This design comes from an exercise in tuning for small area on the open sky130 flow, not from production work. Function was checked by simulation only, so behaviour that the tests miss may differ from the original. Not every run is shown, and edits may drop behaviour that the tests do not exercise.

--- flow/config.mk ---
export PLATFORM = sky130hd
export DESIGN_NAME = simple_microprocessor
export DESIGN_NICKNAME = simple_microprocessor
export VERILOG_FILES = /design/flow/design.v
export SDC_FILE = /design/flow/constraint.sdc
export NUM_CORES = 4
export LEC_CHECK = 0
export CAP_MARGIN = 20
export CORE_MARGIN = 2
export CORE_UTILIZATION = 40
export SLEW_MARGIN = 20
--- flow/constraint.sdc ---
create_clock -name core_clock -period 10.0 [get_ports {CLK100MHZ}]
set_input_delay 2.0000 -clock core_clock [delete_from_list [all_inputs] [get_ports {CLK100MHZ}]]
set_output_delay 2.0000 -clock core_clock [all_outputs]
set_load 0.01 [all_outputs]
--- flow/design.v ---
`timescale 1ns / 1ps
module ALU(Y,A,B,F);
input logic [3:0] A,B;
input logic [2:0] F;
output logic [3:0] Y;
parameter OP_AND = 3'b000;
parameter OP_OR = 3'b001;
parameter OP_ADD = 3'b010;
parameter OP_ANDI = 3'b011;
parameter OP_MOV = 3'b100;
parameter OP_SUB = 3'b101;
parameter OP_LT = 3'b110;
parameter OP_GT = 3'b111;
always_comb
begin
    case(F)
        OP_AND : Y = A & B;
        OP_OR  : Y = A | B;
        OP_ADD : Y = A + B;
        OP_ANDI: Y = A & ~B;
        OP_MOV : Y = A;
        OP_SUB : Y = A - B;
        OP_LT : begin
            if(A < B)
                Y = A;
            else
                Y = B;
        end
        OP_GT : begin
            if(A >= B)
                Y = A;
            else
                Y = B;
        end
        default: Y = 0;
    endcase
end
endmodule
`timescale 1ns / 1ps
module mux_2_to_1(y,d0,d1,s);
input logic [3:0] d0,d1;
input logic s;
output logic [3:0] y;
assign y = s ? d1 : d0;
endmodule
`timescale 1ns / 1ps
module program_counter(address_out,clk,rst,enable);
input logic clk,rst,enable;
output logic [2:0] address_out;
always_ff@(posedge clk or posedge rst)
begin
    if(rst==1)
    begin
        address_out <= -1;
    end
    else begin
        if(enable==1)
            address_out <= address_out + 1;
    end
end
endmodule
`timescale 1ns / 1ps
module instruction_register(data_out,data_in,clk,rst);
input logic clk,rst;
input logic [11:0] data_in;
output logic [11:0] data_out;
always_ff@(posedge clk or posedge rst)
begin
    if(rst)
        data_out <= 0;
    else
        data_out <= data_in;
end
endmodule
`timescale 1ns / 1ps
module instruction_memory_v2(data_out,clk,rst,address,isexternal,switches,record);
input logic clk,rst,isexternal,record;
input logic [2:0] address;
input logic [11:0] switches;
output logic [11:0] data_out;
logic [11:0] memory [7:0];  
always_ff @(posedge clk or posedge rst)
begin
    if(rst==1) 
    begin  
        memory[0] <= 12'b010_010_000_001;  
        memory[1] <= 12'b011_011_000_001;  
        memory[2] <= 12'b110_000_000_111;  
        memory[3] <= 12'b100_100_000_100;  
        memory[4] <= 12'b110_000_000_111;  
        memory[5] <= 12'b101_100_000_100;  
        memory[6] <= 12'b110_000_000_111;  
        memory[7] <= 12'b111_111_111_111;  
        data_out <= 0;  
    end
    else
    begin
        if(record==0)
        begin
            if(isexternal==1)
                data_out <= switches;
            else
                data_out <= memory[address];
        end
        else
            memory[address] = switches;
    end
end
endmodule
`timescale 1ns / 1ps
module data_memory(M_rd,M_add,M_we,M_re,M_wd,clk,rst);
input logic M_we,M_re,clk,rst;
input logic [3:0] M_add;
input logic [3:0] M_wd;
output logic [3:0] M_rd;
logic [3:0] memory [15:0];
always_ff@(posedge clk or posedge rst)
begin
    if(rst)
    begin  
        memory[0] <= 0;
        memory[1] <= 1;
        memory[2] <= 5;
        memory[3] <= 0;
        memory[4] <= 0;
        memory[5] <= 0;
        memory[6] <= 0;
        memory[7] <= 0;
        memory[8] <= 0;
        memory[9] <= 0;
        memory[10] <= 0;
        memory[11] <= 0;
        memory[12] <= 0;
        memory[13] <= 0;
        memory[14] <= 0;
        memory[15] <= 0;
        M_rd <= 0;
    end
    else 
    begin
        if(M_we && M_re)  
        begin
            memory[M_add] <= M_wd;
            M_rd <= M_wd;
        end
        else if(M_we)
            memory[M_add] <= M_wd;
        else if(M_re)
            M_rd <= memory[M_add];
    end
end
endmodule
`timescale 1ns / 1ps
module register_file_v2(RF_d1,RF_d2,RF_ad1,RF_ad2,RF_wa,RF_we,RF_wd,clk,rst,sw,record);
input logic RF_we,clk,rst,record;
input logic [2:0] RF_ad1,RF_ad2,RF_wa;
input logic [3:0] RF_wd;
input logic [6:0] sw;
output logic [3:0] RF_d1,RF_d2;
logic [3:0] registers [7:0];
always_ff@(posedge clk or posedge rst)
begin
    if(rst==1)
    begin
        registers[0] <= 6;
        registers[1] <= 3;
        registers[2] <= 2;
        registers[3] <= 3;
        registers[4] <= 4;
        registers[5] <= 5;
        registers[6] <= 6;
        registers[7] <= 7;
        RF_d1 <= 0;
        RF_d2 <= 0;
    end
    else begin
        if(record==0)
        begin
            if(RF_we==1)  
            begin
                registers[RF_wa] <= RF_wd;
            end
            else  
            begin
                RF_d1 <= registers[RF_ad1];
                RF_d2 <= registers[RF_ad2];
            end
        end
        else
        begin
            registers[sw[2:0]] = sw[6:3];
        end
    end
end
endmodule
`timescale 1ns / 1ps
module control_block_v2(
btnC,btnU,btnL,btnR,
ALU_A,ALU_B,ALU_Y,
ALU_operation,M_re,
RF_ad1,RF_ad2,RF_wa,RF_we,
M_add,M_we,Mux_select,
PC_enable,IR,isexternal,
IM_record,RF_record,clk,rst,S4,S3,S2,S1);
input logic clk,rst;
input logic [11:0] IR;
input logic btnC,btnU,btnL,btnR;
input logic [3:0] ALU_A,ALU_B,ALU_Y;
output logic PC_enable,RF_we,M_we,M_re,Mux_select,IM_record,RF_record;
output logic [2:0] ALU_operation;
output logic [2:0] RF_ad1,RF_ad2,RF_wa;
output logic [3:0] M_add;
output logic [3:0] S4,S3,S2,S1;
output logic isexternal;
typedef enum {FETCH1,FETCH2,DECODE,
EX_LOAD,EX_STORE,EX_SUB1,EX_SUB2,EX_ADD1,EX_ADD2,
EX_ASC1,EX_ASC2,EX_ASC3,EX_ASC4,
EX_ASC5,EX_ASC6,EX_ASC7,EX_ASC8,EX_ASC9,
EX_DES1,EX_DES2,EX_DES3,EX_DES4,
EX_DES5,EX_DES6,EX_DES7,EX_DES8,EX_DES9,
EX_DISP1,EX_DISP2
} state_type;
state_type state;
localparam LOAD=3'b000;
localparam STORE=3'b001;
localparam SUB=3'b010;
localparam ADD=3'b011;
localparam ASC=3'b100;
localparam DES=3'b101;
localparam DISP=3'b110;
parameter OP_AND = 3'b000;
parameter OP_OR = 3'b001;
parameter OP_ADD = 3'b010;
parameter OP_ANDI = 3'b011;
parameter OP_MOV = 3'b100;
parameter OP_SUB = 3'b101;
parameter OP_LT = 3'b110;
parameter OP_GT = 3'b111;
logic [2:0] source_start_address;
logic [2:0] source_end_address;
logic [2:0] source_current_address;
logic [2:0] target_start_address;
logic [2:0] target_end_address;
logic [2:0] target_current_address;
logic ov;  
logic [2:0] count_limit;
localparam integer timer_limit = 20;  
integer counter;
state_type state_n;
integer counter_n;
logic PC_enable_n,RF_we_n,M_we_n,M_re_n,Mux_select_n,IM_record_n,RF_record_n,isexternal_n;
logic [2:0] ALU_operation_n,RF_ad1_n,RF_ad2_n,RF_wa_n;
logic [3:0] M_add_n,S1_n,S2_n,S3_n,S4_n;
logic [2:0] source_start_address_n,source_end_address_n,source_current_address_n;
logic [2:0] target_start_address_n,target_end_address_n,target_current_address_n,count_limit_n;
always_comb
begin
    ov = 0;
    state_n = state;
    counter_n = counter;
    PC_enable_n = PC_enable;
    RF_we_n = RF_we;
    M_we_n = M_we;
    M_re_n = M_re;
    Mux_select_n = Mux_select;
    ALU_operation_n = ALU_operation;
    RF_ad1_n = RF_ad1;
    RF_ad2_n = RF_ad2;
    RF_wa_n = RF_wa;
    M_add_n = M_add;
    source_start_address_n = source_start_address;
    source_end_address_n = source_end_address;
    source_current_address_n = source_current_address;
    target_start_address_n = target_start_address;
    target_end_address_n = target_end_address;
    target_current_address_n = target_current_address;
    count_limit_n = count_limit;
    isexternal_n = isexternal;
    IM_record_n = IM_record;
    RF_record_n = RF_record;
    S1_n = S1;
    S2_n = S2;
    S3_n = S3;
    S4_n = S4;
    begin
        case(state_n)
            FETCH1: begin  
                counter_n = 0;
                PC_enable_n = 0;
                RF_we_n = 0;
                M_we_n = 0;
                M_re_n = 0;
                Mux_select_n = 0;
                ALU_operation_n = 0;
                RF_ad1_n = 0;
                RF_ad2_n = 0;
                RF_wa_n = 0;
                M_add_n = 0;
                ov = 0;
                RF_record_n = 0;
                IM_record_n = 0;
                isexternal_n = 0;
                if(btnC)  
                    IM_record_n = 1;
                else if(btnU)  
                    RF_record_n = 1;
                else if(btnR)
                begin
                    isexternal_n = 1;
                    state_n = FETCH2;  
                end
                else if(btnL)
                    state_n = FETCH2;  
                else
                    state_n = FETCH1;  
            end
            FETCH2: begin  
                if(counter_n == 0)  
                begin
                    if(isexternal_n) 
                        PC_enable_n = 0; 
                    else
                        PC_enable_n = 1;  
                    counter_n = 1;
                end
                else if (counter_n < 2)
                begin
                    PC_enable_n = 0;
                    counter_n = counter_n + 1;
                end
                else
                begin
                    state_n = DECODE;
                    counter_n = 0;
                end
            end
            DECODE: begin
                case(IR[11:9])
                    LOAD: begin
                        Mux_select_n = 1;
                        M_re_n = 1;
                        M_we_n = 0;
                        M_add_n = IR[3:0];
                        state_n = EX_LOAD;
                    end
                    STORE: begin
                        RF_we_n = 0;
                        RF_ad1_n = IR[6:4];
                        state_n = EX_STORE;                    
                    end
                    SUB: begin
                        RF_we_n = 0;  
                        RF_ad1_n = IR[5:3];
                        RF_ad2_n = IR[2:0];
                        ALU_operation_n = OP_SUB;
                        Mux_select_n = 0;  
                        state_n = EX_SUB1;                    
                    end
                    ADD: begin
                        RF_we_n = 0;
                        RF_ad1_n = IR[5:3];
                        RF_ad2_n = IR[2:0];
                        ALU_operation_n = OP_ADD;
                        Mux_select_n = 0;
                        state_n = EX_ADD1;                    
                    end
                    ASC: begin
                        counter_n = 0;
                        count_limit_n = IR[2:0];
                        source_start_address_n = IR[5:3];
                        {ov,source_end_address_n} = IR[5:3] + IR[2:0] - 1;
                        if(ov == 1)
                            source_end_address_n = 3'b111;
                        source_current_address_n = IR[5:3];
                        target_start_address_n = IR[8:6];
                        target_current_address_n = IR[8:6];
                        {ov,target_end_address_n} = IR[8:6]+ IR[2:0] - 1;
                        if(ov == 1)
                            target_end_address_n = 3'b111;
                        Mux_select_n = 0;
                        state_n = EX_ASC1;
                    end
                    DES: begin
                        counter_n = 0;
                        count_limit_n = IR[2:0];
                        source_start_address_n = IR[5:3];
                        {ov,source_end_address_n} = IR[5:3] + IR[2:0] - 1;
                        if(ov == 1)
                            source_end_address_n = 3'b111;
                        source_current_address_n = IR[5:3];
                        target_start_address_n = IR[8:6];
                        target_current_address_n = IR[8:6];
                        if(ov == 1)
                            target_end_address_n = 3'b111;
                        Mux_select_n = 0;
                        state_n = EX_DES1;
                    end
                    DISP: begin
                        source_start_address_n = IR[5:3];
                        {ov,source_end_address_n} = IR[5:3] + IR[2:0] - 1;
                        if(ov == 1)
                            source_end_address_n = 3'b111;
                        source_current_address_n = IR[5:3];
                        Mux_select_n = 0;
                        RF_we_n = 0;
                        state_n = EX_DISP1;                    
                    end
                    default:  
                        state_n = FETCH1; 
                endcase
            end
            EX_LOAD: begin
                RF_we_n = 1;
                RF_wa_n = IR[6:4];
                state_n = FETCH1;
            end
            EX_STORE: begin
                M_we_n = 1;
                M_re_n = 0;
                M_add_n = IR[3:0];
                state_n = FETCH1;
            end
            EX_SUB1: begin
                state_n = EX_SUB2;
            end
            EX_SUB2: begin
                S4_n = ALU_A;
                S3_n = ALU_B;
                S2_n = 4'b1111;
                S1_n = ALU_Y;
                RF_we_n = 1;
                RF_wa_n = IR[8:6];
                state_n = FETCH1;
            end
            EX_ADD1: begin
                state_n = EX_ADD2;
            end
            EX_ADD2: begin
                S4_n = ALU_A;
                S3_n = ALU_B;
                S2_n = 4'b1111;
                S1_n = ALU_Y;
                RF_we_n = 1;
                RF_wa_n = IR[8:6];
                state_n = FETCH1;
            end
            EX_ASC1: begin
                RF_we_n = 0;
                ALU_operation_n = OP_LT;
                RF_ad1_n = source_current_address_n;
                RF_ad2_n = source_current_address_n+1;
                state_n = EX_ASC2;
            end
            EX_ASC2: begin
                RF_we_n = 1;
                RF_wa_n = target_current_address_n;
                state_n = EX_ASC3;
            end
            EX_ASC3: begin
                RF_we_n = 0;
                ALU_operation_n = OP_GT;
                RF_ad1_n = source_current_address_n;
                RF_ad2_n = source_current_address_n+1;
                state_n = EX_ASC4;
            end
            EX_ASC4: begin
                RF_we_n = 1;
                RF_wa_n = target_current_address_n+1;
                state_n = EX_ASC5;
            end 
            EX_ASC5: begin
                RF_we_n = 0;
                ALU_operation_n = OP_MOV;
                RF_ad1_n = target_current_address_n;
                RF_ad2_n = target_current_address_n+1;
                state_n = EX_ASC6;
            end
            EX_ASC6: begin
                RF_we_n = 1;
                RF_wa_n = source_current_address_n;
                state_n = EX_ASC7;
            end
            EX_ASC7: begin
                RF_we_n = 0;
                ALU_operation_n = OP_MOV;
                RF_ad1_n = target_current_address_n+1;
                RF_ad2_n = target_current_address_n;
                state_n = EX_ASC8;
            end
            EX_ASC8: begin
                RF_we_n = 1;
                RF_wa_n = source_current_address_n+1;
                state_n = EX_ASC9;
            end
            EX_ASC9: begin
                RF_we_n = 0;  
                if(source_current_address_n == source_end_address_n-1)
                begin
                    source_current_address_n = source_start_address_n;
                    target_current_address_n = target_start_address_n;
                    counter_n = counter_n + 1;
                end
                else begin
                    source_current_address_n = source_current_address_n + 1;
                    target_current_address_n = target_current_address_n + 1;   
                end
                if(count_limit_n == 0 || counter_n < count_limit_n-1)  
                    state_n = EX_ASC1;
                else  
                begin
                    source_current_address_n = source_start_address_n;
                    state_n = EX_DISP1;
                end
            end
            EX_DES1: begin
                RF_we_n = 0;
                ALU_operation_n = OP_GT;
                RF_ad1_n = source_current_address_n;
                RF_ad2_n = source_current_address_n+1;
                state_n = EX_DES2;
            end
            EX_DES2: begin
                RF_we_n = 1;
                RF_wa_n = target_current_address_n;
                state_n = EX_DES3;
            end
            EX_DES3: begin
                RF_we_n = 0;
                ALU_operation_n = OP_LT;
                RF_ad1_n = source_current_address_n;
                RF_ad2_n = source_current_address_n+1;
                state_n = EX_DES4;
            end
            EX_DES4: begin
                RF_we_n = 1;
                RF_wa_n = target_current_address_n+1;
                state_n = EX_DES5;
            end 
            EX_DES5: begin
                RF_we_n = 0;
                ALU_operation_n = OP_MOV;
                RF_ad1_n = target_current_address_n;
                RF_ad2_n = target_current_address_n+1;
                state_n = EX_DES6;
            end
            EX_DES6: begin
                RF_we_n = 1;
                RF_wa_n = source_current_address_n;
                state_n = EX_DES7;
            end
            EX_DES7: begin
                RF_we_n = 0;
                ALU_operation_n = OP_MOV;
                RF_ad1_n = target_current_address_n+1;
                RF_ad2_n = target_current_address_n;
                state_n = EX_DES8;
            end
            EX_DES8: begin
                RF_we_n = 1;
                RF_wa_n = source_current_address_n+1;
                state_n = EX_DES9;
            end
            EX_DES9: begin
                RF_we_n = 0;  
                if(source_current_address_n == source_end_address_n-1)
                begin
                    source_current_address_n = source_start_address_n;
                    target_current_address_n = target_start_address_n;
                    counter_n = counter_n + 1;
                end
                else begin
                    source_current_address_n = source_current_address_n + 1;
                    target_current_address_n = target_current_address_n + 1;   
                end
                if(count_limit_n == 0 || counter_n < count_limit_n-1)  
                    state_n = EX_DES1;
                else  
                begin
                    source_current_address_n = source_start_address_n;
                    state_n = EX_DISP1;
                end
            end
            EX_DISP1: begin
                counter_n = 0;
                ALU_operation_n = OP_MOV;
                RF_ad1_n = source_current_address_n;
                S4_n = RF_ad1_n;
                S3_n = 4'b1111;
                S2_n = 4'b1111;
                state_n = EX_DISP2;
            end           
            EX_DISP2: begin  
                S1_n = ALU_Y;
                if(counter_n < timer_limit)  
                begin
                    counter_n = counter_n + 1;
                end
                else 
                begin
                    if(source_current_address_n<source_end_address_n)
                    begin 
                        source_current_address_n = source_current_address_n + 1;
                        state_n = EX_DISP1;
                    end
                    else
                    begin
                        state_n = FETCH1;
                    end
                end
            end            
            default: state_n = FETCH1;
        endcase
    end
end
always_ff@(posedge clk or posedge rst)
begin
    if(rst)
    begin
        state <= FETCH1;
        counter <= 0;
        PC_enable <= 0;
        RF_we <= 0;
        M_we <= 0;
        M_re <= 0;
        Mux_select <= 0;
        ALU_operation <= 0;
        RF_ad1 <= 0;
        RF_ad2 <= 0;
        RF_wa <= 0;
        M_add <= 0;
        source_start_address <= 0;
        source_end_address <= 0;
        source_current_address <= 0;
        target_start_address <= 0;
        target_end_address <= 0;
        target_current_address <= 0;
        count_limit <= 0;
        isexternal <= 0;
        IM_record <= 0;
        RF_record <= 0;
        S1 <= 0;
        S2 <= 0;
        S3 <= 0;
        S4 <= 0;
    end
    else
    begin
        state <= state_n;
        counter <= counter_n;
        PC_enable <= PC_enable_n;
        RF_we <= RF_we_n;
        M_we <= M_we_n;
        M_re <= M_re_n;
        Mux_select <= Mux_select_n;
        ALU_operation <= ALU_operation_n;
        RF_ad1 <= RF_ad1_n;
        RF_ad2 <= RF_ad2_n;
        RF_wa <= RF_wa_n;
        M_add <= M_add_n;
        source_start_address <= source_start_address_n;
        source_end_address <= source_end_address_n;
        source_current_address <= source_current_address_n;
        target_start_address <= target_start_address_n;
        target_end_address <= target_end_address_n;
        target_current_address <= target_current_address_n;
        count_limit <= count_limit_n;
        isexternal <= isexternal_n;
        IM_record <= IM_record_n;
        RF_record <= RF_record_n;
        S1 <= S1_n;
        S2 <= S2_n;
        S3 <= S3_n;
        S4 <= S4_n;
    end
end
endmodule
`timescale 1ns / 1ps
module seven_segment(number,segment_out);
input logic [3:0] number;
output logic [6:0] segment_out;
reg[6:0] LED_out;
always_comb
begin
 case(number)
 4'b0000: segment_out = 7'b1000000;  
 4'b0001: segment_out = 7'b1111001;  
 4'b0010: segment_out = 7'b0100100;  
 4'b0011: segment_out = 7'b0110000;  
 4'b0100: segment_out = 7'b0011001;  
 4'b0101: segment_out = 7'b0010010;  
 4'b0110: segment_out = 7'b0000010;  
 4'b0111: segment_out = 7'b1111000;  
 4'b1000: segment_out = 7'b0000000;  
 4'b1001: segment_out = 7'b0010000;  
 4'b1010: segment_out = 7'b0001000;  
 4'b1011: segment_out = 7'b0000011;  
 4'b1100: segment_out = 7'b1000110;  
 4'b1101: segment_out = 7'b0100001;  
 4'b1110: segment_out = 7'b0000110;  
 4'b1111: segment_out = 7'b1111111;  
 default: segment_out = 7'b1000000;  
 endcase
end
endmodule
`timescale 1ns / 1ps
module seven_segment_four(segment_out,segment_enable,d4,d3,d2,d1,clk,rst);
input logic clk,rst;
input logic [3:0] d4,d3,d2,d1;
output logic [6:0] segment_out;
output logic [3:0] segment_enable;
logic [3:0] segment_number;
integer counter;
localparam counter_limit = 3;  
typedef enum {D1,D2,D3,D4} state_type;
state_type state;
seven_segment seven_segment_inst(segment_number,segment_out);
always_ff@(posedge clk or posedge rst)
begin
    if(rst)
    begin
        counter <= 0;
        state <= D1;
    end
    else begin
        if(counter<counter_limit)
        begin
            counter <= counter + 1;
        end
        else begin  
            counter <= 0;
            case(state)
            D1: begin
                state <= D2;
            end
            D2: begin
                state <= D3;
            end
            D3: begin
                state <= D4;
            end
            D4: begin
                state <= D1;
            end
            default: begin
                state <= D1;
            end                  
            endcase
        end
    end
end
always_comb
begin
    case(state)
        D1: begin
            segment_number = d1;
            segment_enable = 4'b1110;                    
        end
        D2: begin
            segment_number = d2;
            segment_enable = 4'b1101;                    
        end
        D3: begin
            segment_number = d3;
            segment_enable = 4'b1011;                    
        end
        D4: begin
            segment_number = d4;
            segment_enable = 4'b0111;                    
        end
        default: begin
            segment_number = 0;
            segment_enable = 0;         
        end
    endcase
end
endmodule
`timescale 1ns / 1ps
module debouncer(button,button_out,clk,rst);
input logic button,clk,rst;
output logic button_out;
typedef enum {FIRST,SECOND} state_type;
state_type state;
logic ff1_out, ff2_out, xor_out, counter_out,result;
integer counter;
localparam counter_limit = 20;  
assign xor_out = ff1_out^ff2_out;
always_ff@(posedge clk or posedge rst)  
begin
    if(rst)
    begin
        ff1_out <= 0;
        ff2_out <= 0;
        counter <= 0;
        counter_out <= 0;
        result <= 0;
    end
    else begin
        ff1_out <= button;
        ff2_out <= ff1_out;
        if(counter_out == 1)
            result <= ff2_out;
        if(xor_out)  
        begin
            counter <= 0;
            counter_out <= 0;
        end
        else
        begin
            if(counter_out==0)  
                if(counter < counter_limit)
                        counter <= counter + 1;
                else
                        counter_out <= 1;
        end
    end
end
always_ff@(posedge clk or posedge rst)  
begin
    if(rst)
    begin
        state <= FIRST;
        button_out <= 0;
    end
    else
    begin
        case(state)
        FIRST: begin
            if(result==1)
            begin
                state <= SECOND;
                button_out <= 1;
            end
            else
            begin
                state <= FIRST;
                button_out <= 0;
            end
        end
        SECOND: begin
            button_out <= 0;
            if(result==0)
                state <= FIRST;
            else
                state <= SECOND;
            end
        endcase
    end
end
endmodule
`timescale 1ns / 1ps
module simple_microprocessor(btnC,btnU,btnL,btnR,btnD,CLK100MHZ,rst_in,sw,seg,an);
input logic btnC,btnU,btnL,btnR,btnD;
input logic rst_in;  
input logic CLK100MHZ;
input logic [15:0] sw;
output logic [6:0] seg;
output logic [3:0] an;
logic btnC_dbd,btnL_dbd,btnR_dbd,btnU_dbd,btnD_dbd;
debouncer dbd1(btnC,btnC_dbd,CLK100MHZ,rst_in);
debouncer dbd2(btnR,btnR_dbd,CLK100MHZ,rst_in);
debouncer dbd3(btnL,btnL_dbd,CLK100MHZ,rst_in);
debouncer dbd4(btnU,btnU_dbd,CLK100MHZ,rst_in);
debouncer dbd5(btnD,btnD_dbd,CLK100MHZ,rst_in);
logic [2:0] ALU_operation;
logic PC_enable,RF_we,M_we,M_re,Mux_select,IM_record,RF_record;
logic [2:0] RF_ad1,RF_ad2,RF_wa;
logic [3:0] M_add;
logic isexternal;
logic rst;
assign rst = btnD_dbd | rst_in;
logic [3:0] S4,S3,S2,S1;
seven_segment_four seven_segment_four_inst(seg,an,S4,S3,S2,S1,CLK100MHZ,rst);
logic [2:0] PC_address_out;
logic [11:0] IM_data_out;
logic [11:0] IR_data_out;
logic [3:0] M_rd;
logic [3:0] Mux_out;
logic [3:0] ALU_out;
logic [3:0] RF_d1,RF_d2;
control_block_v2 control_block_inst(
.btnC(btnC_dbd),
.btnU(btnU_dbd),
.btnL(btnL_dbd),
.btnR(btnR_dbd),
.ALU_operation(ALU_operation),
.M_re(M_re),
.RF_ad1(RF_ad1),
.RF_ad2(RF_ad2),
.RF_wa(RF_wa),
.RF_we(RF_we),
.M_add(M_add),
.M_we(M_we),
.Mux_select(Mux_select),
.PC_enable(PC_enable),
.IR(IR_data_out),
.isexternal(isexternal),
.IM_record(IM_record),
.RF_record(RF_record),
.clk(CLK100MHZ),
.rst(rst),
.ALU_A(RF_d1),
.ALU_B(RF_d2),
.ALU_Y(ALU_out),
.S4(S4),
.S3(S3),
.S2(S2),
.S1(S1)
);
program_counter program_counter_inst(
.address_out(PC_address_out),
.clk(CLK100MHZ),
.rst(rst),
.enable(PC_enable));
instruction_memory_v2 instruction_memory_inst(
.data_out(IM_data_out),
.clk(CLK100MHZ),
.rst(rst),
.address(PC_address_out),
.isexternal(isexternal),
.switches(sw[11:0]),
.record(IM_record));
instruction_register instruction_register_inst(
.data_out(IR_data_out),
.data_in(IM_data_out),
.clk(CLK100MHZ),
.rst(rst));
data_memory data_memory_inst(
.M_rd(M_rd),
.M_add(M_add),
.M_we(M_we),
.M_re(M_re),
.M_wd(RF_d1),
.clk(CLK100MHZ),
.rst(rst));
mux_2_to_1 mux_2_to_1(
.y(Mux_out),
.d0(ALU_out),
.d1(M_rd),
.s(Mux_select));
ALU ALU_inst(
.Y(ALU_out),
.A(RF_d1),
.B(RF_d2),
.F(ALU_operation));
register_file_v2 register_file_inst(
.RF_d1(RF_d1),
.RF_d2(RF_d2),
.RF_ad1(RF_ad1),
.RF_ad2(RF_ad2),
.RF_wa(RF_wa),
.RF_we(RF_we),
.RF_wd(Mux_out),
.clk(CLK100MHZ),
.rst(rst),
.sw(sw[15:9]),
.record(RF_record));
endmodule
--- flow/run.sh ---
#!/bin/bash
# synth_recipe.tcl (not shown) runs the flow's synth.tcl, then flattens the netlist and writes it again
# the make line also repeats each setting of config.mk as NAME=value (left out here)
make -C /OpenROAD-flow-scripts/flow DESIGN_CONFIG=/design/flow/config.mk WORK_HOME=/design/flow/orfs CLKGATE_MAP_FILE= SYNTH_SCRIPT=/design/flow/synth_recipe.tcl finish
==> out/results.txt, run 1 <==
The clock net in this run drives a total of 547 sinks. The final cell count without fillers was 4076. The largest register by flop count is instruction_memory_inst.memory.

Summing the sequential cell areas from Yosys gives 46.4% of the chip area. In this run the core area contains 99 standard-cell rows. The run gives 80 as the distinct cell type count of the synthesized netlist. The net count of the mapped netlist was 3193. TritonCTS built the clock tree. After clock tree synthesis, the flow added hold-fix buffers numbering 0. For this configuration, the core starts out at a cell density of 40.5%. Of the total standard cell area in the layout, the sequential portion is 41.5%.

Derived from the worst setup path, the maximum achievable clock frequency is 188 MHz. The residual DRC count was 0; the global-route wire length before repair was 120000 um.

The final layout contains routed wiring with a total length of 72200 um. The hold-critical path depth works out to 0. The signal on the critical path passes through inv_1, ha_1, a22oi_1, and3_1, inv_1, ha_1, or2_2, a31o_2, clkdlybuf4s50_1. For this run the aggregate overflow at the end of global routing stands at 0.

After synthesis, the largest family of logic cells by area is simple AND/OR/NAND/NOR gates. For the worst setup path, the data arrival time is 3.31 ns. For the maximum count of clock buffers along a single path, the log shows 3. The kind of cell with the highest combined delay along the critical path is buffers and inverters. The logs give 959 for the well tap count and 5.18 ns for the slack of the worst reg-to-reg path. Width of the die: 276 um. The flip-flop cell with the highest count after synthesis was sky130_fd_sc_hd__dfrtp_1. The most instantiated library cell after synthesis is sky130_fd_sc_hd__dfrtp_1.

Summing all multi-input logic gate instances after layout gives 15000 um^2. The number of I/O port buffers works out to 33. The HPWL after detailed placement is 48000 um. The number of clock buffers added by TritonCTS is 66.

The count of flip-flops with a built-in enable after synthesis is 0. Counting flops and latches in the post-synthesis netlist gives 547. met2 is the most crowded layer.

Largest net degree at the start of global routing: 164. For this run, the post-layout net count is 3175. The floorplan step defined a die boundary enclosing 76300 um^2.

After layout, the worst setup slack is 4.69 ns. The top cell type by area accounts for 40.8% of the synthesized area. For the count of H-tree levels built during CTS, the log shows 3. The nature of the critical path endpoint was a primary output.

The run finished with no timing, DRC or antenna violations. The non-clock inverters instantiated in the layout total 104. The start-to-end type of the worst setup path is flip-flop to primary output. Setup repair after global routing left no endpoint under its margin. The tools report the area of the core as 73200 um^2. The tools report the total negative slack as 0 ns. Number of non-clock buffers in the layout: 66. Hold-critical path endpoint: instruction_register_inst.data_out[4]$_DFF_PP0_. The peak per-stage delay on the critical path is 0.47 ns. Pin placement for this block handled 34 I/O pins.

The area of all placed cells without fillers was 33200 um^2. The tools report the initial antenna violation count as 0.

The biggest area contributor in the post-synthesis netlist is sky130_fd_sc_hd__dfrtp_1. The critical path contains buffers and inverters numbering 3 combined. Start of the worst register-to-register path: control_block_inst.counter[0]$_DFFE_PP0P_. The number of cells on the worst reg-to-reg path is 16. Summing all flip-flop and latch instances after layout gives 13800 um^2. The logic depth of the worst path, buffers included was 9. Summing the areas of all fa, ha and maj instances in the mapped netlist gives 3.66% of the synthesized area. OpenSTA, run right after detailed placement, puts the worst setup slack at 5.27 ns. The cell type of the slowest stage on the worst timing path was sky130_fd_sc_hd__clkdlybuf4s50_1. In this run the tightest slew margin relative to its limit is 30.5%. Total count of hold-check failures in the final report: 0. Dividing the detail-routed wire length by the instance count gives 17.7 um. Nature of the critical path startpoint: a flip-flop. After detailed routing, the wire length on met1 is 33800 um. The total global-route track usage came out at 18.9%.

The proportion of layout cells with a drive suffix above 1 is 13.5%, and the number of vias per cell is 5.61. Among all cell classes, the greatest summed area belongs to multi-input combinational cells. The clock arrives with 0.0317 ns of skew. After clock tree synthesis, the clock-pin slew on the worst setup and hold paths is 0.06 ns. The worst path in the final design needs a cycle of 5.31 ns, including I/O delays and setup. Across the run, the number of max-cap violations was 0. Setup violations remaining at the end of the flow were counted as 0. 0 antenna diodes ended up in the layout.

After technology mapping, the gate count stands at 3085. 2282 cells are multi-input combinational gates. Post-route worst hold slack: 0.367 ns. The endpoint identified for the worst register-to-register timing path is control_block_inst.source_current_address[0]$_DFFE_PP0P_. The parity-gate share of the synthesized area counting xor and xnor cells works out to 5.93%. The multi-input gate share of total cell area is 45.3%. Uppermost layer routed: met4.

For the total of clock buffers placed in the layout, the log shows 104. The met2 wire length is 33600 um.

Tracing the worst setup path back leads to its startpoint at seven_segment_four_inst.state[0]$_DFFE_PP0N_. The most common library cell in the layout ignoring fill and taps was sky130_fd_sc_hd__dfrtp_1.

The tree is rooted in a sky130_fd_sc_hd__clkbuf_16. The run gives 0.62 ns as the source-to-sink clock delay at the later pin of the worst-skew pair. Once detail routing completed, the nets flagged for antenna violations numbered 0. Met2 track utilization from global routing: 30.7%. Of the available clock period, the critical path in the final layout requires 53.1%. In this run the vertical extent of the chip is 276 um. The run gives 22.9k as the via count.

At the end of routability-driven placement, the weighted congestion stood at 0.921. For this run, global-route usage on met1 was measured as 26.1%. At the worst endpoint, the required time is 8.00 ns. The area of the mapped netlist is 29700 um^2. Class of the tightest hold or removal check: flip-flop to flip-flop.

The simple logic cell fraction of the synthesized area was 18.8%. The Yosys step of the flow raised 13 warnings. The measured slew at the worst slew-check pin is 1.04 ns. The maximum fanout encountered on the critical timing path came out at 7.

The start point of the worst hold path is instruction_memory_inst.data_out[4]$_DFFE_PP0N_. The portion of the layout cell area used by non-clock buffers works out to 1.78%. The post-route core utilization was 45.3%; the flip-flop count of the largest register, all copies and words added was 96. The proportion of synthesized flip-flops having asynchronous set or reset works out to 100%. Detailed routing placed a total of 2720 um of wire on met3.
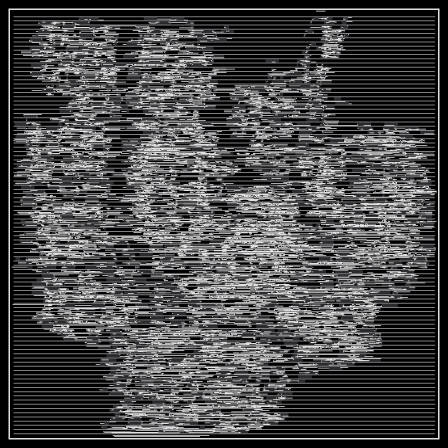
run_1/met1.png
Supply wires on this layer in gray.
The wires run mostly horizontal. The layer carries 33.8 mm of wire.

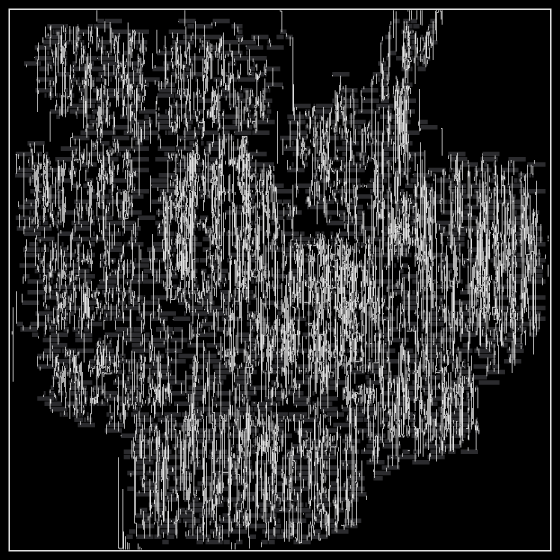
run_1/met2.png
The layer carries 33.6 mm of wire. 2585 nets have wire on it. The layer holds 47% of the routed length.

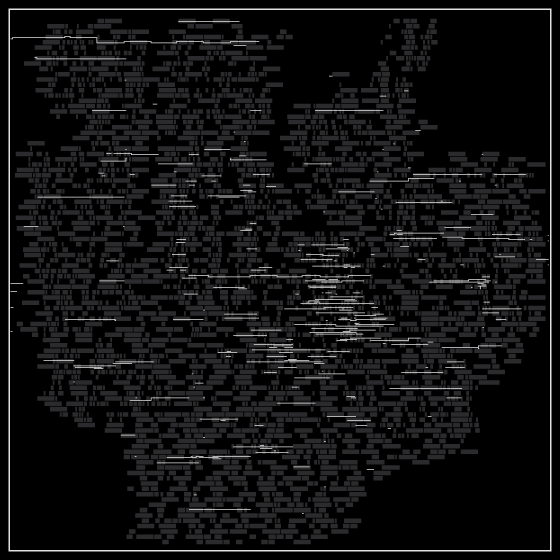
run_1/met3.png
The longest straight run is 45.5 um. The layer carries 2720 um of wire. 166 nets have wire on it. The wires run mostly horizontal. The layer holds 3.8% of the routed length.

run_1/final_congestion.png
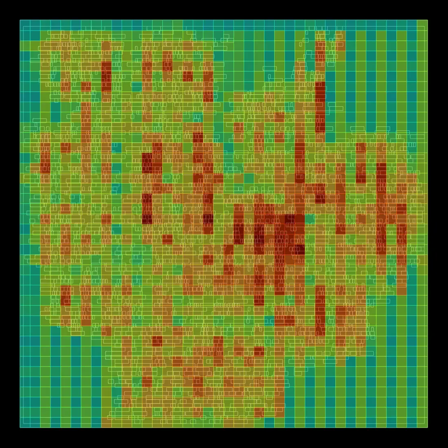

## Run 2: files that changed since run 1, shown whole
==> flow/design.v <==
`timescale 1ns / 1ps
module seven_segment(number,segment_out);
input logic [3:0] number;
output logic [6:0] segment_out;
always_comb
begin
 case(number)
 4'b0000: segment_out = 7'b1000000;
 4'b0001: segment_out = 7'b1111001;
 4'b0010: segment_out = 7'b0100100;
 4'b0011: segment_out = 7'b0110000;
 4'b0100: segment_out = 7'b0011001;
 4'b0101: segment_out = 7'b0010010;
 4'b0110: segment_out = 7'b0000010;
 4'b0111: segment_out = 7'b1111000;
 4'b1000: segment_out = 7'b0000000;
 4'b1001: segment_out = 7'b0010000;
 4'b1010: segment_out = 7'b0001000;
 4'b1011: segment_out = 7'b0000011;
 4'b1100: segment_out = 7'b1000110;
 4'b1101: segment_out = 7'b0100001;
 4'b1110: segment_out = 7'b0000110;
 default: segment_out = 7'b1111111;
 endcase
end
endmodule
`timescale 1ns / 1ps
module seven_segment_four(segment_out,segment_enable,d4,d3,d2,d1,clk,rst);
input logic clk,rst;
input logic [3:0] d4,d3,d2,d1;
output logic [6:0] segment_out;
output logic [3:0] segment_enable;
logic [3:0] cnt;  
logic [3:0] segment_number;
seven_segment seven_segment_inst(segment_number,segment_out);
always_ff @(posedge clk or posedge rst)
begin
    if (rst)
        cnt <= 0;
    else
        cnt <= cnt + 1;
end
always_comb
begin
    case (cnt[3:2])
        2'd0: begin segment_number = d1; segment_enable = 4'b1110; end
        2'd1: begin segment_number = d2; segment_enable = 4'b1101; end
        2'd2: begin segment_number = d3; segment_enable = 4'b1011; end
        default: begin segment_number = d4; segment_enable = 4'b0111; end
    endcase
end
endmodule
`timescale 1ns / 1ps
module debouncer(button,button_out,clk,rst);
input logic button,clk,rst;
output logic button_out;
logic ff1, ff2, result, state;
logic [4:0] cnt;
logic done;
assign done = cnt[4] & cnt[2] & cnt[0];  
always_ff @(posedge clk or posedge rst)
begin
    if (rst) begin
        ff1 <= 0;
        ff2 <= 0;
        cnt <= 0;
        result <= 0;
        state <= 0;
        button_out <= 0;
    end
    else begin
        ff1 <= button;
        ff2 <= ff1;
        if (done)
            result <= ff2;
        if (ff1 ^ ff2)
            cnt <= 0;
        else if (!done)
            cnt <= cnt + 1;
        state <= result;
        button_out <= result & ~state;
    end
end
endmodule
`timescale 1ns / 1ps
module simple_microprocessor(btnC,btnU,btnL,btnR,btnD,CLK100MHZ,rst_in,sw,seg,an);
input logic btnC,btnU,btnL,btnR,btnD;
input logic rst_in;
input logic CLK100MHZ;
input logic [15:0] sw;
output logic [6:0] seg;
output logic [3:0] an;
logic clk;
assign clk = CLK100MHZ;
logic bC,bL,bR,bU,bD;
debouncer dbd1(btnC,bC,clk,rst_in);
debouncer dbd2(btnR,bR,clk,rst_in);
debouncer dbd3(btnL,bL,clk,rst_in);
debouncer dbd4(btnU,bU,clk,rst_in);
debouncer dbd5(btnD,bD,clk,rst_in);
logic rst;
assign rst = bD | rst_in;
logic [3:0] S4,S3,S1;
logic S2;
seven_segment_four disp(seg,an,S4,S3,{4{S2}},S1,clk,rst);
localparam [4:0] FETCH1=5'd0, F2A=5'd1, F2B=5'd2, F2C=5'd3, DECODE=5'd4,
    EXLOAD=5'd5, EXSTORE=5'd6, AR1=5'd7, AR2=5'd8,
    SO1=5'd9, SO2=5'd10, SO3=5'd11, SO4=5'd12, SO5=5'd13, SO6=5'd14, SO7=5'd15, SO8=5'd16, SO9=5'd17,
    DISP1=5'd18, DISP2=5'd19;
logic [4:0] st;
logic [4:0] cnt;
logic isext, imrec, rfrec, rfwe, mwe, msel, opf;
logic [2:0] ad1, ad2, wa;
logic [3:0] madd;
logic [2:0] ss, cl, ts, sc, tc;
logic [11:0] im [0:7];
logic [11:0] sd1, sd2;
logic [11:0] I;
assign I = isext ? sd2 : im[0];
always_ff @(posedge clk)
begin
    sd1 <= sw[11:0];
    sd2 <= sd1;
end
logic rot;
assign rot = (st == DECODE) & ~isext;
always_ff @(posedge clk or posedge rst)
begin
    if (rst) begin
        im[0] <= 12'b111_111_111_111;
        im[1] <= 12'b010_010_000_001;
        im[2] <= 12'b011_011_000_001;
        im[3] <= 12'b110_000_000_111;
        im[4] <= 12'b100_100_000_100;
        im[5] <= 12'b110_000_000_111;
        im[6] <= 12'b101_100_000_100;
        im[7] <= 12'b110_000_000_111;
    end
    else if (rot) begin
        for (int k = 0; k < 7; k++) im[k] <= im[k+1];
        im[7] <= im[0];
    end
    else if (imrec)
        im[0] <= sw[11:0];
end
logic [3:0] rf [0:7];
logic [3:0] d1, d2;
logic [3:0] dm [0:15];
logic [3:0] Y;
logic [3:0] wd;
assign wd = msel ? dm[madd] : Y;
always_ff @(posedge clk or posedge rst)
begin
    if (rst) begin
        rf[0] <= 6; rf[1] <= 3; rf[2] <= 2; rf[3] <= 3;
        rf[4] <= 4; rf[5] <= 5; rf[6] <= 6; rf[7] <= 7;
        d1 <= 0;
        d2 <= 0;
    end
    else if (rfrec)
        rf[sw[11:9]] <= sw[15:12];
    else if (rfwe)
        rf[wa] <= wd;
    else begin
        d1 <= rf[ad1];
        d2 <= rf[ad2];
    end
end
always_ff @(posedge clk or posedge rst)
begin
    if (rst) begin
        for (int k = 0; k < 16; k++) dm[k] <= 0;
        dm[1] <= 1;
        dm[2] <= 5;
    end
    else if (mwe)
        dm[madd] <= d1;
end
logic [4:0] diff;
logic lt, wantmin, selA;
assign diff = {1'b0,d1} - {1'b0,d2};
assign lt = diff[4];
assign wantmin = (st == SO3) ^ opf;
assign selA = wantmin ? lt : ~lt;
always_comb
begin
    if (st == SO3 || st == SO5)
        Y = selA ? d1 : d2;
    else if (st == SO7 || st == SO9 || st == DISP2)
        Y = d1;
    else
        Y = opf ? d1 + d2 : diff[3:0];
end
logic [3:0] sum;
logic [2:0] se;
assign sum = ss + cl;
assign se = (sum == 4'd0 || sum[3]) ? 3'd7 : sum[2:0] - 3'd1;
logic pass_end, more;
logic [4:0] cnt_p;
assign pass_end = (se != 3'd0) && (sc == se - 3'd1);
assign cnt_p = pass_end ? cnt + 5'd1 : cnt;
assign more = (cl == 3'd0) || ({2'b00,cl} - 5'd1 > cnt_p);
always_ff @(posedge clk or posedge rst)
begin
    if (rst) begin
        st <= FETCH1;
        cnt <= 0;
        isext <= 0; imrec <= 0; rfrec <= 0; rfwe <= 0; mwe <= 0; msel <= 0; opf <= 0;
        ad1 <= 0; ad2 <= 0; wa <= 0; madd <= 0;
        ss <= 0; cl <= 0; ts <= 0; sc <= 0; tc <= 0;
        S1 <= 0; S2 <= 0; S3 <= 0; S4 <= 0;
    end
    else begin
        case (st)
        FETCH1: begin
            cnt <= 0;
            rfwe <= 0; mwe <= 0; msel <= 0;
            ad1 <= 0; ad2 <= 0; wa <= 0; madd <= 0;
            imrec <= bC;
            rfrec <= ~bC & bU;
            isext <= ~bC & ~bU & bR;
            if (~bC & ~bU & (bR | bL))
                st <= F2A;
        end
        F2A: st <= F2B;
        F2B: st <= F2C;
        F2C: st <= DECODE;
        DECODE: begin
            case (I[11:9])
            3'b000: begin msel <= 1; madd <= I[3:0]; st <= EXLOAD; end
            3'b001: begin ad1 <= I[6:4]; st <= EXSTORE; end
            3'b010, 3'b011: begin
                ad1 <= I[5:3]; ad2 <= I[2:0]; opf <= I[9]; msel <= 0; st <= AR1;
            end
            3'b100, 3'b101: begin
                cl <= I[2:0]; ss <= I[5:3]; sc <= I[5:3]; ts <= I[8:6]; tc <= I[8:6];
                opf <= I[9]; msel <= 0; st <= SO1;
            end
            3'b110: begin
                cl <= I[2:0]; ss <= I[5:3]; sc <= I[5:3]; msel <= 0; st <= DISP1;
            end
            default: st <= FETCH1;
            endcase
        end
        EXLOAD: begin rfwe <= 1; wa <= I[6:4]; st <= FETCH1; end
        EXSTORE: begin mwe <= 1; madd <= I[3:0]; st <= FETCH1; end
        AR1: st <= AR2;
        AR2: begin
            S4 <= d1; S3 <= d2; S2 <= 1; S1 <= Y;
            rfwe <= 1; wa <= I[8:6]; st <= FETCH1;
        end
        SO1: begin rfwe <= 0; ad1 <= sc; ad2 <= sc + 3'd1; st <= SO2; end
        SO2: begin rfwe <= 1; wa <= tc; st <= SO3; end
        SO3: begin rfwe <= 0; ad1 <= sc; ad2 <= sc + 3'd1; st <= SO4; end
        SO4: begin rfwe <= 1; wa <= tc + 3'd1; st <= SO5; end
        SO5: begin rfwe <= 0; ad1 <= tc; ad2 <= tc + 3'd1; st <= SO6; end
        SO6: begin rfwe <= 1; wa <= sc; st <= SO7; end
        SO7: begin rfwe <= 0; ad1 <= tc + 3'd1; ad2 <= tc; st <= SO8; end
        SO8: begin rfwe <= 1; wa <= sc + 3'd1; st <= SO9; end
        SO9: begin
            rfwe <= 0;
            cnt <= cnt_p;
            if (more) begin
                st <= SO1;
                if (pass_end) begin sc <= ss; tc <= ts; end
                else begin sc <= sc + 3'd1; tc <= tc + 3'd1; end
            end
            else begin
                st <= DISP1;
                sc <= ss;
                if (pass_end) tc <= ts; else tc <= tc + 3'd1;
            end
        end
        DISP1: begin
            cnt <= 0; ad1 <= sc;
            S4 <= {1'b0, sc}; S3 <= 4'b1111; S2 <= 1;
            st <= DISP2;
        end
        DISP2: begin
            S1 <= Y;
            if (cnt < 5'd20)
                cnt <= cnt + 5'd1;
            else if (sc < se) begin
                sc <= sc + 3'd1;
                st <= DISP1;
            end
            else
                st <= FETCH1;
        end
        default: st <= FETCH1;
        endcase
    end
end
endmodule
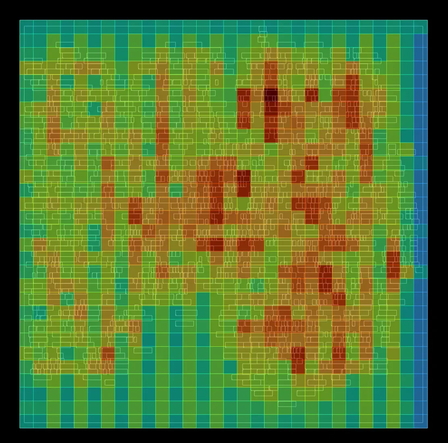
run_2/final_congestion.png
global route hottest layer: met2
post-route core utilization: 45.6%
GR Layer Usage met2: 27.7%

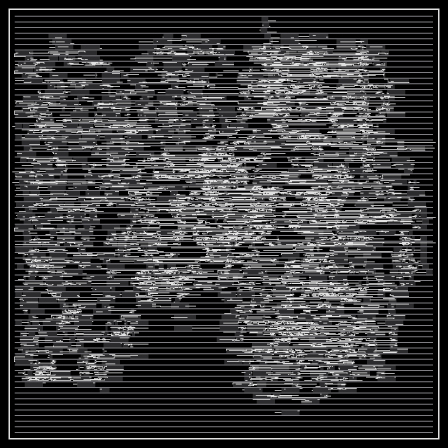
run_2/met1.png
Supply wires on this layer in gray.
The wires run mostly horizontal. 1506 nets have wire on it. The layer carries 17900 um of wire. The longest straight run is 44.6 um. The layer holds 48% of the routed length.

==> run 2 against run 1 <==
  * Still clean
  * Worst setup slack worse by 0.27 ns
  * Via count down 49%
  * Die area decreased by 44%
  * Cell count is 49% lower
  * Non-clock buffer count fell by 22
==> out/results.txt, run 2 <==
Setup repair after global routing left no endpoint under its margin. The total I/O pin count is 34 (unchanged). The tools report the end of the critical path as sc[1]$_DFFE_PP0P_.

For the effective utilization at floorplan, the log shows 40.5% (about the same). The portion of the layout cell area used by non-clock buffers came out at 2.29% (+0.51 points). The clock sink count was 336 (-39%); the average size of a mapped cell was 10.8 um^2.

The parity-gate share of the synthesized area counting xor and xnor cells is 1.49% (-4.4 points). The logs give 24.7% (-1.4 points) for the met1 layer usage reported by global route and 25600 um (-47%) for the HPWL after detailed placement. STA classifies the critical path endpoint as a flip-flop. The number of vias per cell works out to 5.57 (-0.70%). The path with the worst hold slack has its endpoint at sd2[1]$_DFF_P_. The start of the worst register-to-register path is ss[0]$_DFFE_PP0P_. The number of standard-cell rows in the floorplan is 74 (-25%), and the number of pins exceeding their max-slew limit in the final report is 0. The total count of hold-check failures in the final report is 0 (unchanged), and the arithmetic-cell share of the synthesized area counting full adders, half adders and majority gates is 3.25% (-0.42 points). Endpoint of the most critical register-to-register path: sc[1]$_DFFE_PP0P_.

The tools report the post-synthesis cell count as 1529 (-50%). The run gives 955 as the number of DRC violations after detailed-routing iteration 0. The cell type of the slowest stage on the worst timing path is sky130_fd_sc_hd__nor4_1. The logs give 532 (-45%) for the well tap count and 1067 (-53%) for the number of multi-input logic gates. Counting flops per register, the top entry is im. Of the post-synthesis cell area, the part taken by muxes is 17.0%. Class of the tightest hold or removal check: flip-flop to flip-flop. The logs give 11.7k (-49%) for the via count and 3846 for the number of inserted filler cells in the final layout.

The total negative slack is 0 ns (unchanged), and the peak per-stage delay on the critical path is 0.68 ns (+0.21 ns). The net count of the mapped netlist is 1593 (-50%), and the final critical-path setup slack is 4.42 ns (-0.269 ns). Measured slew at the worst slew-check pin: 0.973 ns (-0.0688 ns). For the relative slew slack, the log shows 35.1% (+4.6 points).

The count of inverters other than clock inverters in the layout works out to 49 (-53%). The area used by multi-input combinational logic was 7660 um^2 (-49%); the count of H-tree levels built during CTS was 2 (-1). The number of max-capacitance violations reported is 0 (unchanged).

The area of the core was 40700 um^2 (-44%); the pre-CTS worst setup slack was 4.37 ns (-0.904 ns). Ranked by total cell area, the synthesized netlist is headed by sky130_fd_sc_hd__dfrtp_1 (38%), sky130_fd_sc_hd__mux2_2 (11%), sky130_fd_sc_hd__dfstp_2 (9.6%). sky130_fd_sc_hd__dfrtp_1 is the most common cell in the netlist. The number of I/O port buffers is 33 (unchanged), and the residual DRC count is 0 (unchanged). The portion of the clock cycle consumed by the worst path in the final layout was 55.8% (+2.7 points).

The count of flip-flops with a built-in enable after synthesis was 0 (unchanged). In this run the most critical hold path is launched from sd1[1]$_DFF_P_. The run gives 1710 um (-37%) as the routed length on met3. The via count of the first global-routing pass is 11.8k. The proportion of layout cells with a drive suffix above 1 is 20.5% (+7.0 points), and the number of non-clock buffers in the layout is 44 (-33%).

For the maximum count of clock buffers along a single path, the log shows 3 (unchanged).

The count of instances resized after the clock tree is built was 0; the post-route worst hold slack was 0.319 ns (-0.0475 ns). The logs give 42900 um^2 (-44%) for the area of the die and 6.00 ns (+2.69 ns) for the data arrival time of the critical path. Leaving out fill and tap cells, the most frequent cells in the layout are sky130_fd_sc_hd__dfrtp_1 (252), sky130_fd_sc_hd__mux2_2 (164), sky130_fd_sc_hd__nand2_1 (139).

The tools report the number of placed instances with taps included as 2028. The hold-critical path depth works out to 0 (unchanged). In the global route stage, met3 resource usage came out at 2.91%. The instance area at placement came out at 17300 um^2. Initial antenna violation count: 0 (unchanged).

The critical path goes through ha_1, inv_1, fa_1, ha_1, a221oi_1, and2_1, ha_1, ha_1, xnor2_1, nor4_1, nand2_1, xor2_1, ha_1, and3_1, a31oi_1, or2_2, o21ai_0, mux2i_1, o221ai_1, mux2_2. Logic depth of the worst path, buffers included: 20 (+11). The data required time at the worst endpoint is 10.42 ns (+2.42 ns). On the critical path the largest part of the delay comes from adder cells. The biggest area contributor in the post-synthesis netlist is sky130_fd_sc_hd__dfrtp_1. The synthesized-area fraction occupied by ao, oa, aoi and oai cells works out to 12.7%.

For the number of nets with antenna violations after detailed routing, the log shows 0 (unchanged). The fraction of area in clock buffers and inverters is 6.97%. The width of the die is 207 um (-25%). The multi-input gate share of total cell area works out to 41.2% (-4.2 points).

The tools report the largest net degree at the start of global routing as 141 (-14%). The run gives 16500 um^2 (-44%) as the area of the mapped netlist. The setup path with the least slack is of type flip-flop to flip-flop. The flow ran to the end and the layout has no timing, DRC or antenna violations. By area, the combinational part of the netlist is dominated by multiplexers.

The total global-route track usage is 17.5% (-1.4 points). The run gives 179 MHz (-4.8%) as the timing-limited maximum frequency. The final cell count without fillers is 2098 (-49%), and the area share of the largest cell type after synthesis is 38.2% (-2.6 points).

The synthesis-stage register bit count was 336 (-39%); the global-route wire length before repair was 62300 um (-48%). The worst reg2reg path depth is 20 (+4). The library cell used most frequently in the layout, excluding fill and tap cells, is sky130_fd_sc_hd__dfrtp_1. The distinct cell type count of the synthesized netlist was 71 (-11%). The total routed wirelength is 37600 um (-48%).

The area taken by flip-flops and latches was 8360 um^2 (-39%). Routability congestion estimate: 0.893 (-3.0%). The part of the Yosys area used for sequential elements is 50.7% (+4.3 points), and the maximum fanout encountered on the critical timing path is 6 (-1).

Buffers added to address setup during post-CTS repair amount to 0. The overall die height came out at 207 um (-25%). The number of buffers inserted during clock tree synthesis was 38 (-42%). First element of the critical path: ss[0]$_DFFE_PP0P_. The uppermost layer routed was met4. The simple logic cell fraction of the synthesized area is 11.9% (-7.0 points). The number of buffers added to fix hold violations after cts is 0 (unchanged).

TritonCTS built the clock tree. Proportion of synthesized flip-flops having asynchronous set or reset: 92.9% (-7.1 points). For the area of all placed cells without fillers, the log shows 18600 um^2 (-44%). The biggest slice of the area belongs to registers. For the source-to-sink clock delay at the later pin of the worst-skew pair, the log shows 0.53 ns (-0.09 ns). The number of antenna repair diodes is 1 (+1). Final period demand of the worst path: 5.58 ns (+0.269 ns). CTS root buffer: sky130_fd_sc_hd__clkbuf_16. By count the netlist is led by sky130_fd_sc_hd__dfrtp_1 (252), sky130_fd_sc_hd__mux2_2 (164), sky130_fd_sc_hd__nand2_1 (139). Nature of the critical path startpoint: a flip-flop.

The CTS clock-pin slew for the worst setup and hold paths came out at 0.06 ns (about the same). The flip-flop count of the largest register, all copies and words added works out to 96 (unchanged). For this run, the detailed router's first-pass iteration total came to 6. The largest registers in the layout are im (96), dm (64), rf (32). The design has 336 sequential cells. For the met2 wire length, the log shows 17100 um (-49%). Total of clock buffers placed in the layout: 57 (-45%).

The met1 layer wirelength in the final routing was 17900 um (-47%). The share of the final layout cell area in sequential cells came out at 45.0% (+3.5 points). Compared with the post-synthesis result, the final layout area differs by 12.7%. The most numerous cell type found on the critical path is sky130_fd_sc_hd__ha_1.

Worst setup skew after layout: 0.0144 ns (-0.0173 ns). The total grt overflow is 0 (unchanged), and the worst path buffer plus inverter count is 1 (-2). The average routed wire per standard cell was 17.9 um (+1.0%); the synthesis warning total was 7 (-6). The slack of the worst reg-to-reg path came out at 4.42 ns (-0.76 ns). For this run, the leading register cell type out of synthesis is sky130_fd_sc_hd__dfrtp_1. The number of setup violations in the final report was 0 (unchanged). Number of nets in the final layout: 1600 (-50%).
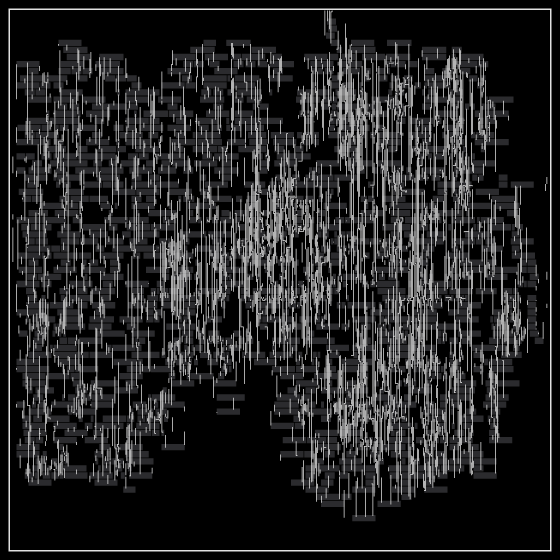
run_2/met2.png
The layer holds 45% of the routed length. 1355 nets have wire on it.

run_2/met4.png
Supply wires on this layer in gray.
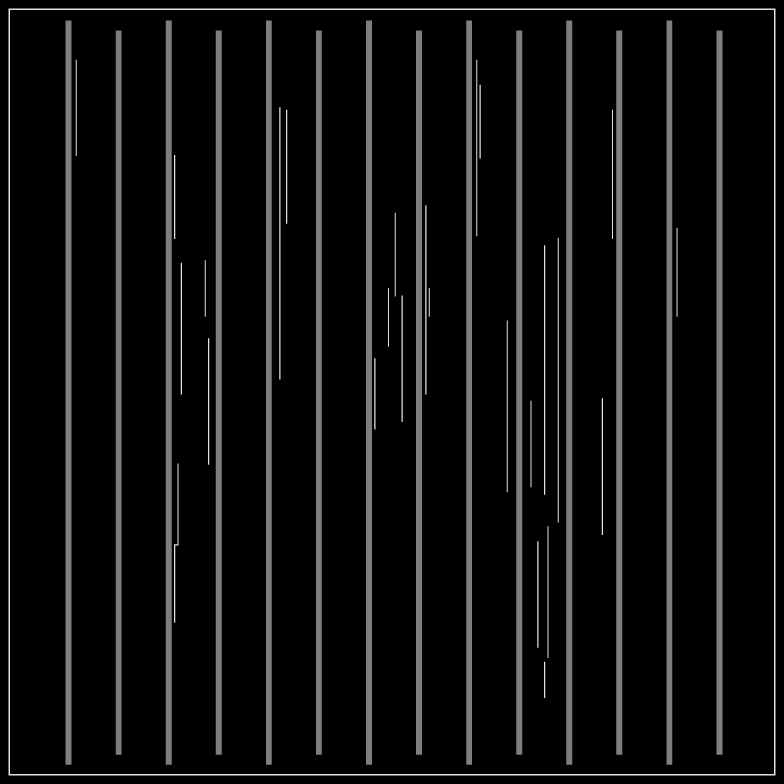

==> run 3: a larger rewrite; changed files in full <==
==> flow/design.v <==
`timescale 1ns / 1ps
module seven_segment(number,segment_out);
input logic [3:0] number;
output logic [6:0] segment_out;
always_comb
begin
 case(number)
 4'b0000: segment_out = 7'b1000000;
 4'b0001: segment_out = 7'b1111001;
 4'b0010: segment_out = 7'b0100100;
 4'b0011: segment_out = 7'b0110000;
 4'b0100: segment_out = 7'b0011001;
 4'b0101: segment_out = 7'b0010010;
 4'b0110: segment_out = 7'b0000010;
 4'b0111: segment_out = 7'b1111000;
 4'b1000: segment_out = 7'b0000000;
 4'b1001: segment_out = 7'b0010000;
 4'b1010: segment_out = 7'b0001000;
 4'b1011: segment_out = 7'b0000011;
 4'b1100: segment_out = 7'b1000110;
 4'b1101: segment_out = 7'b0100001;
 4'b1110: segment_out = 7'b0000110;
 default: segment_out = 7'b1111111;
 endcase
end
endmodule
`timescale 1ns / 1ps
module seven_segment_four(segment_out,segment_enable,d4,d3,d2,d1,clk,rst);
input logic clk,rst;
input logic [3:0] d4,d3,d2,d1;
output logic [6:0] segment_out;
output logic [3:0] segment_enable;
logic [3:0] cnt;  
logic [3:0] segment_number;
seven_segment seven_segment_inst(segment_number,segment_out);
always_ff @(posedge clk or posedge rst)
begin
    if (rst)
        cnt <= 0;
    else
        cnt <= cnt + 1;
end
always_comb
begin
    case (cnt[3:2])
        2'd0: begin segment_number = d1; segment_enable = 4'b1110; end
        2'd1: begin segment_number = d2; segment_enable = 4'b1101; end
        2'd2: begin segment_number = d3; segment_enable = 4'b1011; end
        default: begin segment_number = d4; segment_enable = 4'b0111; end
    endcase
end
endmodule
`timescale 1ns / 1ps
module debouncer(button,button_out,clk,rst);
input logic button,clk,rst;
output logic button_out;
logic ff1, ff2, result, state;
logic [4:0] cnt;
logic done;
assign done = cnt[4] & cnt[2] & cnt[0];  
always_ff @(posedge clk or posedge rst)
begin
    if (rst) begin
        ff1 <= 0;
        ff2 <= 0;
        cnt <= 0;
        result <= 0;
        state <= 0;
        button_out <= 0;
    end
    else begin
        ff1 <= button;
        ff2 <= ff1;
        if (done)
            result <= ff2;
        if (ff1 ^ ff2)
            cnt <= 0;
        else if (!done)
            cnt <= cnt + 1;
        state <= result;
        button_out <= result & ~state;
    end
end
endmodule
`timescale 1ns / 1ps
module simple_microprocessor(btnC,btnU,btnL,btnR,btnD,CLK100MHZ,rst_in,sw,seg,an);
input logic btnC,btnU,btnL,btnR,btnD;
input logic rst_in;
input logic CLK100MHZ;
input logic [15:0] sw;
output logic [6:0] seg;
output logic [3:0] an;
logic clk;
assign clk = CLK100MHZ;
logic bC,bL,bR,bU,bD;
debouncer dbd1(btnC,bC,clk,rst_in);
debouncer dbd2(btnR,bR,clk,rst_in);
debouncer dbd3(btnL,bL,clk,rst_in);
debouncer dbd4(btnU,bU,clk,rst_in);
debouncer dbd5(btnD,bD,clk,rst_in);
logic rst;
assign rst = bD | rst_in;
logic [3:0] S4,S3,S1;
logic S2;
seven_segment_four disp(seg,an,S4,S3,{4{S2}},S1,clk,rst);
localparam [5:0]
    F1=6'd0, F1L=6'd1, F1A=6'd2, F1S=6'd3, F1C=6'd4, F1U=6'd5,   
    F2=6'd8, DEC=6'd9,
    L1=6'd10, L2=6'd11, L3=6'd12,
    T1=6'd13, T2=6'd14, T3=6'd15,
    A1=6'd16, A2=6'd17, A3=6'd18, A4=6'd19,
    Q1=6'd20, Q2=6'd21, P1=6'd22, P2=6'd23, N1=6'd24, N2=6'd25,
    DISP1=6'd26, DISP2=6'd27,
    SO1=6'd32, SO2=6'd33, SO3=6'd34, SO4=6'd35, SO5=6'd36, SO6=6'd37, SO7=6'd38, SO8=6'd39, SO9=6'd40;
logic [5:0] st;
logic [4:0] cnt;
logic isext, opf;
logic [2:0] ss, cl, ts, sc, tc;
logic idle;
assign idle = (st[5:3] == 3'b000);
logic [11:0] im [0:7];
logic [11:0] I;
assign I = isext ? sw[11:0] : im[0];
logic rot;
assign rot = (st == DEC) & ~isext;
always_ff @(posedge clk or posedge rst)
begin
    if (rst) begin
        im[0] <= 12'b111_111_111_111;
        im[1] <= 12'b010_010_000_001;
        im[2] <= 12'b011_011_000_001;
        im[3] <= 12'b110_000_000_111;
        im[4] <= 12'b100_100_000_100;
        im[5] <= 12'b110_000_000_111;
        im[6] <= 12'b101_100_000_100;
        im[7] <= 12'b110_000_000_111;
    end
    else if (rot) begin
        for (int k = 0; k < 7; k++) im[k] <= im[k+1];
        im[7] <= im[0];
    end
    else if (st == F1C)
        im[0] <= sw[11:0];
end
logic [3:0] rf [0:7];
logic [3:0] dm [0:15];
logic [3:0] A, B, Y, wd;
logic [2:0] ra1, ra2, wa;
logic we;
always_comb
begin
    if (st == SO7 || (st == DISP2 && cnt == 5'd0))
        ra1 = tc;
    else if (st == SO9)
        ra1 = tc + 3'd1;
    else if (st == F1S)
        ra1 = {tc[0], sc[2:1]};
    else
        ra1 = sc;
    if (st[5])
        ra2 = sc + 3'd1;
    else
        ra2 = cl;
    if (st == F1U)
        wa = sw[11:9];
    else if (st == F1L || st == F1A || st == SO3)
        wa = tc;
    else if (st == SO5)
        wa = tc + 3'd1;
    else if (st == SO7)
        wa = sc;
    else
        wa = sc + 3'd1;
    we = (st == F1U) || (st == F1L) || (st == F1A) || (st == SO3) || (st == SO5) || (st == SO7) || (st == SO9);
    if (st == F1U)
        wd = sw[15:12];
    else if (st == F1L)
        wd = dm[{opf, cl}];
    else
        wd = Y;
end
assign A = rf[ra1];
assign B = rf[ra2];
always_ff @(posedge clk or posedge rst)
begin
    if (rst) begin
        rf[0] <= 6; rf[1] <= 3; rf[2] <= 2; rf[3] <= 3;
        rf[4] <= 4; rf[5] <= 5; rf[6] <= 6; rf[7] <= 7;
    end
    else if (we)
        rf[wa] <= wd;
end
always_ff @(posedge clk or posedge rst)
begin
    if (rst) begin
        for (int k = 0; k < 16; k++) dm[k] <= 0;
        dm[1] <= 1;
        dm[2] <= 5;
    end
    else if (st == F1S)
        dm[{opf, cl}] <= A;
end
logic [4:0] diff;
logic lt, wantmin, selA;
assign diff = {1'b0,A} - {1'b0,B};
assign lt = diff[4];
assign wantmin = (st == SO3) ^ opf;
assign selA = wantmin ? lt : ~lt;
always_comb
begin
    if (st == SO3 || st == SO5)
        Y = selA ? A : B;
    else if (st[5] || st == DISP2)
        Y = A;
    else
        Y = opf ? A + B : diff[3:0];
end
logic [3:0] sum;
logic [2:0] se;
assign sum = ss + cl;
assign se = (sum == 4'd0 || sum[3]) ? 3'd7 : sum[2:0] - 3'd1;
logic pass_end, more;
logic [4:0] cnt_p;
assign pass_end = (sc == se - 3'd1);
assign cnt_p = pass_end ? cnt + 5'd1 : cnt;
assign more = (cl == 3'd0) || ({2'b00,cl} - 5'd1 > cnt_p);
always_ff @(posedge clk or posedge rst)
begin
    if (rst) begin
        st <= F1;
        cnt <= 0;
        isext <= 0; opf <= 0;
        ss <= 0; cl <= 0; ts <= 0; sc <= 0; tc <= 0;
        S1 <= 0; S2 <= 0; S3 <= 0; S4 <= 0;
    end
    else begin
        if (idle) begin
            cnt <= 0;
            isext <= ~bC & ~bU & bR;
            if (bC) st <= F1C;
            else if (bU) st <= F1U;
            else if (bR | bL) st <= F2;
            else st <= F1;
        end
        else case (st)
        F2: st <= DEC;
        DEC: begin
            ss <= I[5:3]; sc <= I[5:3]; cl <= I[2:0]; ts <= I[8:6];
            opf <= (I[11:9] == 3'b000) ? I[3] : I[9];
            tc <= (I[11:9] == 3'b110) ? 3'd0 : I[8:6];
            case (I[11:9])
            3'b000: st <= L1;
            3'b001: st <= T1;
            3'b010, 3'b011: st <= A1;
            3'b100, 3'b101: st <= Q1;
            3'b110: st <= P1;
            default: st <= N1;
            endcase
        end
        L1: begin tc <= I[6:4]; st <= L2; end
        L2: st <= L3;
        L3: st <= F1L;
        T1: begin cl <= I[2:0]; opf <= I[3]; st <= T2; end
        T2: st <= T3;
        T3: st <= F1S;
        A1: st <= A2;
        A2: begin tc <= I[8:6]; st <= A3; end
        A3: st <= A4;
        A4: begin
            S4 <= A; S3 <= B; S2 <= 1; S1 <= Y;
            st <= F1A;
        end
        Q1: st <= Q2;
        Q2: st <= SO1;
        P1: st <= P2;
        P2: st <= DISP1;
        N1: st <= N2;
        N2: st <= F1;
        SO1: st <= SO2;
        SO2: st <= SO3;
        SO3: st <= SO4;
        SO4: st <= SO5;
        SO5: st <= SO6;
        SO6: st <= SO7;
        SO7: st <= SO8;
        SO8: st <= SO9;
        SO9: begin
            cnt <= cnt_p;
            if (more) begin
                st <= SO1;
                if (pass_end) begin sc <= ss; tc <= ts; end
                else begin sc <= sc + 3'd1; tc <= tc + 3'd1; end
            end
            else begin
                st <= DISP1;
                sc <= ss;
                tc <= tc + 3'd1;
            end
        end
        DISP1: begin
            cnt <= 0;
            S4 <= {1'b0, sc}; S3 <= 4'b1111; S2 <= 1;
            st <= DISP2;
        end
        DISP2: begin
            S1 <= Y;
            if (cnt < 5'd20)
                cnt <= cnt + 5'd1;
            else if (sc < se) begin
                tc <= sc;
                sc <= sc + 3'd1;
                st <= DISP1;
            end
            else
                st <= F1;
        end
        default: st <= F1;
        endcase
    end
end
endmodule
==> flow/config.mk <==
export PLATFORM = sky130hd
export DESIGN_NAME = simple_microprocessor
export DESIGN_NICKNAME = simple_microprocessor
export VERILOG_FILES = /design/flow/design.v
export SDC_FILE = /design/flow/constraint.sdc
export NUM_CORES = 4
export LEC_CHECK = 0
export ABC_AREA = 1
export CAP_MARGIN = 20
export CORE_MARGIN = 2
export CORE_UTILIZATION = 60
export CTS_BUF_LIST = sky130_fd_sc_hd__clkbuf_4 sky130_fd_sc_hd__clkbuf_8
export SLEW_MARGIN = 20
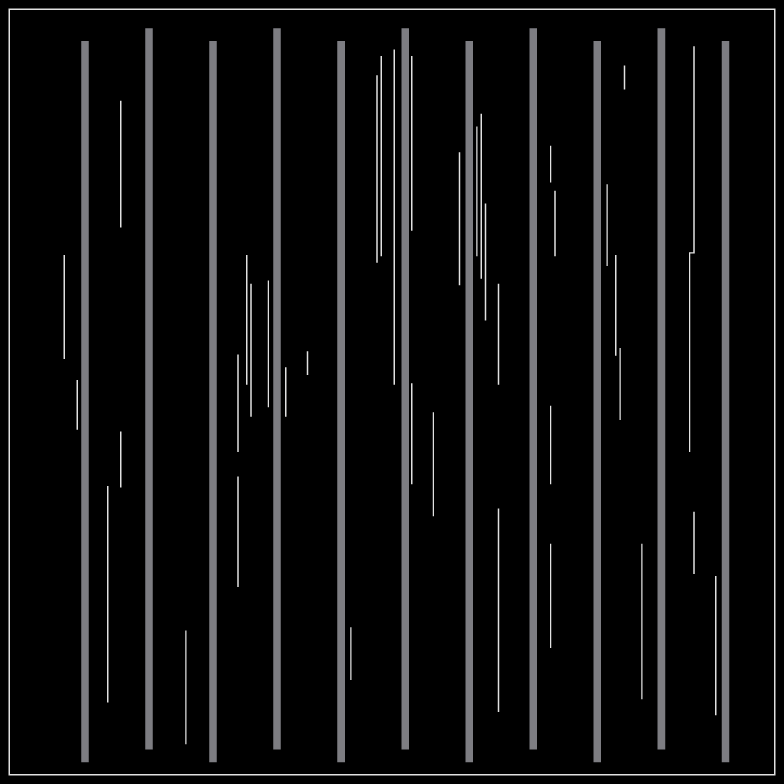
run_3/met4.png
Supply wires on this layer in gray.
The wires run mostly vertical. The layer carries 979 um of wire.

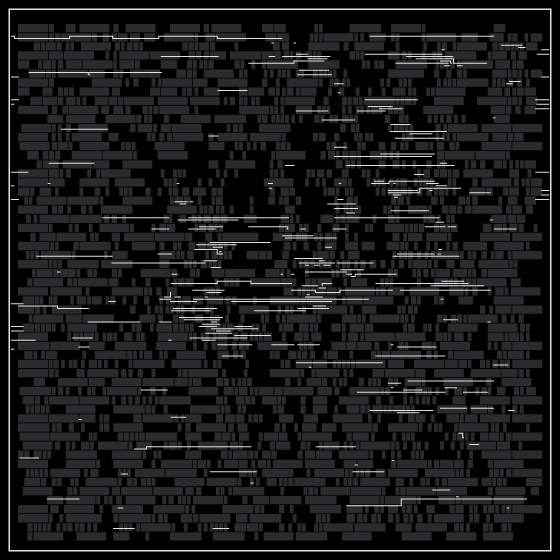
run_3/met3.png
met3 track utilization from global routing: 4.55%
routed via count: 12.5k
Routed WL: 36000 um

==> run 3 against run 2 <==
  * First-iteration DRC count increased by 17%
  * Global-route usage increased by 11 points
  * Synthesized cell count increased by 21%
  * Area after synthesis decreased by 9.4%
  * Core utilization increased by 23 points
  * Critical path type is now flip-flop to primary output
==> out/results.txt, run 3 <==
The tools report the global-route wire length before repair as 59900 um (-3.8%). The worst hold path terminates at dbd3.state$_DFF_PP0_. The logs give 3.26 ns (-2.74 ns) for the data arrival time of the critical path and 0 (unchanged) for the number of nets with antenna violations after detailed routing. The logs give 189 (+34%) for the largest net degree at the start of global routing and 15600 um^2 (-10%) for the instance area at placement.

For the residual DRC count, the log shows 0 (unchanged). For the count of instances resized after the clock tree is built, the log shows 0 (unchanged). The width of the die is 162 um (-22%), and the synthesized-area fraction occupied by ao, oa, aoi and oai cells is 13.1% (+0.40 points). The CTS clock-pin slew for the worst setup and hold paths is 0.06 ns (about the same).

The first-pass detailed-route iteration total came out at 7 (+1). met2 is the most crowded layer. The tools report the maximum count of clock buffers along a single path as 3 (unchanged). The peak per-stage delay on the critical path came out at 0.55 ns (-0.13 ns). The tools report the first element of the critical path as disp.cnt[2]$_DFF_PP0_.

Main combinational cell family by area after synthesis: simple AND/OR/NAND/NOR gates. The area growth from synthesis to layout is 11.3%. The number of placed instances with taps included was 2173 (+7.1%). In the final layout, the registers with the most flip-flops are im (96), dm (64), rf (32). The count of flip-flops with a built-in enable after synthesis is 0 (unchanged). The pre-CTS worst setup slack came out at 5.13 ns (+0.761 ns). The number of setup violations in the final report is 0 (unchanged).

The largest register by flop count is im. The area of the die came out at 26200 um^2 (-39%). The overall die height was 162 um (-22%). The arithmetic-cell share of the synthesized area counting full adders, half adders and majority gates works out to 3.92% (+0.67 points). Class of the tightest hold or removal check: flip-flop to flip-flop. Proportion of synthesized flip-flops having asynchronous set or reset: 100% (+7.1 points).

The count of sequential standard cells was 287 (-15%). Counting stages on the worst path, the most repeated cell is sky130_fd_sc_hd__inv_1. The number of standard-cell rows in the floorplan came out at 57 (-23%).

The area of the core came out at 24400 um^2 (-40%). The final critical-path setup slack is 4.74 ns (+0.323 ns), and the share of the final layout cell area in sequential cells is 43.6% (-1.4 points). The run finished with no timing, DRC or antenna violations. The part of the Yosys area used for sequential elements was 48.5% (-2.2 points).

For the source-to-sink clock delay at the later pin of the worst-skew pair, the log shows 0.56 ns (+0.03 ns). The CTS root buffer is sky130_fd_sc_hd__clkbuf_8. For the number of max-capacitance violations reported, the log shows 0 (unchanged). The total I/O pin count is 34 (unchanged). The proportion of layout cells with a drive suffix above 1 was 12.4% (-8.2 points); the final period demand of the worst path was 5.26 ns (-0.323 ns). The area share of the largest cell type after synthesis is 38.0% (-0.24 points). The met2 wire length is 16700 um (-2.3%). The maximum fanout encountered on the critical timing path works out to 7 (+1). sky130_fd_sc_hd__nand2_1 is the most common cell in the netlist. The number of buffers inserted during clock tree synthesis was 47 (+24%). Relative slew slack: 31.0% (-4.1 points). The parity-gate share of the synthesized area counting xor and xnor cells came out at 1.92% (+0.43 points).

The data required time at the worst endpoint came out at 8.00 ns (-2.42 ns). The average size of a mapped cell is 8.08 um^2 (-25%). The worst setup skew after layout was 0.0213 ns (+0.00688 ns). The count of inverters other than clock inverters in the layout is 246 (+400%), and the final cell count without fillers is 2259 (+7.7%). The logs give 45.0% (+17 points) for the met2 track utilization from global routing and 0 ns (unchanged) for the total negative slack. The number of nets in the final layout is 1966 (+23%).

Setup repair after global routing left no endpoint under its margin. STA classifies the critical path endpoint as a primary output. The run gives 25700 um (+0.25%) as the HPWL after detailed placement.

The run gives 6590 um^2 (-14%) as the area used by multi-input combinational logic. The effective utilization at floorplan is 61.3% (+21 points). The slack of the worst reg-to-reg path was 5.04 ns (+0.62 ns). The tools report the number of antenna repair diodes as 0 (-1).

The portion of the clock cycle consumed by the worst path in the final layout is 52.6% (-3.2 points). Area of the mapped netlist: 15000 um^2 (-9.4%). The worst path buffer plus inverter count works out to 3 (+2). In the synthesized netlist, the cells that appear most often are sky130_fd_sc_hd__nand2_1 (534), sky130_fd_sc_hd__dfrtp_1 (227), sky130_fd_sc_hd__inv_1 (223). Following the worst setup path forward leads to its endpoint at seg[3]. The initial antenna violation count was 0 (unchanged); the number of I/O port buffers was 33 (unchanged). The number of non-clock buffers in the layout works out to 37 (-16%).

Number of vias per cell: 5.55 (-0.45%). The hold-critical path depth was 0 (unchanged); the total of clock buffers placed in the layout was 78 (+37%). The run gives 324 (-39%) as the well tap count.

For the synthesis warning total, the log shows 7 (unchanged).
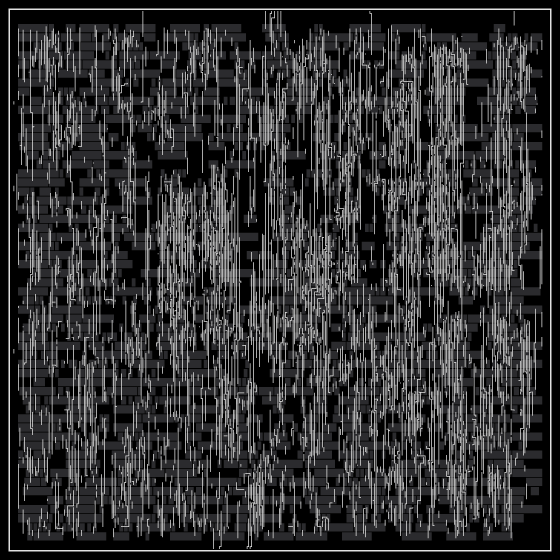
run_3/met2.png
The layer carries 16700 um of wire. 1564 nets have wire on it. The layer holds 46% of the routed length. The longest straight run is 50.7 um.

run_3/met1.png
Supply wires on this layer in gray.
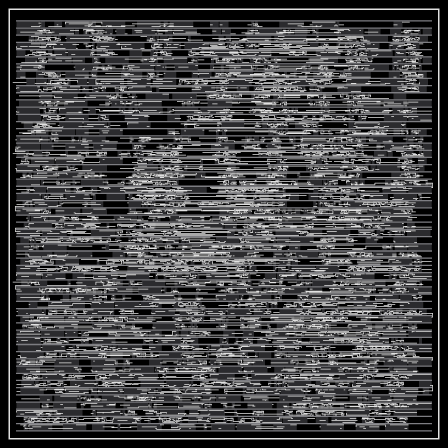

--- run 4 (diff from run 3) ---
--- a/flow/config.mk
+++ b/flow/config.mk
@@ -7,7 +7,5 @@
 export LEC_CHECK = 0
-export ABC_AREA = 1
 export CAP_MARGIN = 20
 export CORE_MARGIN = 2
-export CORE_UTILIZATION = 60
-export CTS_BUF_LIST = sky130_fd_sc_hd__clkbuf_4 sky130_fd_sc_hd__clkbuf_8
+export CORE_UTILIZATION = 40
 export SLEW_MARGIN = 20
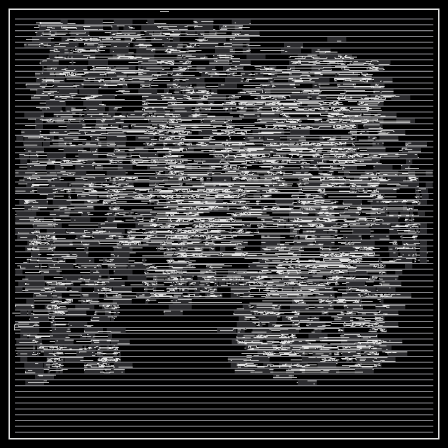
run_4/met1.png
Supply wires on this layer in gray.
1378 nets have wire on it. The layer carries 16700 um of wire.

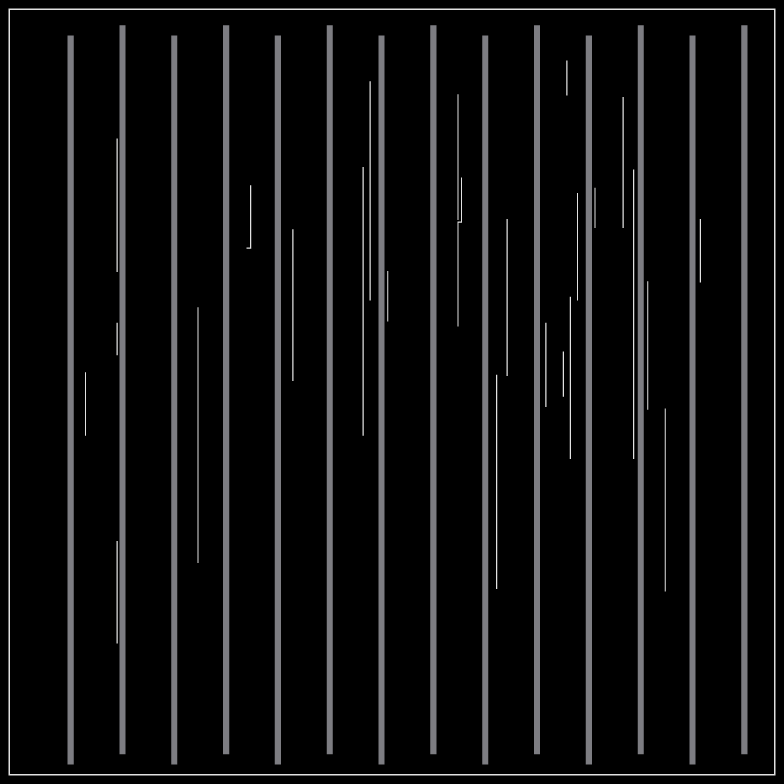
run_4/met4.png
Supply wires on this layer in gray.
The longest straight run is 75.5 um. The layer holds 2.4% of the routed length. The layer carries 847 um of wire. The wires run mostly vertical. 14 nets have wire on it.

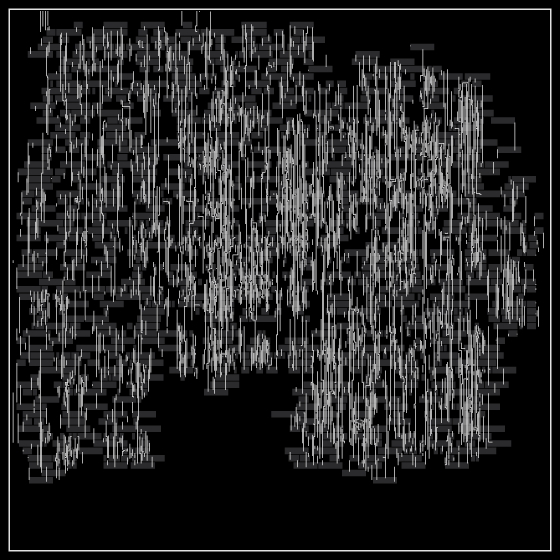
run_4/met2.png
routed via count: 11.0k
GR Layer Usage met2: 28.5%

==> run 4 against run 3 <==
  * Via count is 12% lower
  * Flip-flop and latch count stayed put
  * Worst setup slack worse by 1.3 ns
  * Routed wire length is 1.3% lower
  * Sequential share of layout area is 1.3 points lower
  * Critical path depth is 6 higher
  * Clock skew is 0.0095 ns lower
  * Global-route usage is 9.9 points lower
  * First-iteration DRC count is 23% lower
  * Hold slack better by 0.012 ns
  * Final area is 3.2% higher
  * Critical endpoint is now rf[2][0]$_DFFE_PP0P_
  * Largest cell class is now multi-input combinational cells
  * Highest routed layer unchanged
==> out/results.txt, run 4 <==
The flow ran to the end and the layout has no timing, DRC or antenna violations. After the first detailed-routing iteration, the DRC count stood at 864. For met1 alone, demand over resource in global routing was 26.4%. The area of the core is 37800 um^2 (+55%), and the maximum fanout encountered on the critical timing path is 27 (+20). The logs give 0 for the total count of hold-check failures in the final report and 0.0118 ns (-0.00949 ns) for the worst setup skew after layout.

Among all flip-flop cells after synthesis, the most frequent one is sky130_fd_sc_hd__dfrtp_1. The number of setup violations in the final report is 0 (unchanged). Count of H-tree levels built during CTS: 1.

Count of flip-flops with a built-in enable after synthesis: 0 (unchanged). The average size of a mapped cell is 10.8 um^2 (+34%), and the share of the final layout cell area in sequential cells is 42.3% (-1.3 points). The effective utilization at floorplan is 40.7% (-21 points). On the critical path, the stage with the largest delay is an instance of sky130_fd_sc_hd__dfrtp_1.

After synthesis, the most frequently instantiated cells are sky130_fd_sc_hd__dfrtp_1 (227), sky130_fd_sc_hd__nand2_1 (175), sky130_fd_sc_hd__mux2_2 (150). The area taken by flip-flops and latches is 7260 um^2, and the final period demand of the worst path is 6.57 ns (+1.31 ns). The area of the die was 40000 um^2 (+53%); the multi-input gate share of total cell area was 44.3%. The cell taking the most area after synthesis was sky130_fd_sc_hd__dfrtp_1. The area of all placed cells without fillers came out at 17200 um^2.

The number of buffers inserted during clock tree synthesis is 31 (-34%), and the post-synthesis cell count is 1422. Portion of the clock cycle consumed by the worst path in the final layout: 65.7% (+13 points).

Derived from the worst setup path, the maximum achievable clock frequency is 152 MHz. In the final routed layout, each cell accounts on average for 18.1 um. The main combinational cell family by area after synthesis is multiplexers.

The most instantiated library cell after synthesis is sky130_fd_sc_hd__dfrtp_1. The source-to-sink clock delay at the later pin of the worst-skew pair is 0.59 ns (+0.03 ns). im holds more flip-flops than any other register. Across every metal layer, demand over resource in global routing totals 18.2%. The layout has 3548 filler cells. The worst register-to-register path has a depth of 16. The count of inverters other than clock inverters in the layout is 38 (-85%).

For this run, combinational gates with multiple inputs come to 1020. The number of non-clock buffers in the layout was 46 (+24%).

The CTS clock-pin slew for the worst setup and hold paths came out at 0.06 ns (about the same). TritonCTS built the clock tree.

The clock net in this run drives a total of 287 sinks. The parity-gate share of the synthesized area counting xor and xnor cells was 1.81% (-0.10 points). The initial antenna violation count is 0 (unchanged).

The tools report the largest net degree at the start of global routing as 156 (-17%). The endpoint of the most critical register-to-register path was rf[2][0]$_DFFE_PP0P_. For the pre-CTS worst setup slack, the log shows 3.62 ns (-1.52 ns). Once the clock tree was built, the setup fixing pass inserted 0 buffers. The instance area at placement is 16100 um^2 (+3.4%), and the count of instances resized after the clock tree is built is 0 (unchanged).

Via count of the first global-routing pass: 10.8k. After detailed routing, the met3 layer carries 1600 um of wire. After clock tree synthesis, the flow added hold-fix buffers numbering 0.

The area used by multi-input combinational logic was 7610 um^2 (+15%); the well tap count was 511 (+58%). The logs give 46 (-41%) for the total of clock buffers placed in the layout and 58500 um (-2.3%) for the global-route wire length before repair. For this block, wires on met1 add up to 16700 um.

The tools report the number of nets with antenna violations after detailed routing as 0 (unchanged). The tools report the area of the mapped netlist as 15400 um^2 (+2.8%). When the netlist entered floorplanning its net count stood at 1490. The run gives 3.43 ns (-1.61 ns) as the slack of the worst reg-to-reg path. Post-route core utilization: 45.5%. After synthesis, the netlist uses 101 different library cells. Uppermost layer routed: met4. The area share of the largest cell type after synthesis works out to 36.9% (-1.0 points). The post-route worst hold slack is 0.387 ns. The number of nets in the final layout is 1492 (-24%). The proportion of layout cells with a drive suffix above 1 was 23.3% (+11 points).

Residual DRC count: 0 (unchanged). Most common library cell in the layout ignoring fill and taps: sky130_fd_sc_hd__dfrtp_1.

The proportion of synthesized flip-flops having asynchronous set or reset came out at 100% (unchanged). The fraction of final cell area spent on clock buffers and inverters in this run is 6.22%. The kind of cell with the highest combined delay along the critical path is simple AND/OR/NAND/NOR gates. The portion of the layout cell area used by non-clock buffers works out to 2.64%. The arithmetic-cell share of the synthesized area counting full adders, half adders and majority gates came out at 3.81% (-0.11 points). The synthesis warning total is 7 (unchanged), and the data arrival time of the critical path is 7.02 ns (+3.76 ns).

Compared with the post-synthesis result, the final layout area differs by 11.7%. The library cells used most frequently in the layout, excluding fill and tap cells, are sky130_fd_sc_hd__dfrtp_1 (227), sky130_fd_sc_hd__nand2_1 (175), sky130_fd_sc_hd__mux2_2 (150). The width of the die works out to 200 um (+24%).

The cell sitting at the root of the clock tree is a sky130_fd_sc_hd__clkbuf_16. Number of standard-cell rows in the floorplan: 71 (+25%). STA classifies the critical path startpoint as a flip-flop. The synthesized design contains 287 register bits. In this run the worst setup path terminates at rf[2][0]$_DFFE_PP0P_.

The total negative slack is 0 ns (unchanged). For the met2 wire length, the log shows 16300 um (-2.1%). Start point of the worst hold path: dbd2.state$_DFF_PP0_. The synthesized-area fraction occupied by ao, oa, aoi and oai cells is 15.3% (+2.2 points), and the logic depth of the worst path, buffers included is 16. By area the synthesized netlist is led by sky130_fd_sc_hd__dfrtp_1 (37%), sky130_fd_sc_hd__mux2_2 (11%), sky130_fd_sc_hd__dfstp_2 (10%).

The simple logic cell fraction of the synthesized area was 12.8%; the number of placed instances with taps included was 1901 (-13%). The cell that appears most often on the critical path is sky130_fd_sc_hd__nand2_1. Tracing the worst setup path back leads to its startpoint at st[3]$_DFFE_PP0P_. The critical path goes through nor2b_1, nand2_1, nor2_1, o31a_1, nand3_2, o32a_1, a32oi_2, inv_1, ha_1, a21oi_1, xnor2_1, mux2_2, or2_2, or3_1, nand2_1, o21ai_0.

The overall die height is 200 um (+24%). The total routed wirelength is 35500 um (-1.3%), and the final critical-path setup slack is 3.43 ns (-1.31 ns). The number of vias per cell was 5.60 (+0.88%). Total grt overflow: 0.

The start-to-end type of the worst setup path is flip-flop to flip-flop. The largest registers in the layout are im (96), dm (64), rf (32). The number of I/O port buffers is 33 (unchanged), and the final cell count without fillers is 1960 (-13%).

The worst setup path is captured at a flip-flop. Layer carrying the most global-route usage: met2. Among all cell classes, the greatest summed area belongs to multi-input combinational cells. The tools report the total I/O pin count as 34 (unchanged). The met3 layer usage reported by global route was 2.69% (-1.9 points); the relative slew slack was 30.2% (-0.79 points). The peak per-stage delay on the critical path is 0.93 ns (+0.38 ns). Setup repair after global routing left no endpoint under its margin. The logs give 24500 um (-4.5%) for the HPWL after detailed placement and 0 (unchanged) for the number of max-capacitance violations reported. The tools report the number of antenna repair diodes as 0 (unchanged).

The worst register-to-register path begins at st[3]$_DFFE_PP0P_. The register with the most flip-flops in the layout has 96 of them. For hold timing, the worst endpoint is dbd2.button_out$_DFF_PP0_.

The maximum count of clock buffers along a single path is 3 (unchanged). The worst path buffer plus inverter count was 1 (-2); the part of the Yosys area used for sequential elements was 47.2% (-1.3 points). The min-delay analysis places its worst path in the category flip-flop to flip-flop.

The hold-critical path depth was 1 (+1). The data required time at the worst endpoint is 10.46 ns (+2.46 ns). The number of pins exceeding their max-slew limit in the final report is 0, and the multiplexer share of the synthesized area is 15.6%. First-pass detailed-route iteration total: 8 (+1).

For the pin with the worst max-slew slack, the measured transition is 1.04 ns. The congestion estimate from routability-driven global placement came to 0.883. Count of sequential standard cells: 287 (unchanged).
run_4/met3.png
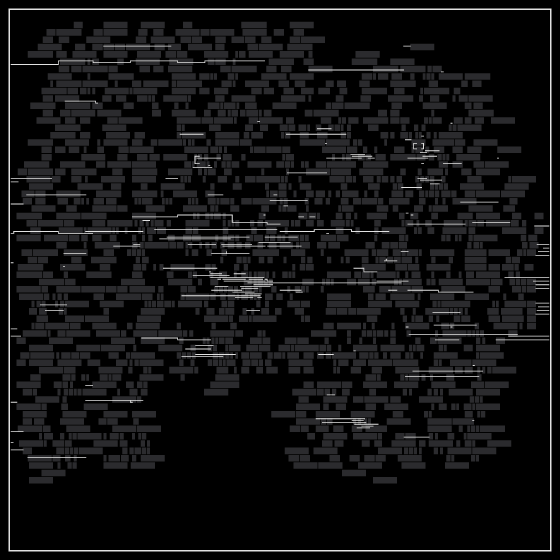

## Run 5: files that changed since run 4, shown whole
==> flow/design.v <==
`timescale 1ns / 1ps
module seven_segment(number,segment_out);
input logic [3:0] number;
output logic [6:0] segment_out;
always_comb
begin
 case(number)
 4'b0000: segment_out = 7'b1000000;
 4'b0001: segment_out = 7'b1111001;
 4'b0010: segment_out = 7'b0100100;
 4'b0011: segment_out = 7'b0110000;
 4'b0100: segment_out = 7'b0011001;
 4'b0101: segment_out = 7'b0010010;
 4'b0110: segment_out = 7'b0000010;
 4'b0111: segment_out = 7'b1111000;
 4'b1000: segment_out = 7'b0000000;
 4'b1001: segment_out = 7'b0010000;
 4'b1010: segment_out = 7'b0001000;
 4'b1011: segment_out = 7'b0000011;
 4'b1100: segment_out = 7'b1000110;
 4'b1101: segment_out = 7'b0100001;
 4'b1110: segment_out = 7'b0000110;
 default: segment_out = 7'b1111111;
 endcase
end
endmodule
`timescale 1ns / 1ps
module seven_segment_four(segment_out,segment_enable,d4,d3,d2,d1,clk,rst);
input logic clk,rst;
input logic [3:0] d4,d3,d2,d1;
output logic [6:0] segment_out;
output logic [3:0] segment_enable;
logic [3:0] cnt;  
logic [3:0] segment_number;
seven_segment seven_segment_inst(segment_number,segment_out);
always_ff @(posedge clk or posedge rst)
begin
    if (rst)
        cnt <= 0;
    else
        cnt <= cnt + 1;
end
always_comb
begin
    case (cnt[3:2])
        2'd0: begin segment_number = d1; segment_enable = 4'b1110; end
        2'd1: begin segment_number = d2; segment_enable = 4'b1101; end
        2'd2: begin segment_number = d3; segment_enable = 4'b1011; end
        default: begin segment_number = d4; segment_enable = 4'b0111; end
    endcase
end
endmodule
`timescale 1ns / 1ps
module debouncer(button,button_out,clk,rst);
input logic button,clk,rst;
output logic button_out;
logic ff1, ff2, result, state;
logic [4:0] cnt;
logic done;
assign done = cnt[4] & cnt[2] & cnt[0];  
always_ff @(posedge clk)
begin
    state <= result;
    if (rst) begin
        ff1 <= 0;
        ff2 <= 0;
        cnt <= 0;
        result <= 0;
        button_out <= 0;
    end
    else begin
        ff1 <= button;
        ff2 <= ff1;
        if (done)
            result <= ff2;
        if (ff1 ^ ff2)
            cnt <= 0;
        else if (!done)
            cnt <= cnt + 1;
        button_out <= result & ~state;
    end
end
endmodule
`timescale 1ns / 1ps
module simple_microprocessor(btnC,btnU,btnL,btnR,btnD,CLK100MHZ,rst_in,sw,seg,an);
input logic btnC,btnU,btnL,btnR,btnD;
input logic rst_in;
input logic CLK100MHZ;
input logic [15:0] sw;
output logic [6:0] seg;
output logic [3:0] an;
logic clk;
assign clk = CLK100MHZ;
logic bC,bL,bR,bU,bD;
debouncer dbd1(btnC,bC,clk,rst_in);
debouncer dbd2(btnR,bR,clk,rst_in);
debouncer dbd3(btnL,bL,clk,rst_in);
debouncer dbd4(btnU,bU,clk,rst_in);
debouncer dbd5(btnD,bD,clk,rst_in);
logic rst;
assign rst = bD | rst_in;
logic [3:0] S4,S3,S1;
logic S2;
seven_segment_four disp(seg,an,S4,S3,{4{S2}},S1,clk,rst);
localparam [5:0]
    F1=6'd0, F1L=6'd1, F1A=6'd2, F1S=6'd3, F1C=6'd4, F1U=6'd5,   
    F2=6'd8, DEC=6'd9,
    L1=6'd10, L2=6'd11, L3=6'd12,
    T1=6'd13, T2=6'd14, T3=6'd15,
    A1=6'd16, A2=6'd17, A3=6'd18, A4=6'd19,
    Q1=6'd20, Q2=6'd21, P1=6'd22, P2=6'd23, N1=6'd24, N2=6'd25,
    DISP1=6'd26, DISP2=6'd27,
    SO1=6'd32, SO2=6'd33, SO3=6'd34, SO4=6'd35, SO5=6'd36, SO6=6'd37, SO7=6'd38, SO8=6'd39, SO9=6'd40;
logic [5:0] st, st_n;
logic [4:0] cnt;
logic isext, opf;
logic [2:0] ss, cl, ts, sc, tc;
logic idle;
assign idle = (st[5:3] == 3'b000);
logic [11:0] im [0:7];
logic [11:0] I;
assign I = isext ? sw[11:0] : im[0];
logic rot;
assign rot = (st == DEC) & ~isext;
always_ff @(posedge clk)
begin
    if (rst) begin
        im[0] <= 12'b111_111_111_111;
        im[1] <= 12'b010_010_000_001;
        im[2] <= 12'b011_011_000_001;
        im[3] <= 12'b110_000_000_111;
        im[4] <= 12'b100_100_000_100;
        im[5] <= 12'b110_000_000_111;
        im[6] <= 12'b101_100_000_100;
        im[7] <= 12'b110_000_000_111;
    end
    else if (rot) begin
        for (int k = 0; k < 7; k++) im[k] <= im[k+1];
        im[7] <= im[0];
    end
    else if (st == F1C)
        im[0] <= sw[11:0];
end
logic [3:0] rf [0:7];
logic [3:0] dm [0:15];
logic [3:0] A, B, Y, wd;
logic [2:0] ra1, ra2, wa;
logic we;
always_comb
begin
    if (st == SO7 || (st == DISP2 && cnt == 5'd0))
        ra1 = tc;
    else if (st == SO9)
        ra1 = tc + 3'd1;
    else if (st == F1S)
        ra1 = {tc[0], sc[2:1]};
    else
        ra1 = sc;
    if (st[5])
        ra2 = sc + 3'd1;
    else
        ra2 = cl;
    if (st == F1U)
        wa = sw[11:9];
    else if (st == F1L || st == F1A || st == SO3)
        wa = tc;
    else if (st == SO5)
        wa = tc + 3'd1;
    else if (st == SO7)
        wa = sc;
    else
        wa = sc + 3'd1;
    we = (st == F1U) || (st == F1L) || (st == F1A) || (st == SO3) || (st == SO5) || (st == SO7) || (st == SO9);
    if (st == F1U)
        wd = sw[15:12];
    else if (st == F1L)
        wd = dm[{opf, cl}];
    else
        wd = Y;
end
assign A = rf[ra1];
assign B = rf[ra2];
always_ff @(posedge clk)
begin
    if (rst) begin
        rf[0] <= 6; rf[1] <= 3; rf[2] <= 2; rf[3] <= 3;
        rf[4] <= 4; rf[5] <= 5; rf[6] <= 6; rf[7] <= 7;
    end
    else if (we)
        rf[wa] <= wd;
end
always_ff @(posedge clk)
begin
    if (rst) begin
        for (int k = 0; k < 16; k++) dm[k] <= 0;
        dm[1] <= 1;
        dm[2] <= 5;
    end
    else if (st == F1S)
        dm[{opf, cl}] <= A;
end
logic sub, mm, lt, selB;
logic [4:0] sum;
assign mm = (st == SO3) || (st == SO5);
assign sub = ~opf | st[5];
assign sum = {1'b0,A} + {1'b0,B ^ {4{sub}}} + {4'b0,sub};
assign lt = ~sum[4];
assign selB = mm & (lt ^ ((st == SO3) ^ opf));
assign Y = selB ? B : ((st[5] || st == DISP2) ? A : sum[3:0]);
logic [3:0] esum;
logic [2:0] se;
assign esum = ss + cl;
assign se = (esum == 4'd0 || esum[3]) ? 3'd7 : esum[2:0] - 3'd1;
logic pass_end, more;
logic [4:0] cnt_p;
assign pass_end = (sc == se - 3'd1);
assign cnt_p = pass_end ? cnt + 5'd1 : cnt;
assign more = (cl == 3'd0) || ({2'b00,cl} - 5'd1 > cnt_p);
always_comb
begin
    st_n = st;
    if (idle) begin
        if (bC) st_n = F1C;
        else if (bU) st_n = F1U;
        else if (bR | bL) st_n = F2;
        else st_n = F1;
    end
    else case (st)
    F2: st_n = DEC;
    DEC: case (I[11:9])
        3'b000: st_n = L1;
        3'b001: st_n = T1;
        3'b010, 3'b011: st_n = A1;
        3'b100, 3'b101: st_n = Q1;
        3'b110: st_n = P1;
        default: st_n = N1;
        endcase
    L1: st_n = L2;
    L2: st_n = L3;
    L3: st_n = F1L;
    T1: st_n = T2;
    T2: st_n = T3;
    T3: st_n = F1S;
    A1: st_n = A2;
    A2: st_n = A3;
    A3: st_n = A4;
    A4: st_n = F1A;
    Q1: st_n = Q2;
    Q2: st_n = SO1;
    P1: st_n = P2;
    P2: st_n = DISP1;
    N1: st_n = N2;
    N2: st_n = F1;
    SO1: st_n = SO2;
    SO2: st_n = SO3;
    SO3: st_n = SO4;
    SO4: st_n = SO5;
    SO5: st_n = SO6;
    SO6: st_n = SO7;
    SO7: st_n = SO8;
    SO8: st_n = SO9;
    SO9: st_n = more ? SO1 : DISP1;
    DISP1: st_n = DISP2;
    DISP2: st_n = (cnt < 5'd20) ? DISP2 : ((sc < se) ? DISP1 : F1);
    default: st_n = F1;
    endcase
end
always_ff @(posedge clk or posedge rst)
begin
    if (rst)
        st <= F1;
    else
        st <= st_n;
end
always_ff @(posedge clk or posedge rst)
begin
    if (rst) begin
        S1 <= 0; S2 <= 0; S3 <= 0; S4 <= 0;
    end
    else if (st == A4) begin
        S4 <= A; S3 <= B; S2 <= 1; S1 <= Y;
    end
    else if (st == DISP1) begin
        S4 <= {1'b0, sc}; S3 <= 4'b1111; S2 <= 1;
    end
    else if (st == DISP2)
        S1 <= Y;
end
always_ff @(posedge clk)
begin
    if (idle) begin
        cnt <= 0;
        isext <= ~bC & ~bU & bR;
    end
    case (st)
    DEC: begin
        ss <= I[5:3]; sc <= I[5:3]; cl <= I[2:0]; ts <= I[8:6];
        opf <= (I[11:9] == 3'b000) ? I[3] : I[9];
        tc <= (I[11:9] == 3'b110) ? 3'd0 : I[8:6];
    end
    L1: tc <= I[6:4];
    T1: begin cl <= I[2:0]; opf <= I[3]; end
    A2: tc <= I[8:6];
    SO9: begin
        cnt <= cnt_p;
        if (more) begin
            if (pass_end) begin sc <= ss; tc <= ts; end
            else begin sc <= sc + 3'd1; tc <= tc + 3'd1; end
        end
        else begin
            sc <= ss;
            tc <= tc + 3'd1;
        end
    end
    DISP1: cnt <= 0;
    DISP2: begin
        if (cnt < 5'd20)
            cnt <= cnt + 5'd1;
        else if (sc < se) begin
            tc <= sc;
            sc <= sc + 3'd1;
        end
    end
    default: ;
    endcase
end
endmodule
==> flow/config.mk <==
export PLATFORM = sky130hd
export DESIGN_NAME = simple_microprocessor
export DESIGN_NICKNAME = simple_microprocessor
export VERILOG_FILES = /design/flow/design.v
export SDC_FILE = /design/flow/constraint.sdc
export NUM_CORES = 4
export LEC_CHECK = 0
export ABC_AREA = 1
export CAP_MARGIN = 20
export CORE_MARGIN = 2
export CORE_UTILIZATION = 60
export CTS_CLUSTER_DIAMETER = 100
export CTS_CLUSTER_SIZE = 30
export SLEW_MARGIN = 20
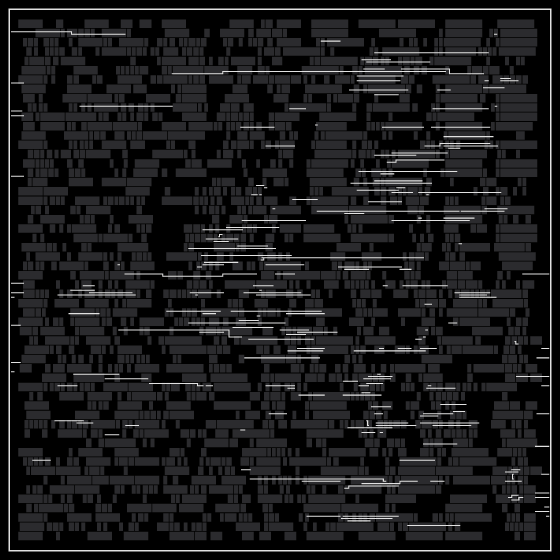
run_5/met3.png
routed via count: 11.6k
Routed WL: 32500 um
met3 track utilization from global routing: 2.49%

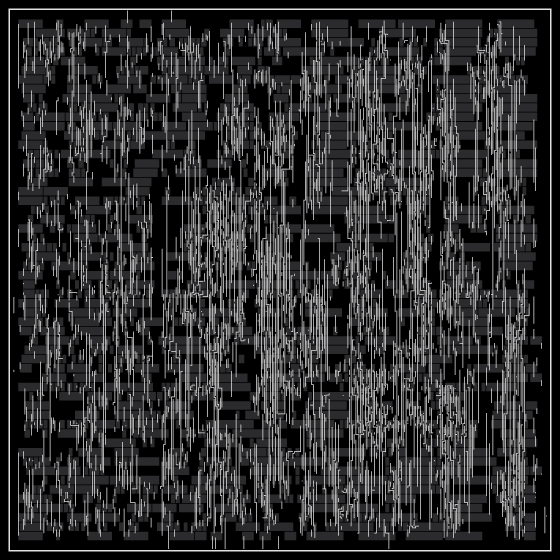
run_5/met2.png
1426 nets have wire on it. The wires run mostly vertical.

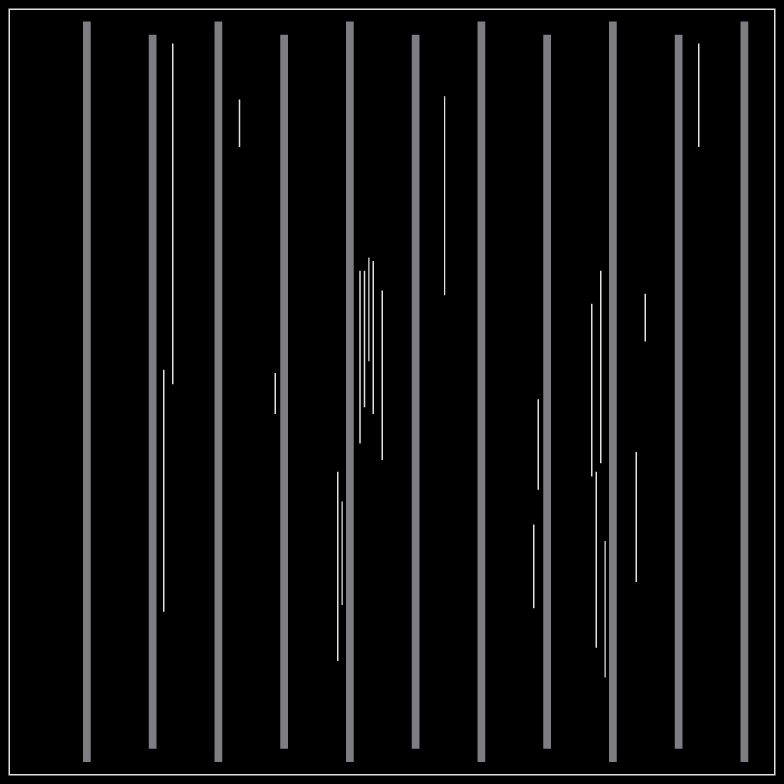
run_5/met4.png
Supply wires on this layer in gray.
The wires run mostly vertical. The longest straight run is 70.0 um.

==> run 5 against run 4 <==
  * Hold slack got worse by 0.015 ns
  * Global-route usage increased by 8.2 points
  * Non-clock buffer count decreased by 5
  * Synthesized cell count increased by 23%
  * Final area decreased by 12%
  * Core utilization increased by 19 points
  * Fmax increased by 19%
  * Flip-flop and latch count unchanged
  * Via count increased by 6.1%
==> out/results.txt, run 5 <==
The largest net degree at the start of global routing came out at 96 (-38%). The maximum fanout encountered on the critical timing path was 23 (-15%); the proportion of synthesized flip-flops having asynchronous set or reset was 8.01% (-92 points). The layer carrying the most global-route usage was met2. The global-route wire length before repair came out at 52800 um (-9.7%).

The start-to-end type of the worst setup path is flip-flop to flip-flop. The end of the critical path is rf[3][0]$_SDFFCE_PN1P_. The post-synthesis cell count was 1755 (+23%). The number of nets with antenna violations after detailed routing is 0 (unchanged), and the synthesis-stage register bit count is 287 (unchanged). The fraction of area in clock buffers and inverters was 2.71% (-3.5 points). Largest register by flop count: im.

The run gives 0 (unchanged) as the number of max-capacitance violations reported. The min-delay analysis places its worst path in the category flip-flop to flip-flop. The share of the final layout cell area in sequential cells came out at 46.3% (+4.0 points). Compared with the post-synthesis result, the final layout area differs by 6.60%. For this run, the leading register cell type out of synthesis is sky130_fd_sc_hd__dfxtp_1.

The run gives 0 (unchanged) as the count of instances resized after the clock tree is built. Slack of the worst reg-to-reg path: 4.47 ns (+1.03 ns). The post-route core utilization was 64.7% (+19 points); the count of sequential standard cells was 287 (unchanged).

The cell type with the highest occurrence count on the critical path is sky130_fd_sc_hd__nand2_1. After synthesis, the cell types taking the most area are sky130_fd_sc_hd__edfxtp_1 (24%), sky130_fd_sc_hd__dfxtp_1 (21%), sky130_fd_sc_hd__nand2_1 (8.4%). The logs give 1065 (+23%) for the number of DRC violations after detailed-routing iteration 0 and 6160 um^2 (-19%) for the area used by multi-input combinational logic. The multiplexer share of the synthesized area is 0.0706% (-16 points), and the number of multi-input logic gates is 1206 (+18%). The worst reg2reg path depth is 21 (+5). The initial antenna violation count is 0 (unchanged). For the count of H-tree levels built during CTS, the log shows 1 (unchanged).

For the number of inserted filler cells in the final layout, the log shows 2043 (-42%). The number of placed instances with taps included was 2051 (+7.9%); the number of pins exceeding their max-slew limit in the final report was 0 (unchanged). For this design, the slowest cell found on the critical path is sky130_fd_sc_hd__edfxtp_1. The cell class contributing the biggest share of worst-path delay was compound AO/OA/AOI/OAI gates. The number of nets in the final layout is 1804 (+21%), and the number of standard-cell rows in the floorplan is 56 (-21%). The tools report the first-pass detailed-route iteration total as 5 (-3).

The CTS clock-pin slew for the worst setup and hold paths came out at 0.11 ns (+0.05 ns). Width of the die: 158 um (-21%). The start of the worst register-to-register path was cl[1]$_DFFE_PP_.

The distinct cell type count of the synthesized netlist was 59 (-42%). TritonCTS built the clock tree. The timing-limited maximum frequency is 181 MHz (+19%). By area, the class that comes first in the final layout consists of registers. Instance area at placement: 14700 um^2 (-8.6%).

The tools report the area of all placed cells without fillers as 15100 um^2 (-12%). The total count of hold-check failures in the final report was 0 (unchanged); the clock sink count was 287 (unchanged). The largest registers in the layout are im (96), dm (64), rf (32). For the well tap count, the log shows 319 (-38%). The area of the mapped netlist was 14200 um^2 (-7.8%); the total grt overflow was 0 (unchanged). The arithmetic-cell share of the synthesized area counting full adders, half adders and majority gates was 3.11% (-0.70 points); the area taken by flip-flops and latches was 6990 um^2 (-3.7%). The cell taking the most area after synthesis was sky130_fd_sc_hd__edfxtp_1. Area of the core: 23300 um^2 (-38%). The HPWL after detailed placement is 23000 um (-5.9%). Portion of the clock cycle consumed by the worst path in the final layout: 55.3% (-10 points). Number of non-clock buffers in the layout: 41 (-11%).

The part of the Yosys area used for sequential elements was 49.3% (+2.1 points). In this run the most critical hold path is launched from dbd4.result$_SDFFE_PP0P_. The met2 track utilization from global routing was 44.5% (+16 points).

The tools report the endpoint of the most critical register-to-register path as rf[3][0]$_SDFFCE_PN1P_.

The run gives 3.95 ns (+0.333 ns) as the pre-CTS worst setup slack. The final critical-path setup slack is 4.47 ns (+1.03 ns). The path with the worst hold slack has its endpoint at dbd4.state$_DFF_P_.

Counting instances in the post-synthesis netlist gives the leading cell types as sky130_fd_sc_hd__nand2_1 (317), sky130_fd_sc_hd__nor2_1 (316), sky130_fd_sc_hd__inv_1 (177). The run gives 34 (unchanged) as the total I/O pin count. The via count of the first global-routing pass came out at 10.6k (-1.9%).

The tools report the number of buffers added to fix hold violations after cts as 0 (unchanged). The area share of the largest cell type after synthesis is 23.9% (-13 points), and the portion of the layout cell area used by non-clock buffers is 2.58% (-0.053 points). The logs give 0 ns (unchanged) for the total negative slack and 0 (unchanged) for the number of setup violations in the final report. The final period demand of the worst path was 5.53 ns (-1.03 ns).

The worst setup skew after layout was 0.0170 ns (+0.00514 ns); the source-to-sink clock delay at the later pin of the worst-skew pair was 0.50 ns (-0.09 ns). The hold-critical path depth is 0 (-1), and the average size of a mapped cell is 8.07 um^2 (-25%). The worst path buffer plus inverter count came out at 3 (+2).

Number of vias per cell: 5.62 (+0.34%). The top cell types in the final layout, fill and taps aside, are sky130_fd_sc_hd__nand2_1 (317), sky130_fd_sc_hd__nor2_1 (314), sky130_fd_sc_hd__inv_1 (176). The multi-input gate share of total cell area is 40.8% (-3.5 points). Setup repair after global routing left no endpoint under its margin. The logic depth of the worst path, buffers included was 21 (+5); the met1 layer wirelength in the final routing was 14700 um (-12%).

Number of antenna repair diodes: 0 (unchanged). The overall die height is 158 um (-21%). The flow ran to the end and the layout has no timing, DRC or antenna violations. The measured slew at the worst slew-check pin is 0.910 ns (-0.128 ns), and the flip-flop count of the largest register, all copies and words added is 96 (unchanged). The number of I/O port buffers is 33 (unchanged).

The relative slew slack was 39.1% (+8.9 points). The effective utilization at floorplan came out at 60.7% (+20 points). The simple logic cell fraction of the synthesized area works out to 24.1% (+11 points). Maximum count of clock buffers along a single path: 3 (unchanged). For the net count of the mapped netlist, the log shows 1812 (+22%). The highest metal layer carrying signal wires in the routed design is met4. The average routed wire per standard cell was 15.7 um (-13%); the met2 wire length was 15300 um (-6.3%).

Clock tree synthesis selected as its root buffer the cell sky130_fd_sc_hd__clkbuf_16. The parity-gate share of the synthesized area counting xor and xnor cells was 1.61% (-0.21 points); the buffer count from post-CTS setup fixing was 0 (unchanged). Nature of the critical path endpoint: a flip-flop. The tools report the synthesis warning total as 5 (-2). For the total of clock buffers placed in the layout, the log shows 20 (-57%).

The count of inverters other than clock inverters in the layout was 198 (+420%); the routed length on met3 was 1900 um (+19%). The post-route worst hold slack is 0.372 ns (-0.0149 ns). The tools report the nature of the critical path startpoint as a flip-flop.

The synthesized-area fraction occupied by ao, oa, aoi and oai cells is 14.5% (-0.80 points). The signal on the critical path passes through inv_1, o21ai_2, inv_1, o21ai_0, o22ai_1, o21ai_0, xor2_1, fa_1, a21oi_1, nor2_1, nor2_1, xor2_1, nand2_1, o21a_1, inv_1, nand2_1, nand2_1, xor2_1, a21oi_1, a21oi_4, nand2_1. Among all cell types in the netlist, the one instantiated most often is sky130_fd_sc_hd__nand2_1. Final cell count without fillers: 2072 (+5.7%). The first element of the critical path was cl[1]$_DFFE_PP_.

The logs give 24900 um^2 (-38%) for the area of the die and 10.25 ns (-0.21 ns) for the data required time at the worst endpoint. Data arrival time of the critical path: 5.78 ns (-1.24 ns). The library cell used most frequently in the layout, excluding fill and tap cells, is sky130_fd_sc_hd__nand2_1.

Main combinational cell family by area after synthesis: simple AND/OR/NAND/NOR gates. The residual DRC count is 0 (unchanged). The peak per-stage delay on the critical path is 0.81 ns (-0.12 ns).

For the routability congestion estimate, the log shows 0.942 (+6.7%). The logs give 36.6% (+10 points) for the met1 layer usage reported by global route and 26.4% (+8.2 points) for the total global-route track usage. For the number of buffers inserted during clock tree synthesis, the log shows 13 (-58%). The count of flip-flops with a built-in enable after synthesis was 113 (+113); the proportion of layout cells with a drive suffix above 1 was 5.31% (-18 points).
run_5/met1.png
Supply wires on this layer in gray.
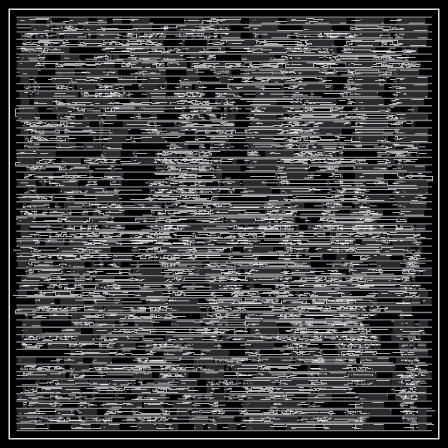

--- run 6 (diff from run 5) ---
--- a/flow/config.mk
+++ b/flow/config.mk
@@ -11,4 +11,3 @@
 export CORE_UTILIZATION = 60
-export CTS_CLUSTER_DIAMETER = 100
-export CTS_CLUSTER_SIZE = 30
+export CTS_BUF_LIST = sky130_fd_sc_hd__clkbuf_4 sky130_fd_sc_hd__clkbuf_8
 export SLEW_MARGIN = 20
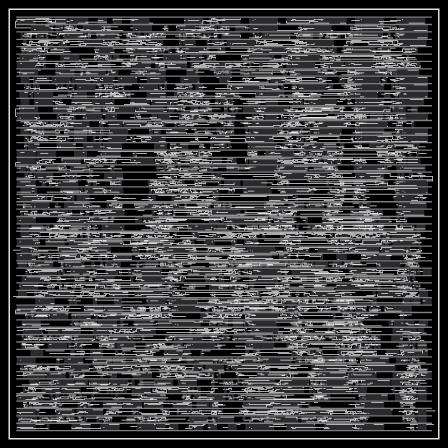
run_6/met1.png
Supply wires on this layer in gray.
routed via count: 11.9k
routing usage on met1: 36.9%
Routed WL: 33400 um

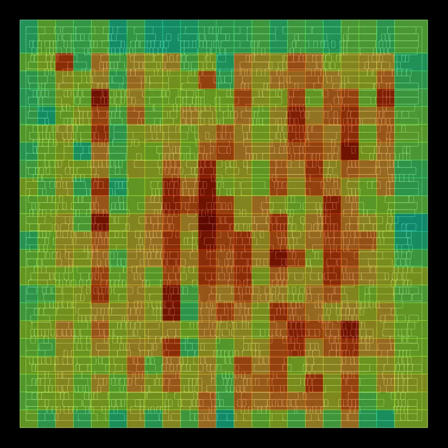
run_6/final_congestion.png
post-route core utilization: 67.2%
met3 track utilization from global routing: 4.27%
per-cell routed wire length: 15.6 um
GR Layer Usage met2: 44.6%
global routing usage summed across all routing layers: 27.2%

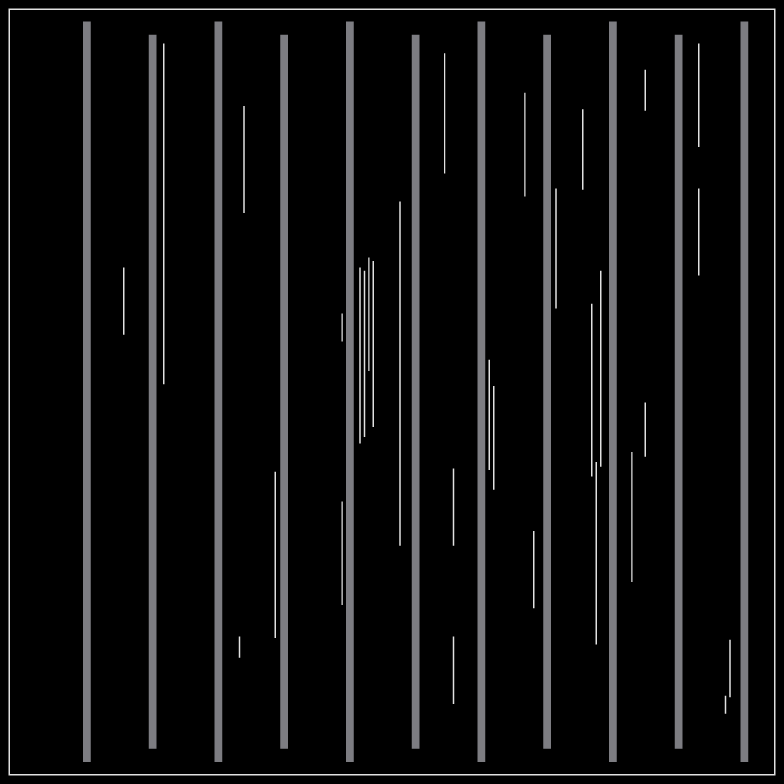
run_6/met4.png
Supply wires on this layer in gray.

==> run 6 against run 5 <==
  * Via count up 2.5%
  * Worst setup slack worse by 0.0085 ns
  * Hold slack worse by 0.0062 ns
  * Critical path depth unchanged
  * Highest routed layer unchanged
==> out/results.txt, run 6 <==
The width of the die was 158 um (unchanged); the maximum fanout encountered on the critical timing path was 23 (unchanged). The flip-flop count of the largest register, all copies and words added came out at 96 (unchanged). The data arrival time of the critical path was 5.85 ns (+0.07 ns); the proportion of synthesized flip-flops having asynchronous set or reset was 8.01% (unchanged).

The post-route worst hold slack was 0.366 ns (-0.00618 ns); the total grt overflow was 0 (unchanged). TritonCTS built the clock tree. The logs give 0 (unchanged) for the buffer count from post-CTS setup fixing and 14700 um^2 (unchanged) for the instance area at placement. Relative to the synthesized area, the layout overhead comes to 10.7%. The part of the Yosys area used for sequential elements was 49.3% (unchanged); the worst path buffer plus inverter count was 3 (unchanged).

Counting flops per register, the top entry is im. The net count of the mapped netlist came out at 1812 (unchanged). The area of the die is 24900 um^2 (unchanged).

The area taken by flip-flops and latches is 6990 um^2 (unchanged). In the final design, more cell area goes to registers than to any other class. The total of clock buffers placed in the layout was 72 (+260%); the synthesis warning total was 5 (unchanged).

The final cell count without fillers was 2135 (+3.0%). The number of I/O port buffers was 33 (unchanged). Most common library cell in the layout ignoring fill and taps: sky130_fd_sc_hd__nand2_1. Parity-gate share of the synthesized area counting xor and xnor cells: 1.61% (unchanged).

The number of vias per cell came out at 5.59 (-0.55%). The logs give 49 (+36) for the number of buffers inserted during clock tree synthesis and 15700 um^2 (+3.8%) for the area of all placed cells without fillers.

Number of non-clock buffers in the layout: 41 (unchanged). In this design, the largest share of critical-path delay is due to compound AO/OA/AOI/OAI gates. The tools report the well tap count as 319 (unchanged). The synthesized-area fraction occupied by ao, oa, aoi and oai cells came out at 14.5% (unchanged). The nature of the critical path endpoint was a flip-flop. The count of flip-flops with a built-in enable after synthesis was 113 (unchanged); the measured slew at the worst slew-check pin was 0.931 ns (+0.0209 ns).

For the met2 wire length, the log shows 15600 um (+2.0%). Count of instances resized after the clock tree is built: 0 (unchanged). Sorting the synthesized cells by area gives the leading types as sky130_fd_sc_hd__edfxtp_1 (24%), sky130_fd_sc_hd__dfxtp_1 (21%), sky130_fd_sc_hd__nand2_1 (8.4%). The flow ran to the end and the layout has no timing, DRC or antenna violations. The effective utilization at floorplan is 60.7% (unchanged). The multi-input gate share of total cell area works out to 39.3% (-1.5 points). The uppermost layer routed is met4. Cell type with the highest occurrence count on the critical path: sky130_fd_sc_hd__nand2_1.

First element of the critical path: cl[1]$_DFFE_PP_. Of all cell types, the one taking the most synthesized area is sky130_fd_sc_hd__edfxtp_1. The area share of the largest cell type after synthesis was 23.9% (unchanged); the portion of the layout cell area used by non-clock buffers was 2.49% (-0.095 points).

The number of DRC violations after detailed-routing iteration 0 was 1067 (+0.19%); the count of inverters other than clock inverters in the layout was 198 (unchanged). The tools report the final critical-path setup slack as 4.46 ns (-0.00853 ns). Source-to-sink clock delay at the later pin of the worst-skew pair: 0.58 ns (+0.08 ns). The worst hold path belongs to the class flip-flop to flip-flop. The proportion of layout cells with a drive suffix above 1 came out at 8.59% (+3.3 points). The run gives 0.942 (unchanged) as the routability congestion estimate. The cell type of the slowest stage on the worst timing path was sky130_fd_sc_hd__edfxtp_1. The tools report the routed length on met3 as 2220 um (+17%).

The start point of the worst hold path is dbd5.result$_SDFFE_PP0P_. Peak per-stage delay on the critical path: 0.79 ns (-0.02 ns). The tools report the total negative slack as 0 ns (unchanged). Via count of the first global-routing pass: 11.0k (+3.6%). In the final layout, the registers with the most flip-flops are im (96), dm (64), rf (32). The number of nets in the final layout is 1840 (+2.0%). The logs give 14200 um^2 (unchanged) for the area of the mapped netlist and 1206 (unchanged) for the number of multi-input logic gates. The logs give 4.46 ns (about the same) for the slack of the worst reg-to-reg path and 0 (unchanged) for the number of nets with antenna violations after detailed routing. The hold-critical path depth is 0 (unchanged). The run gives 1755 (unchanged) as the post-synthesis cell count.

For the relative slew slack, the log shows 37.6% (-1.5 points). The share of the final layout cell area in sequential cells is 44.6% (-1.7 points), and the residual DRC count is 0 (unchanged). The pre-CTS worst setup slack is 3.95 ns (unchanged). The logs give 56 (unchanged) for the number of standard-cell rows in the floorplan and 0 (unchanged) for the initial antenna violation count. In this run the worst setup path terminates at rf[3][0]$_SDFFCE_PN1P_.

==> screenshots <==
Congestion heat map.
shot_01.png
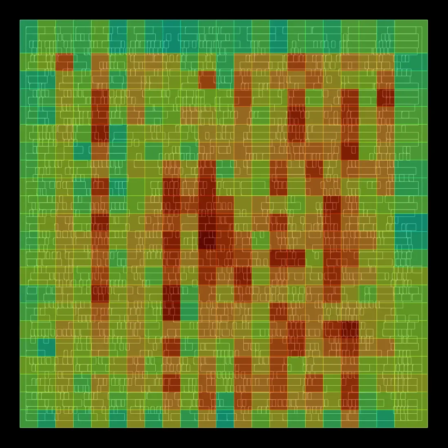
shot_02.png
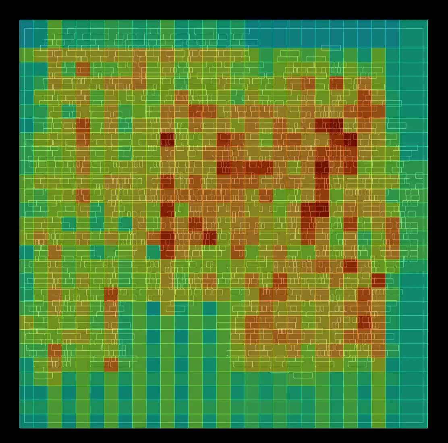
shot_03.png
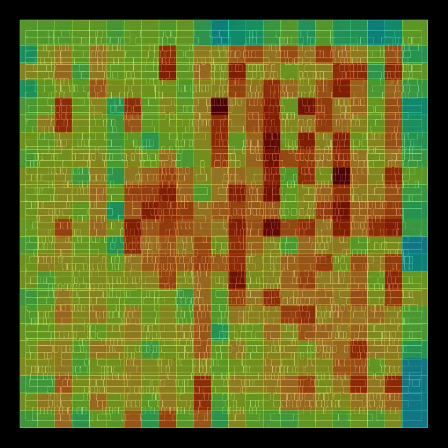
- shot_02.png = run 4
- shot_01.png = run 5
- shot_03.png = run 3

separate check: timing with driven ports:
Ports are ideal in the flow. The routed layouts listed here were re-timed in OpenROAD.
Step 1: set_driving_cell puts a clkbuf_16 on CLK100MHZ and a buf_2 on each other input, an assumption about the parent block.
Step 2 adds t to the input delays and takes it off the output delays; t is the mean of the earliest and latest rising clock arrival at the registers after step 1. Input paths then give back, and output paths get back, about the clock's delay inside the block.
a / b / c = ideal ports / drivers / drivers and shift; a / b = the first two.
| run | t, ns | setup slack, ns | worst setup path after step 2 | clock arrival spread, ns |
|---|---|---|---|---|
| run 1 | 0.665 | 4.687 / 4.622 / 5.180 | register to register | 0.034 / 0.034 |
| run 2 | 0.577 | 4.418 / 4.418 / 4.418 | register to register | 0.017 / 0.017 |
| run 3 | 0.600 | 4.741 / 4.694 / 5.036 | register to register | 0.022 / 0.022 |
| run 4 | 0.632 | 3.434 / 3.434 / 3.434 | register to register | 0.012 / 0.012 |
| run 5 | 0.538 | 4.466 / 4.466 / 4.060 | input to register | 0.025 / 0.025 |
| run 6 | 0.607 | 4.458 / 4.458 / 3.943 | input to register | 0.033 / 0.033 |
After both steps setup and hold are still met in every run listed. For run 6, which loses most, drivers alone change the setup slack by 0.000 ns; drivers and shift together by -0.515 ns.
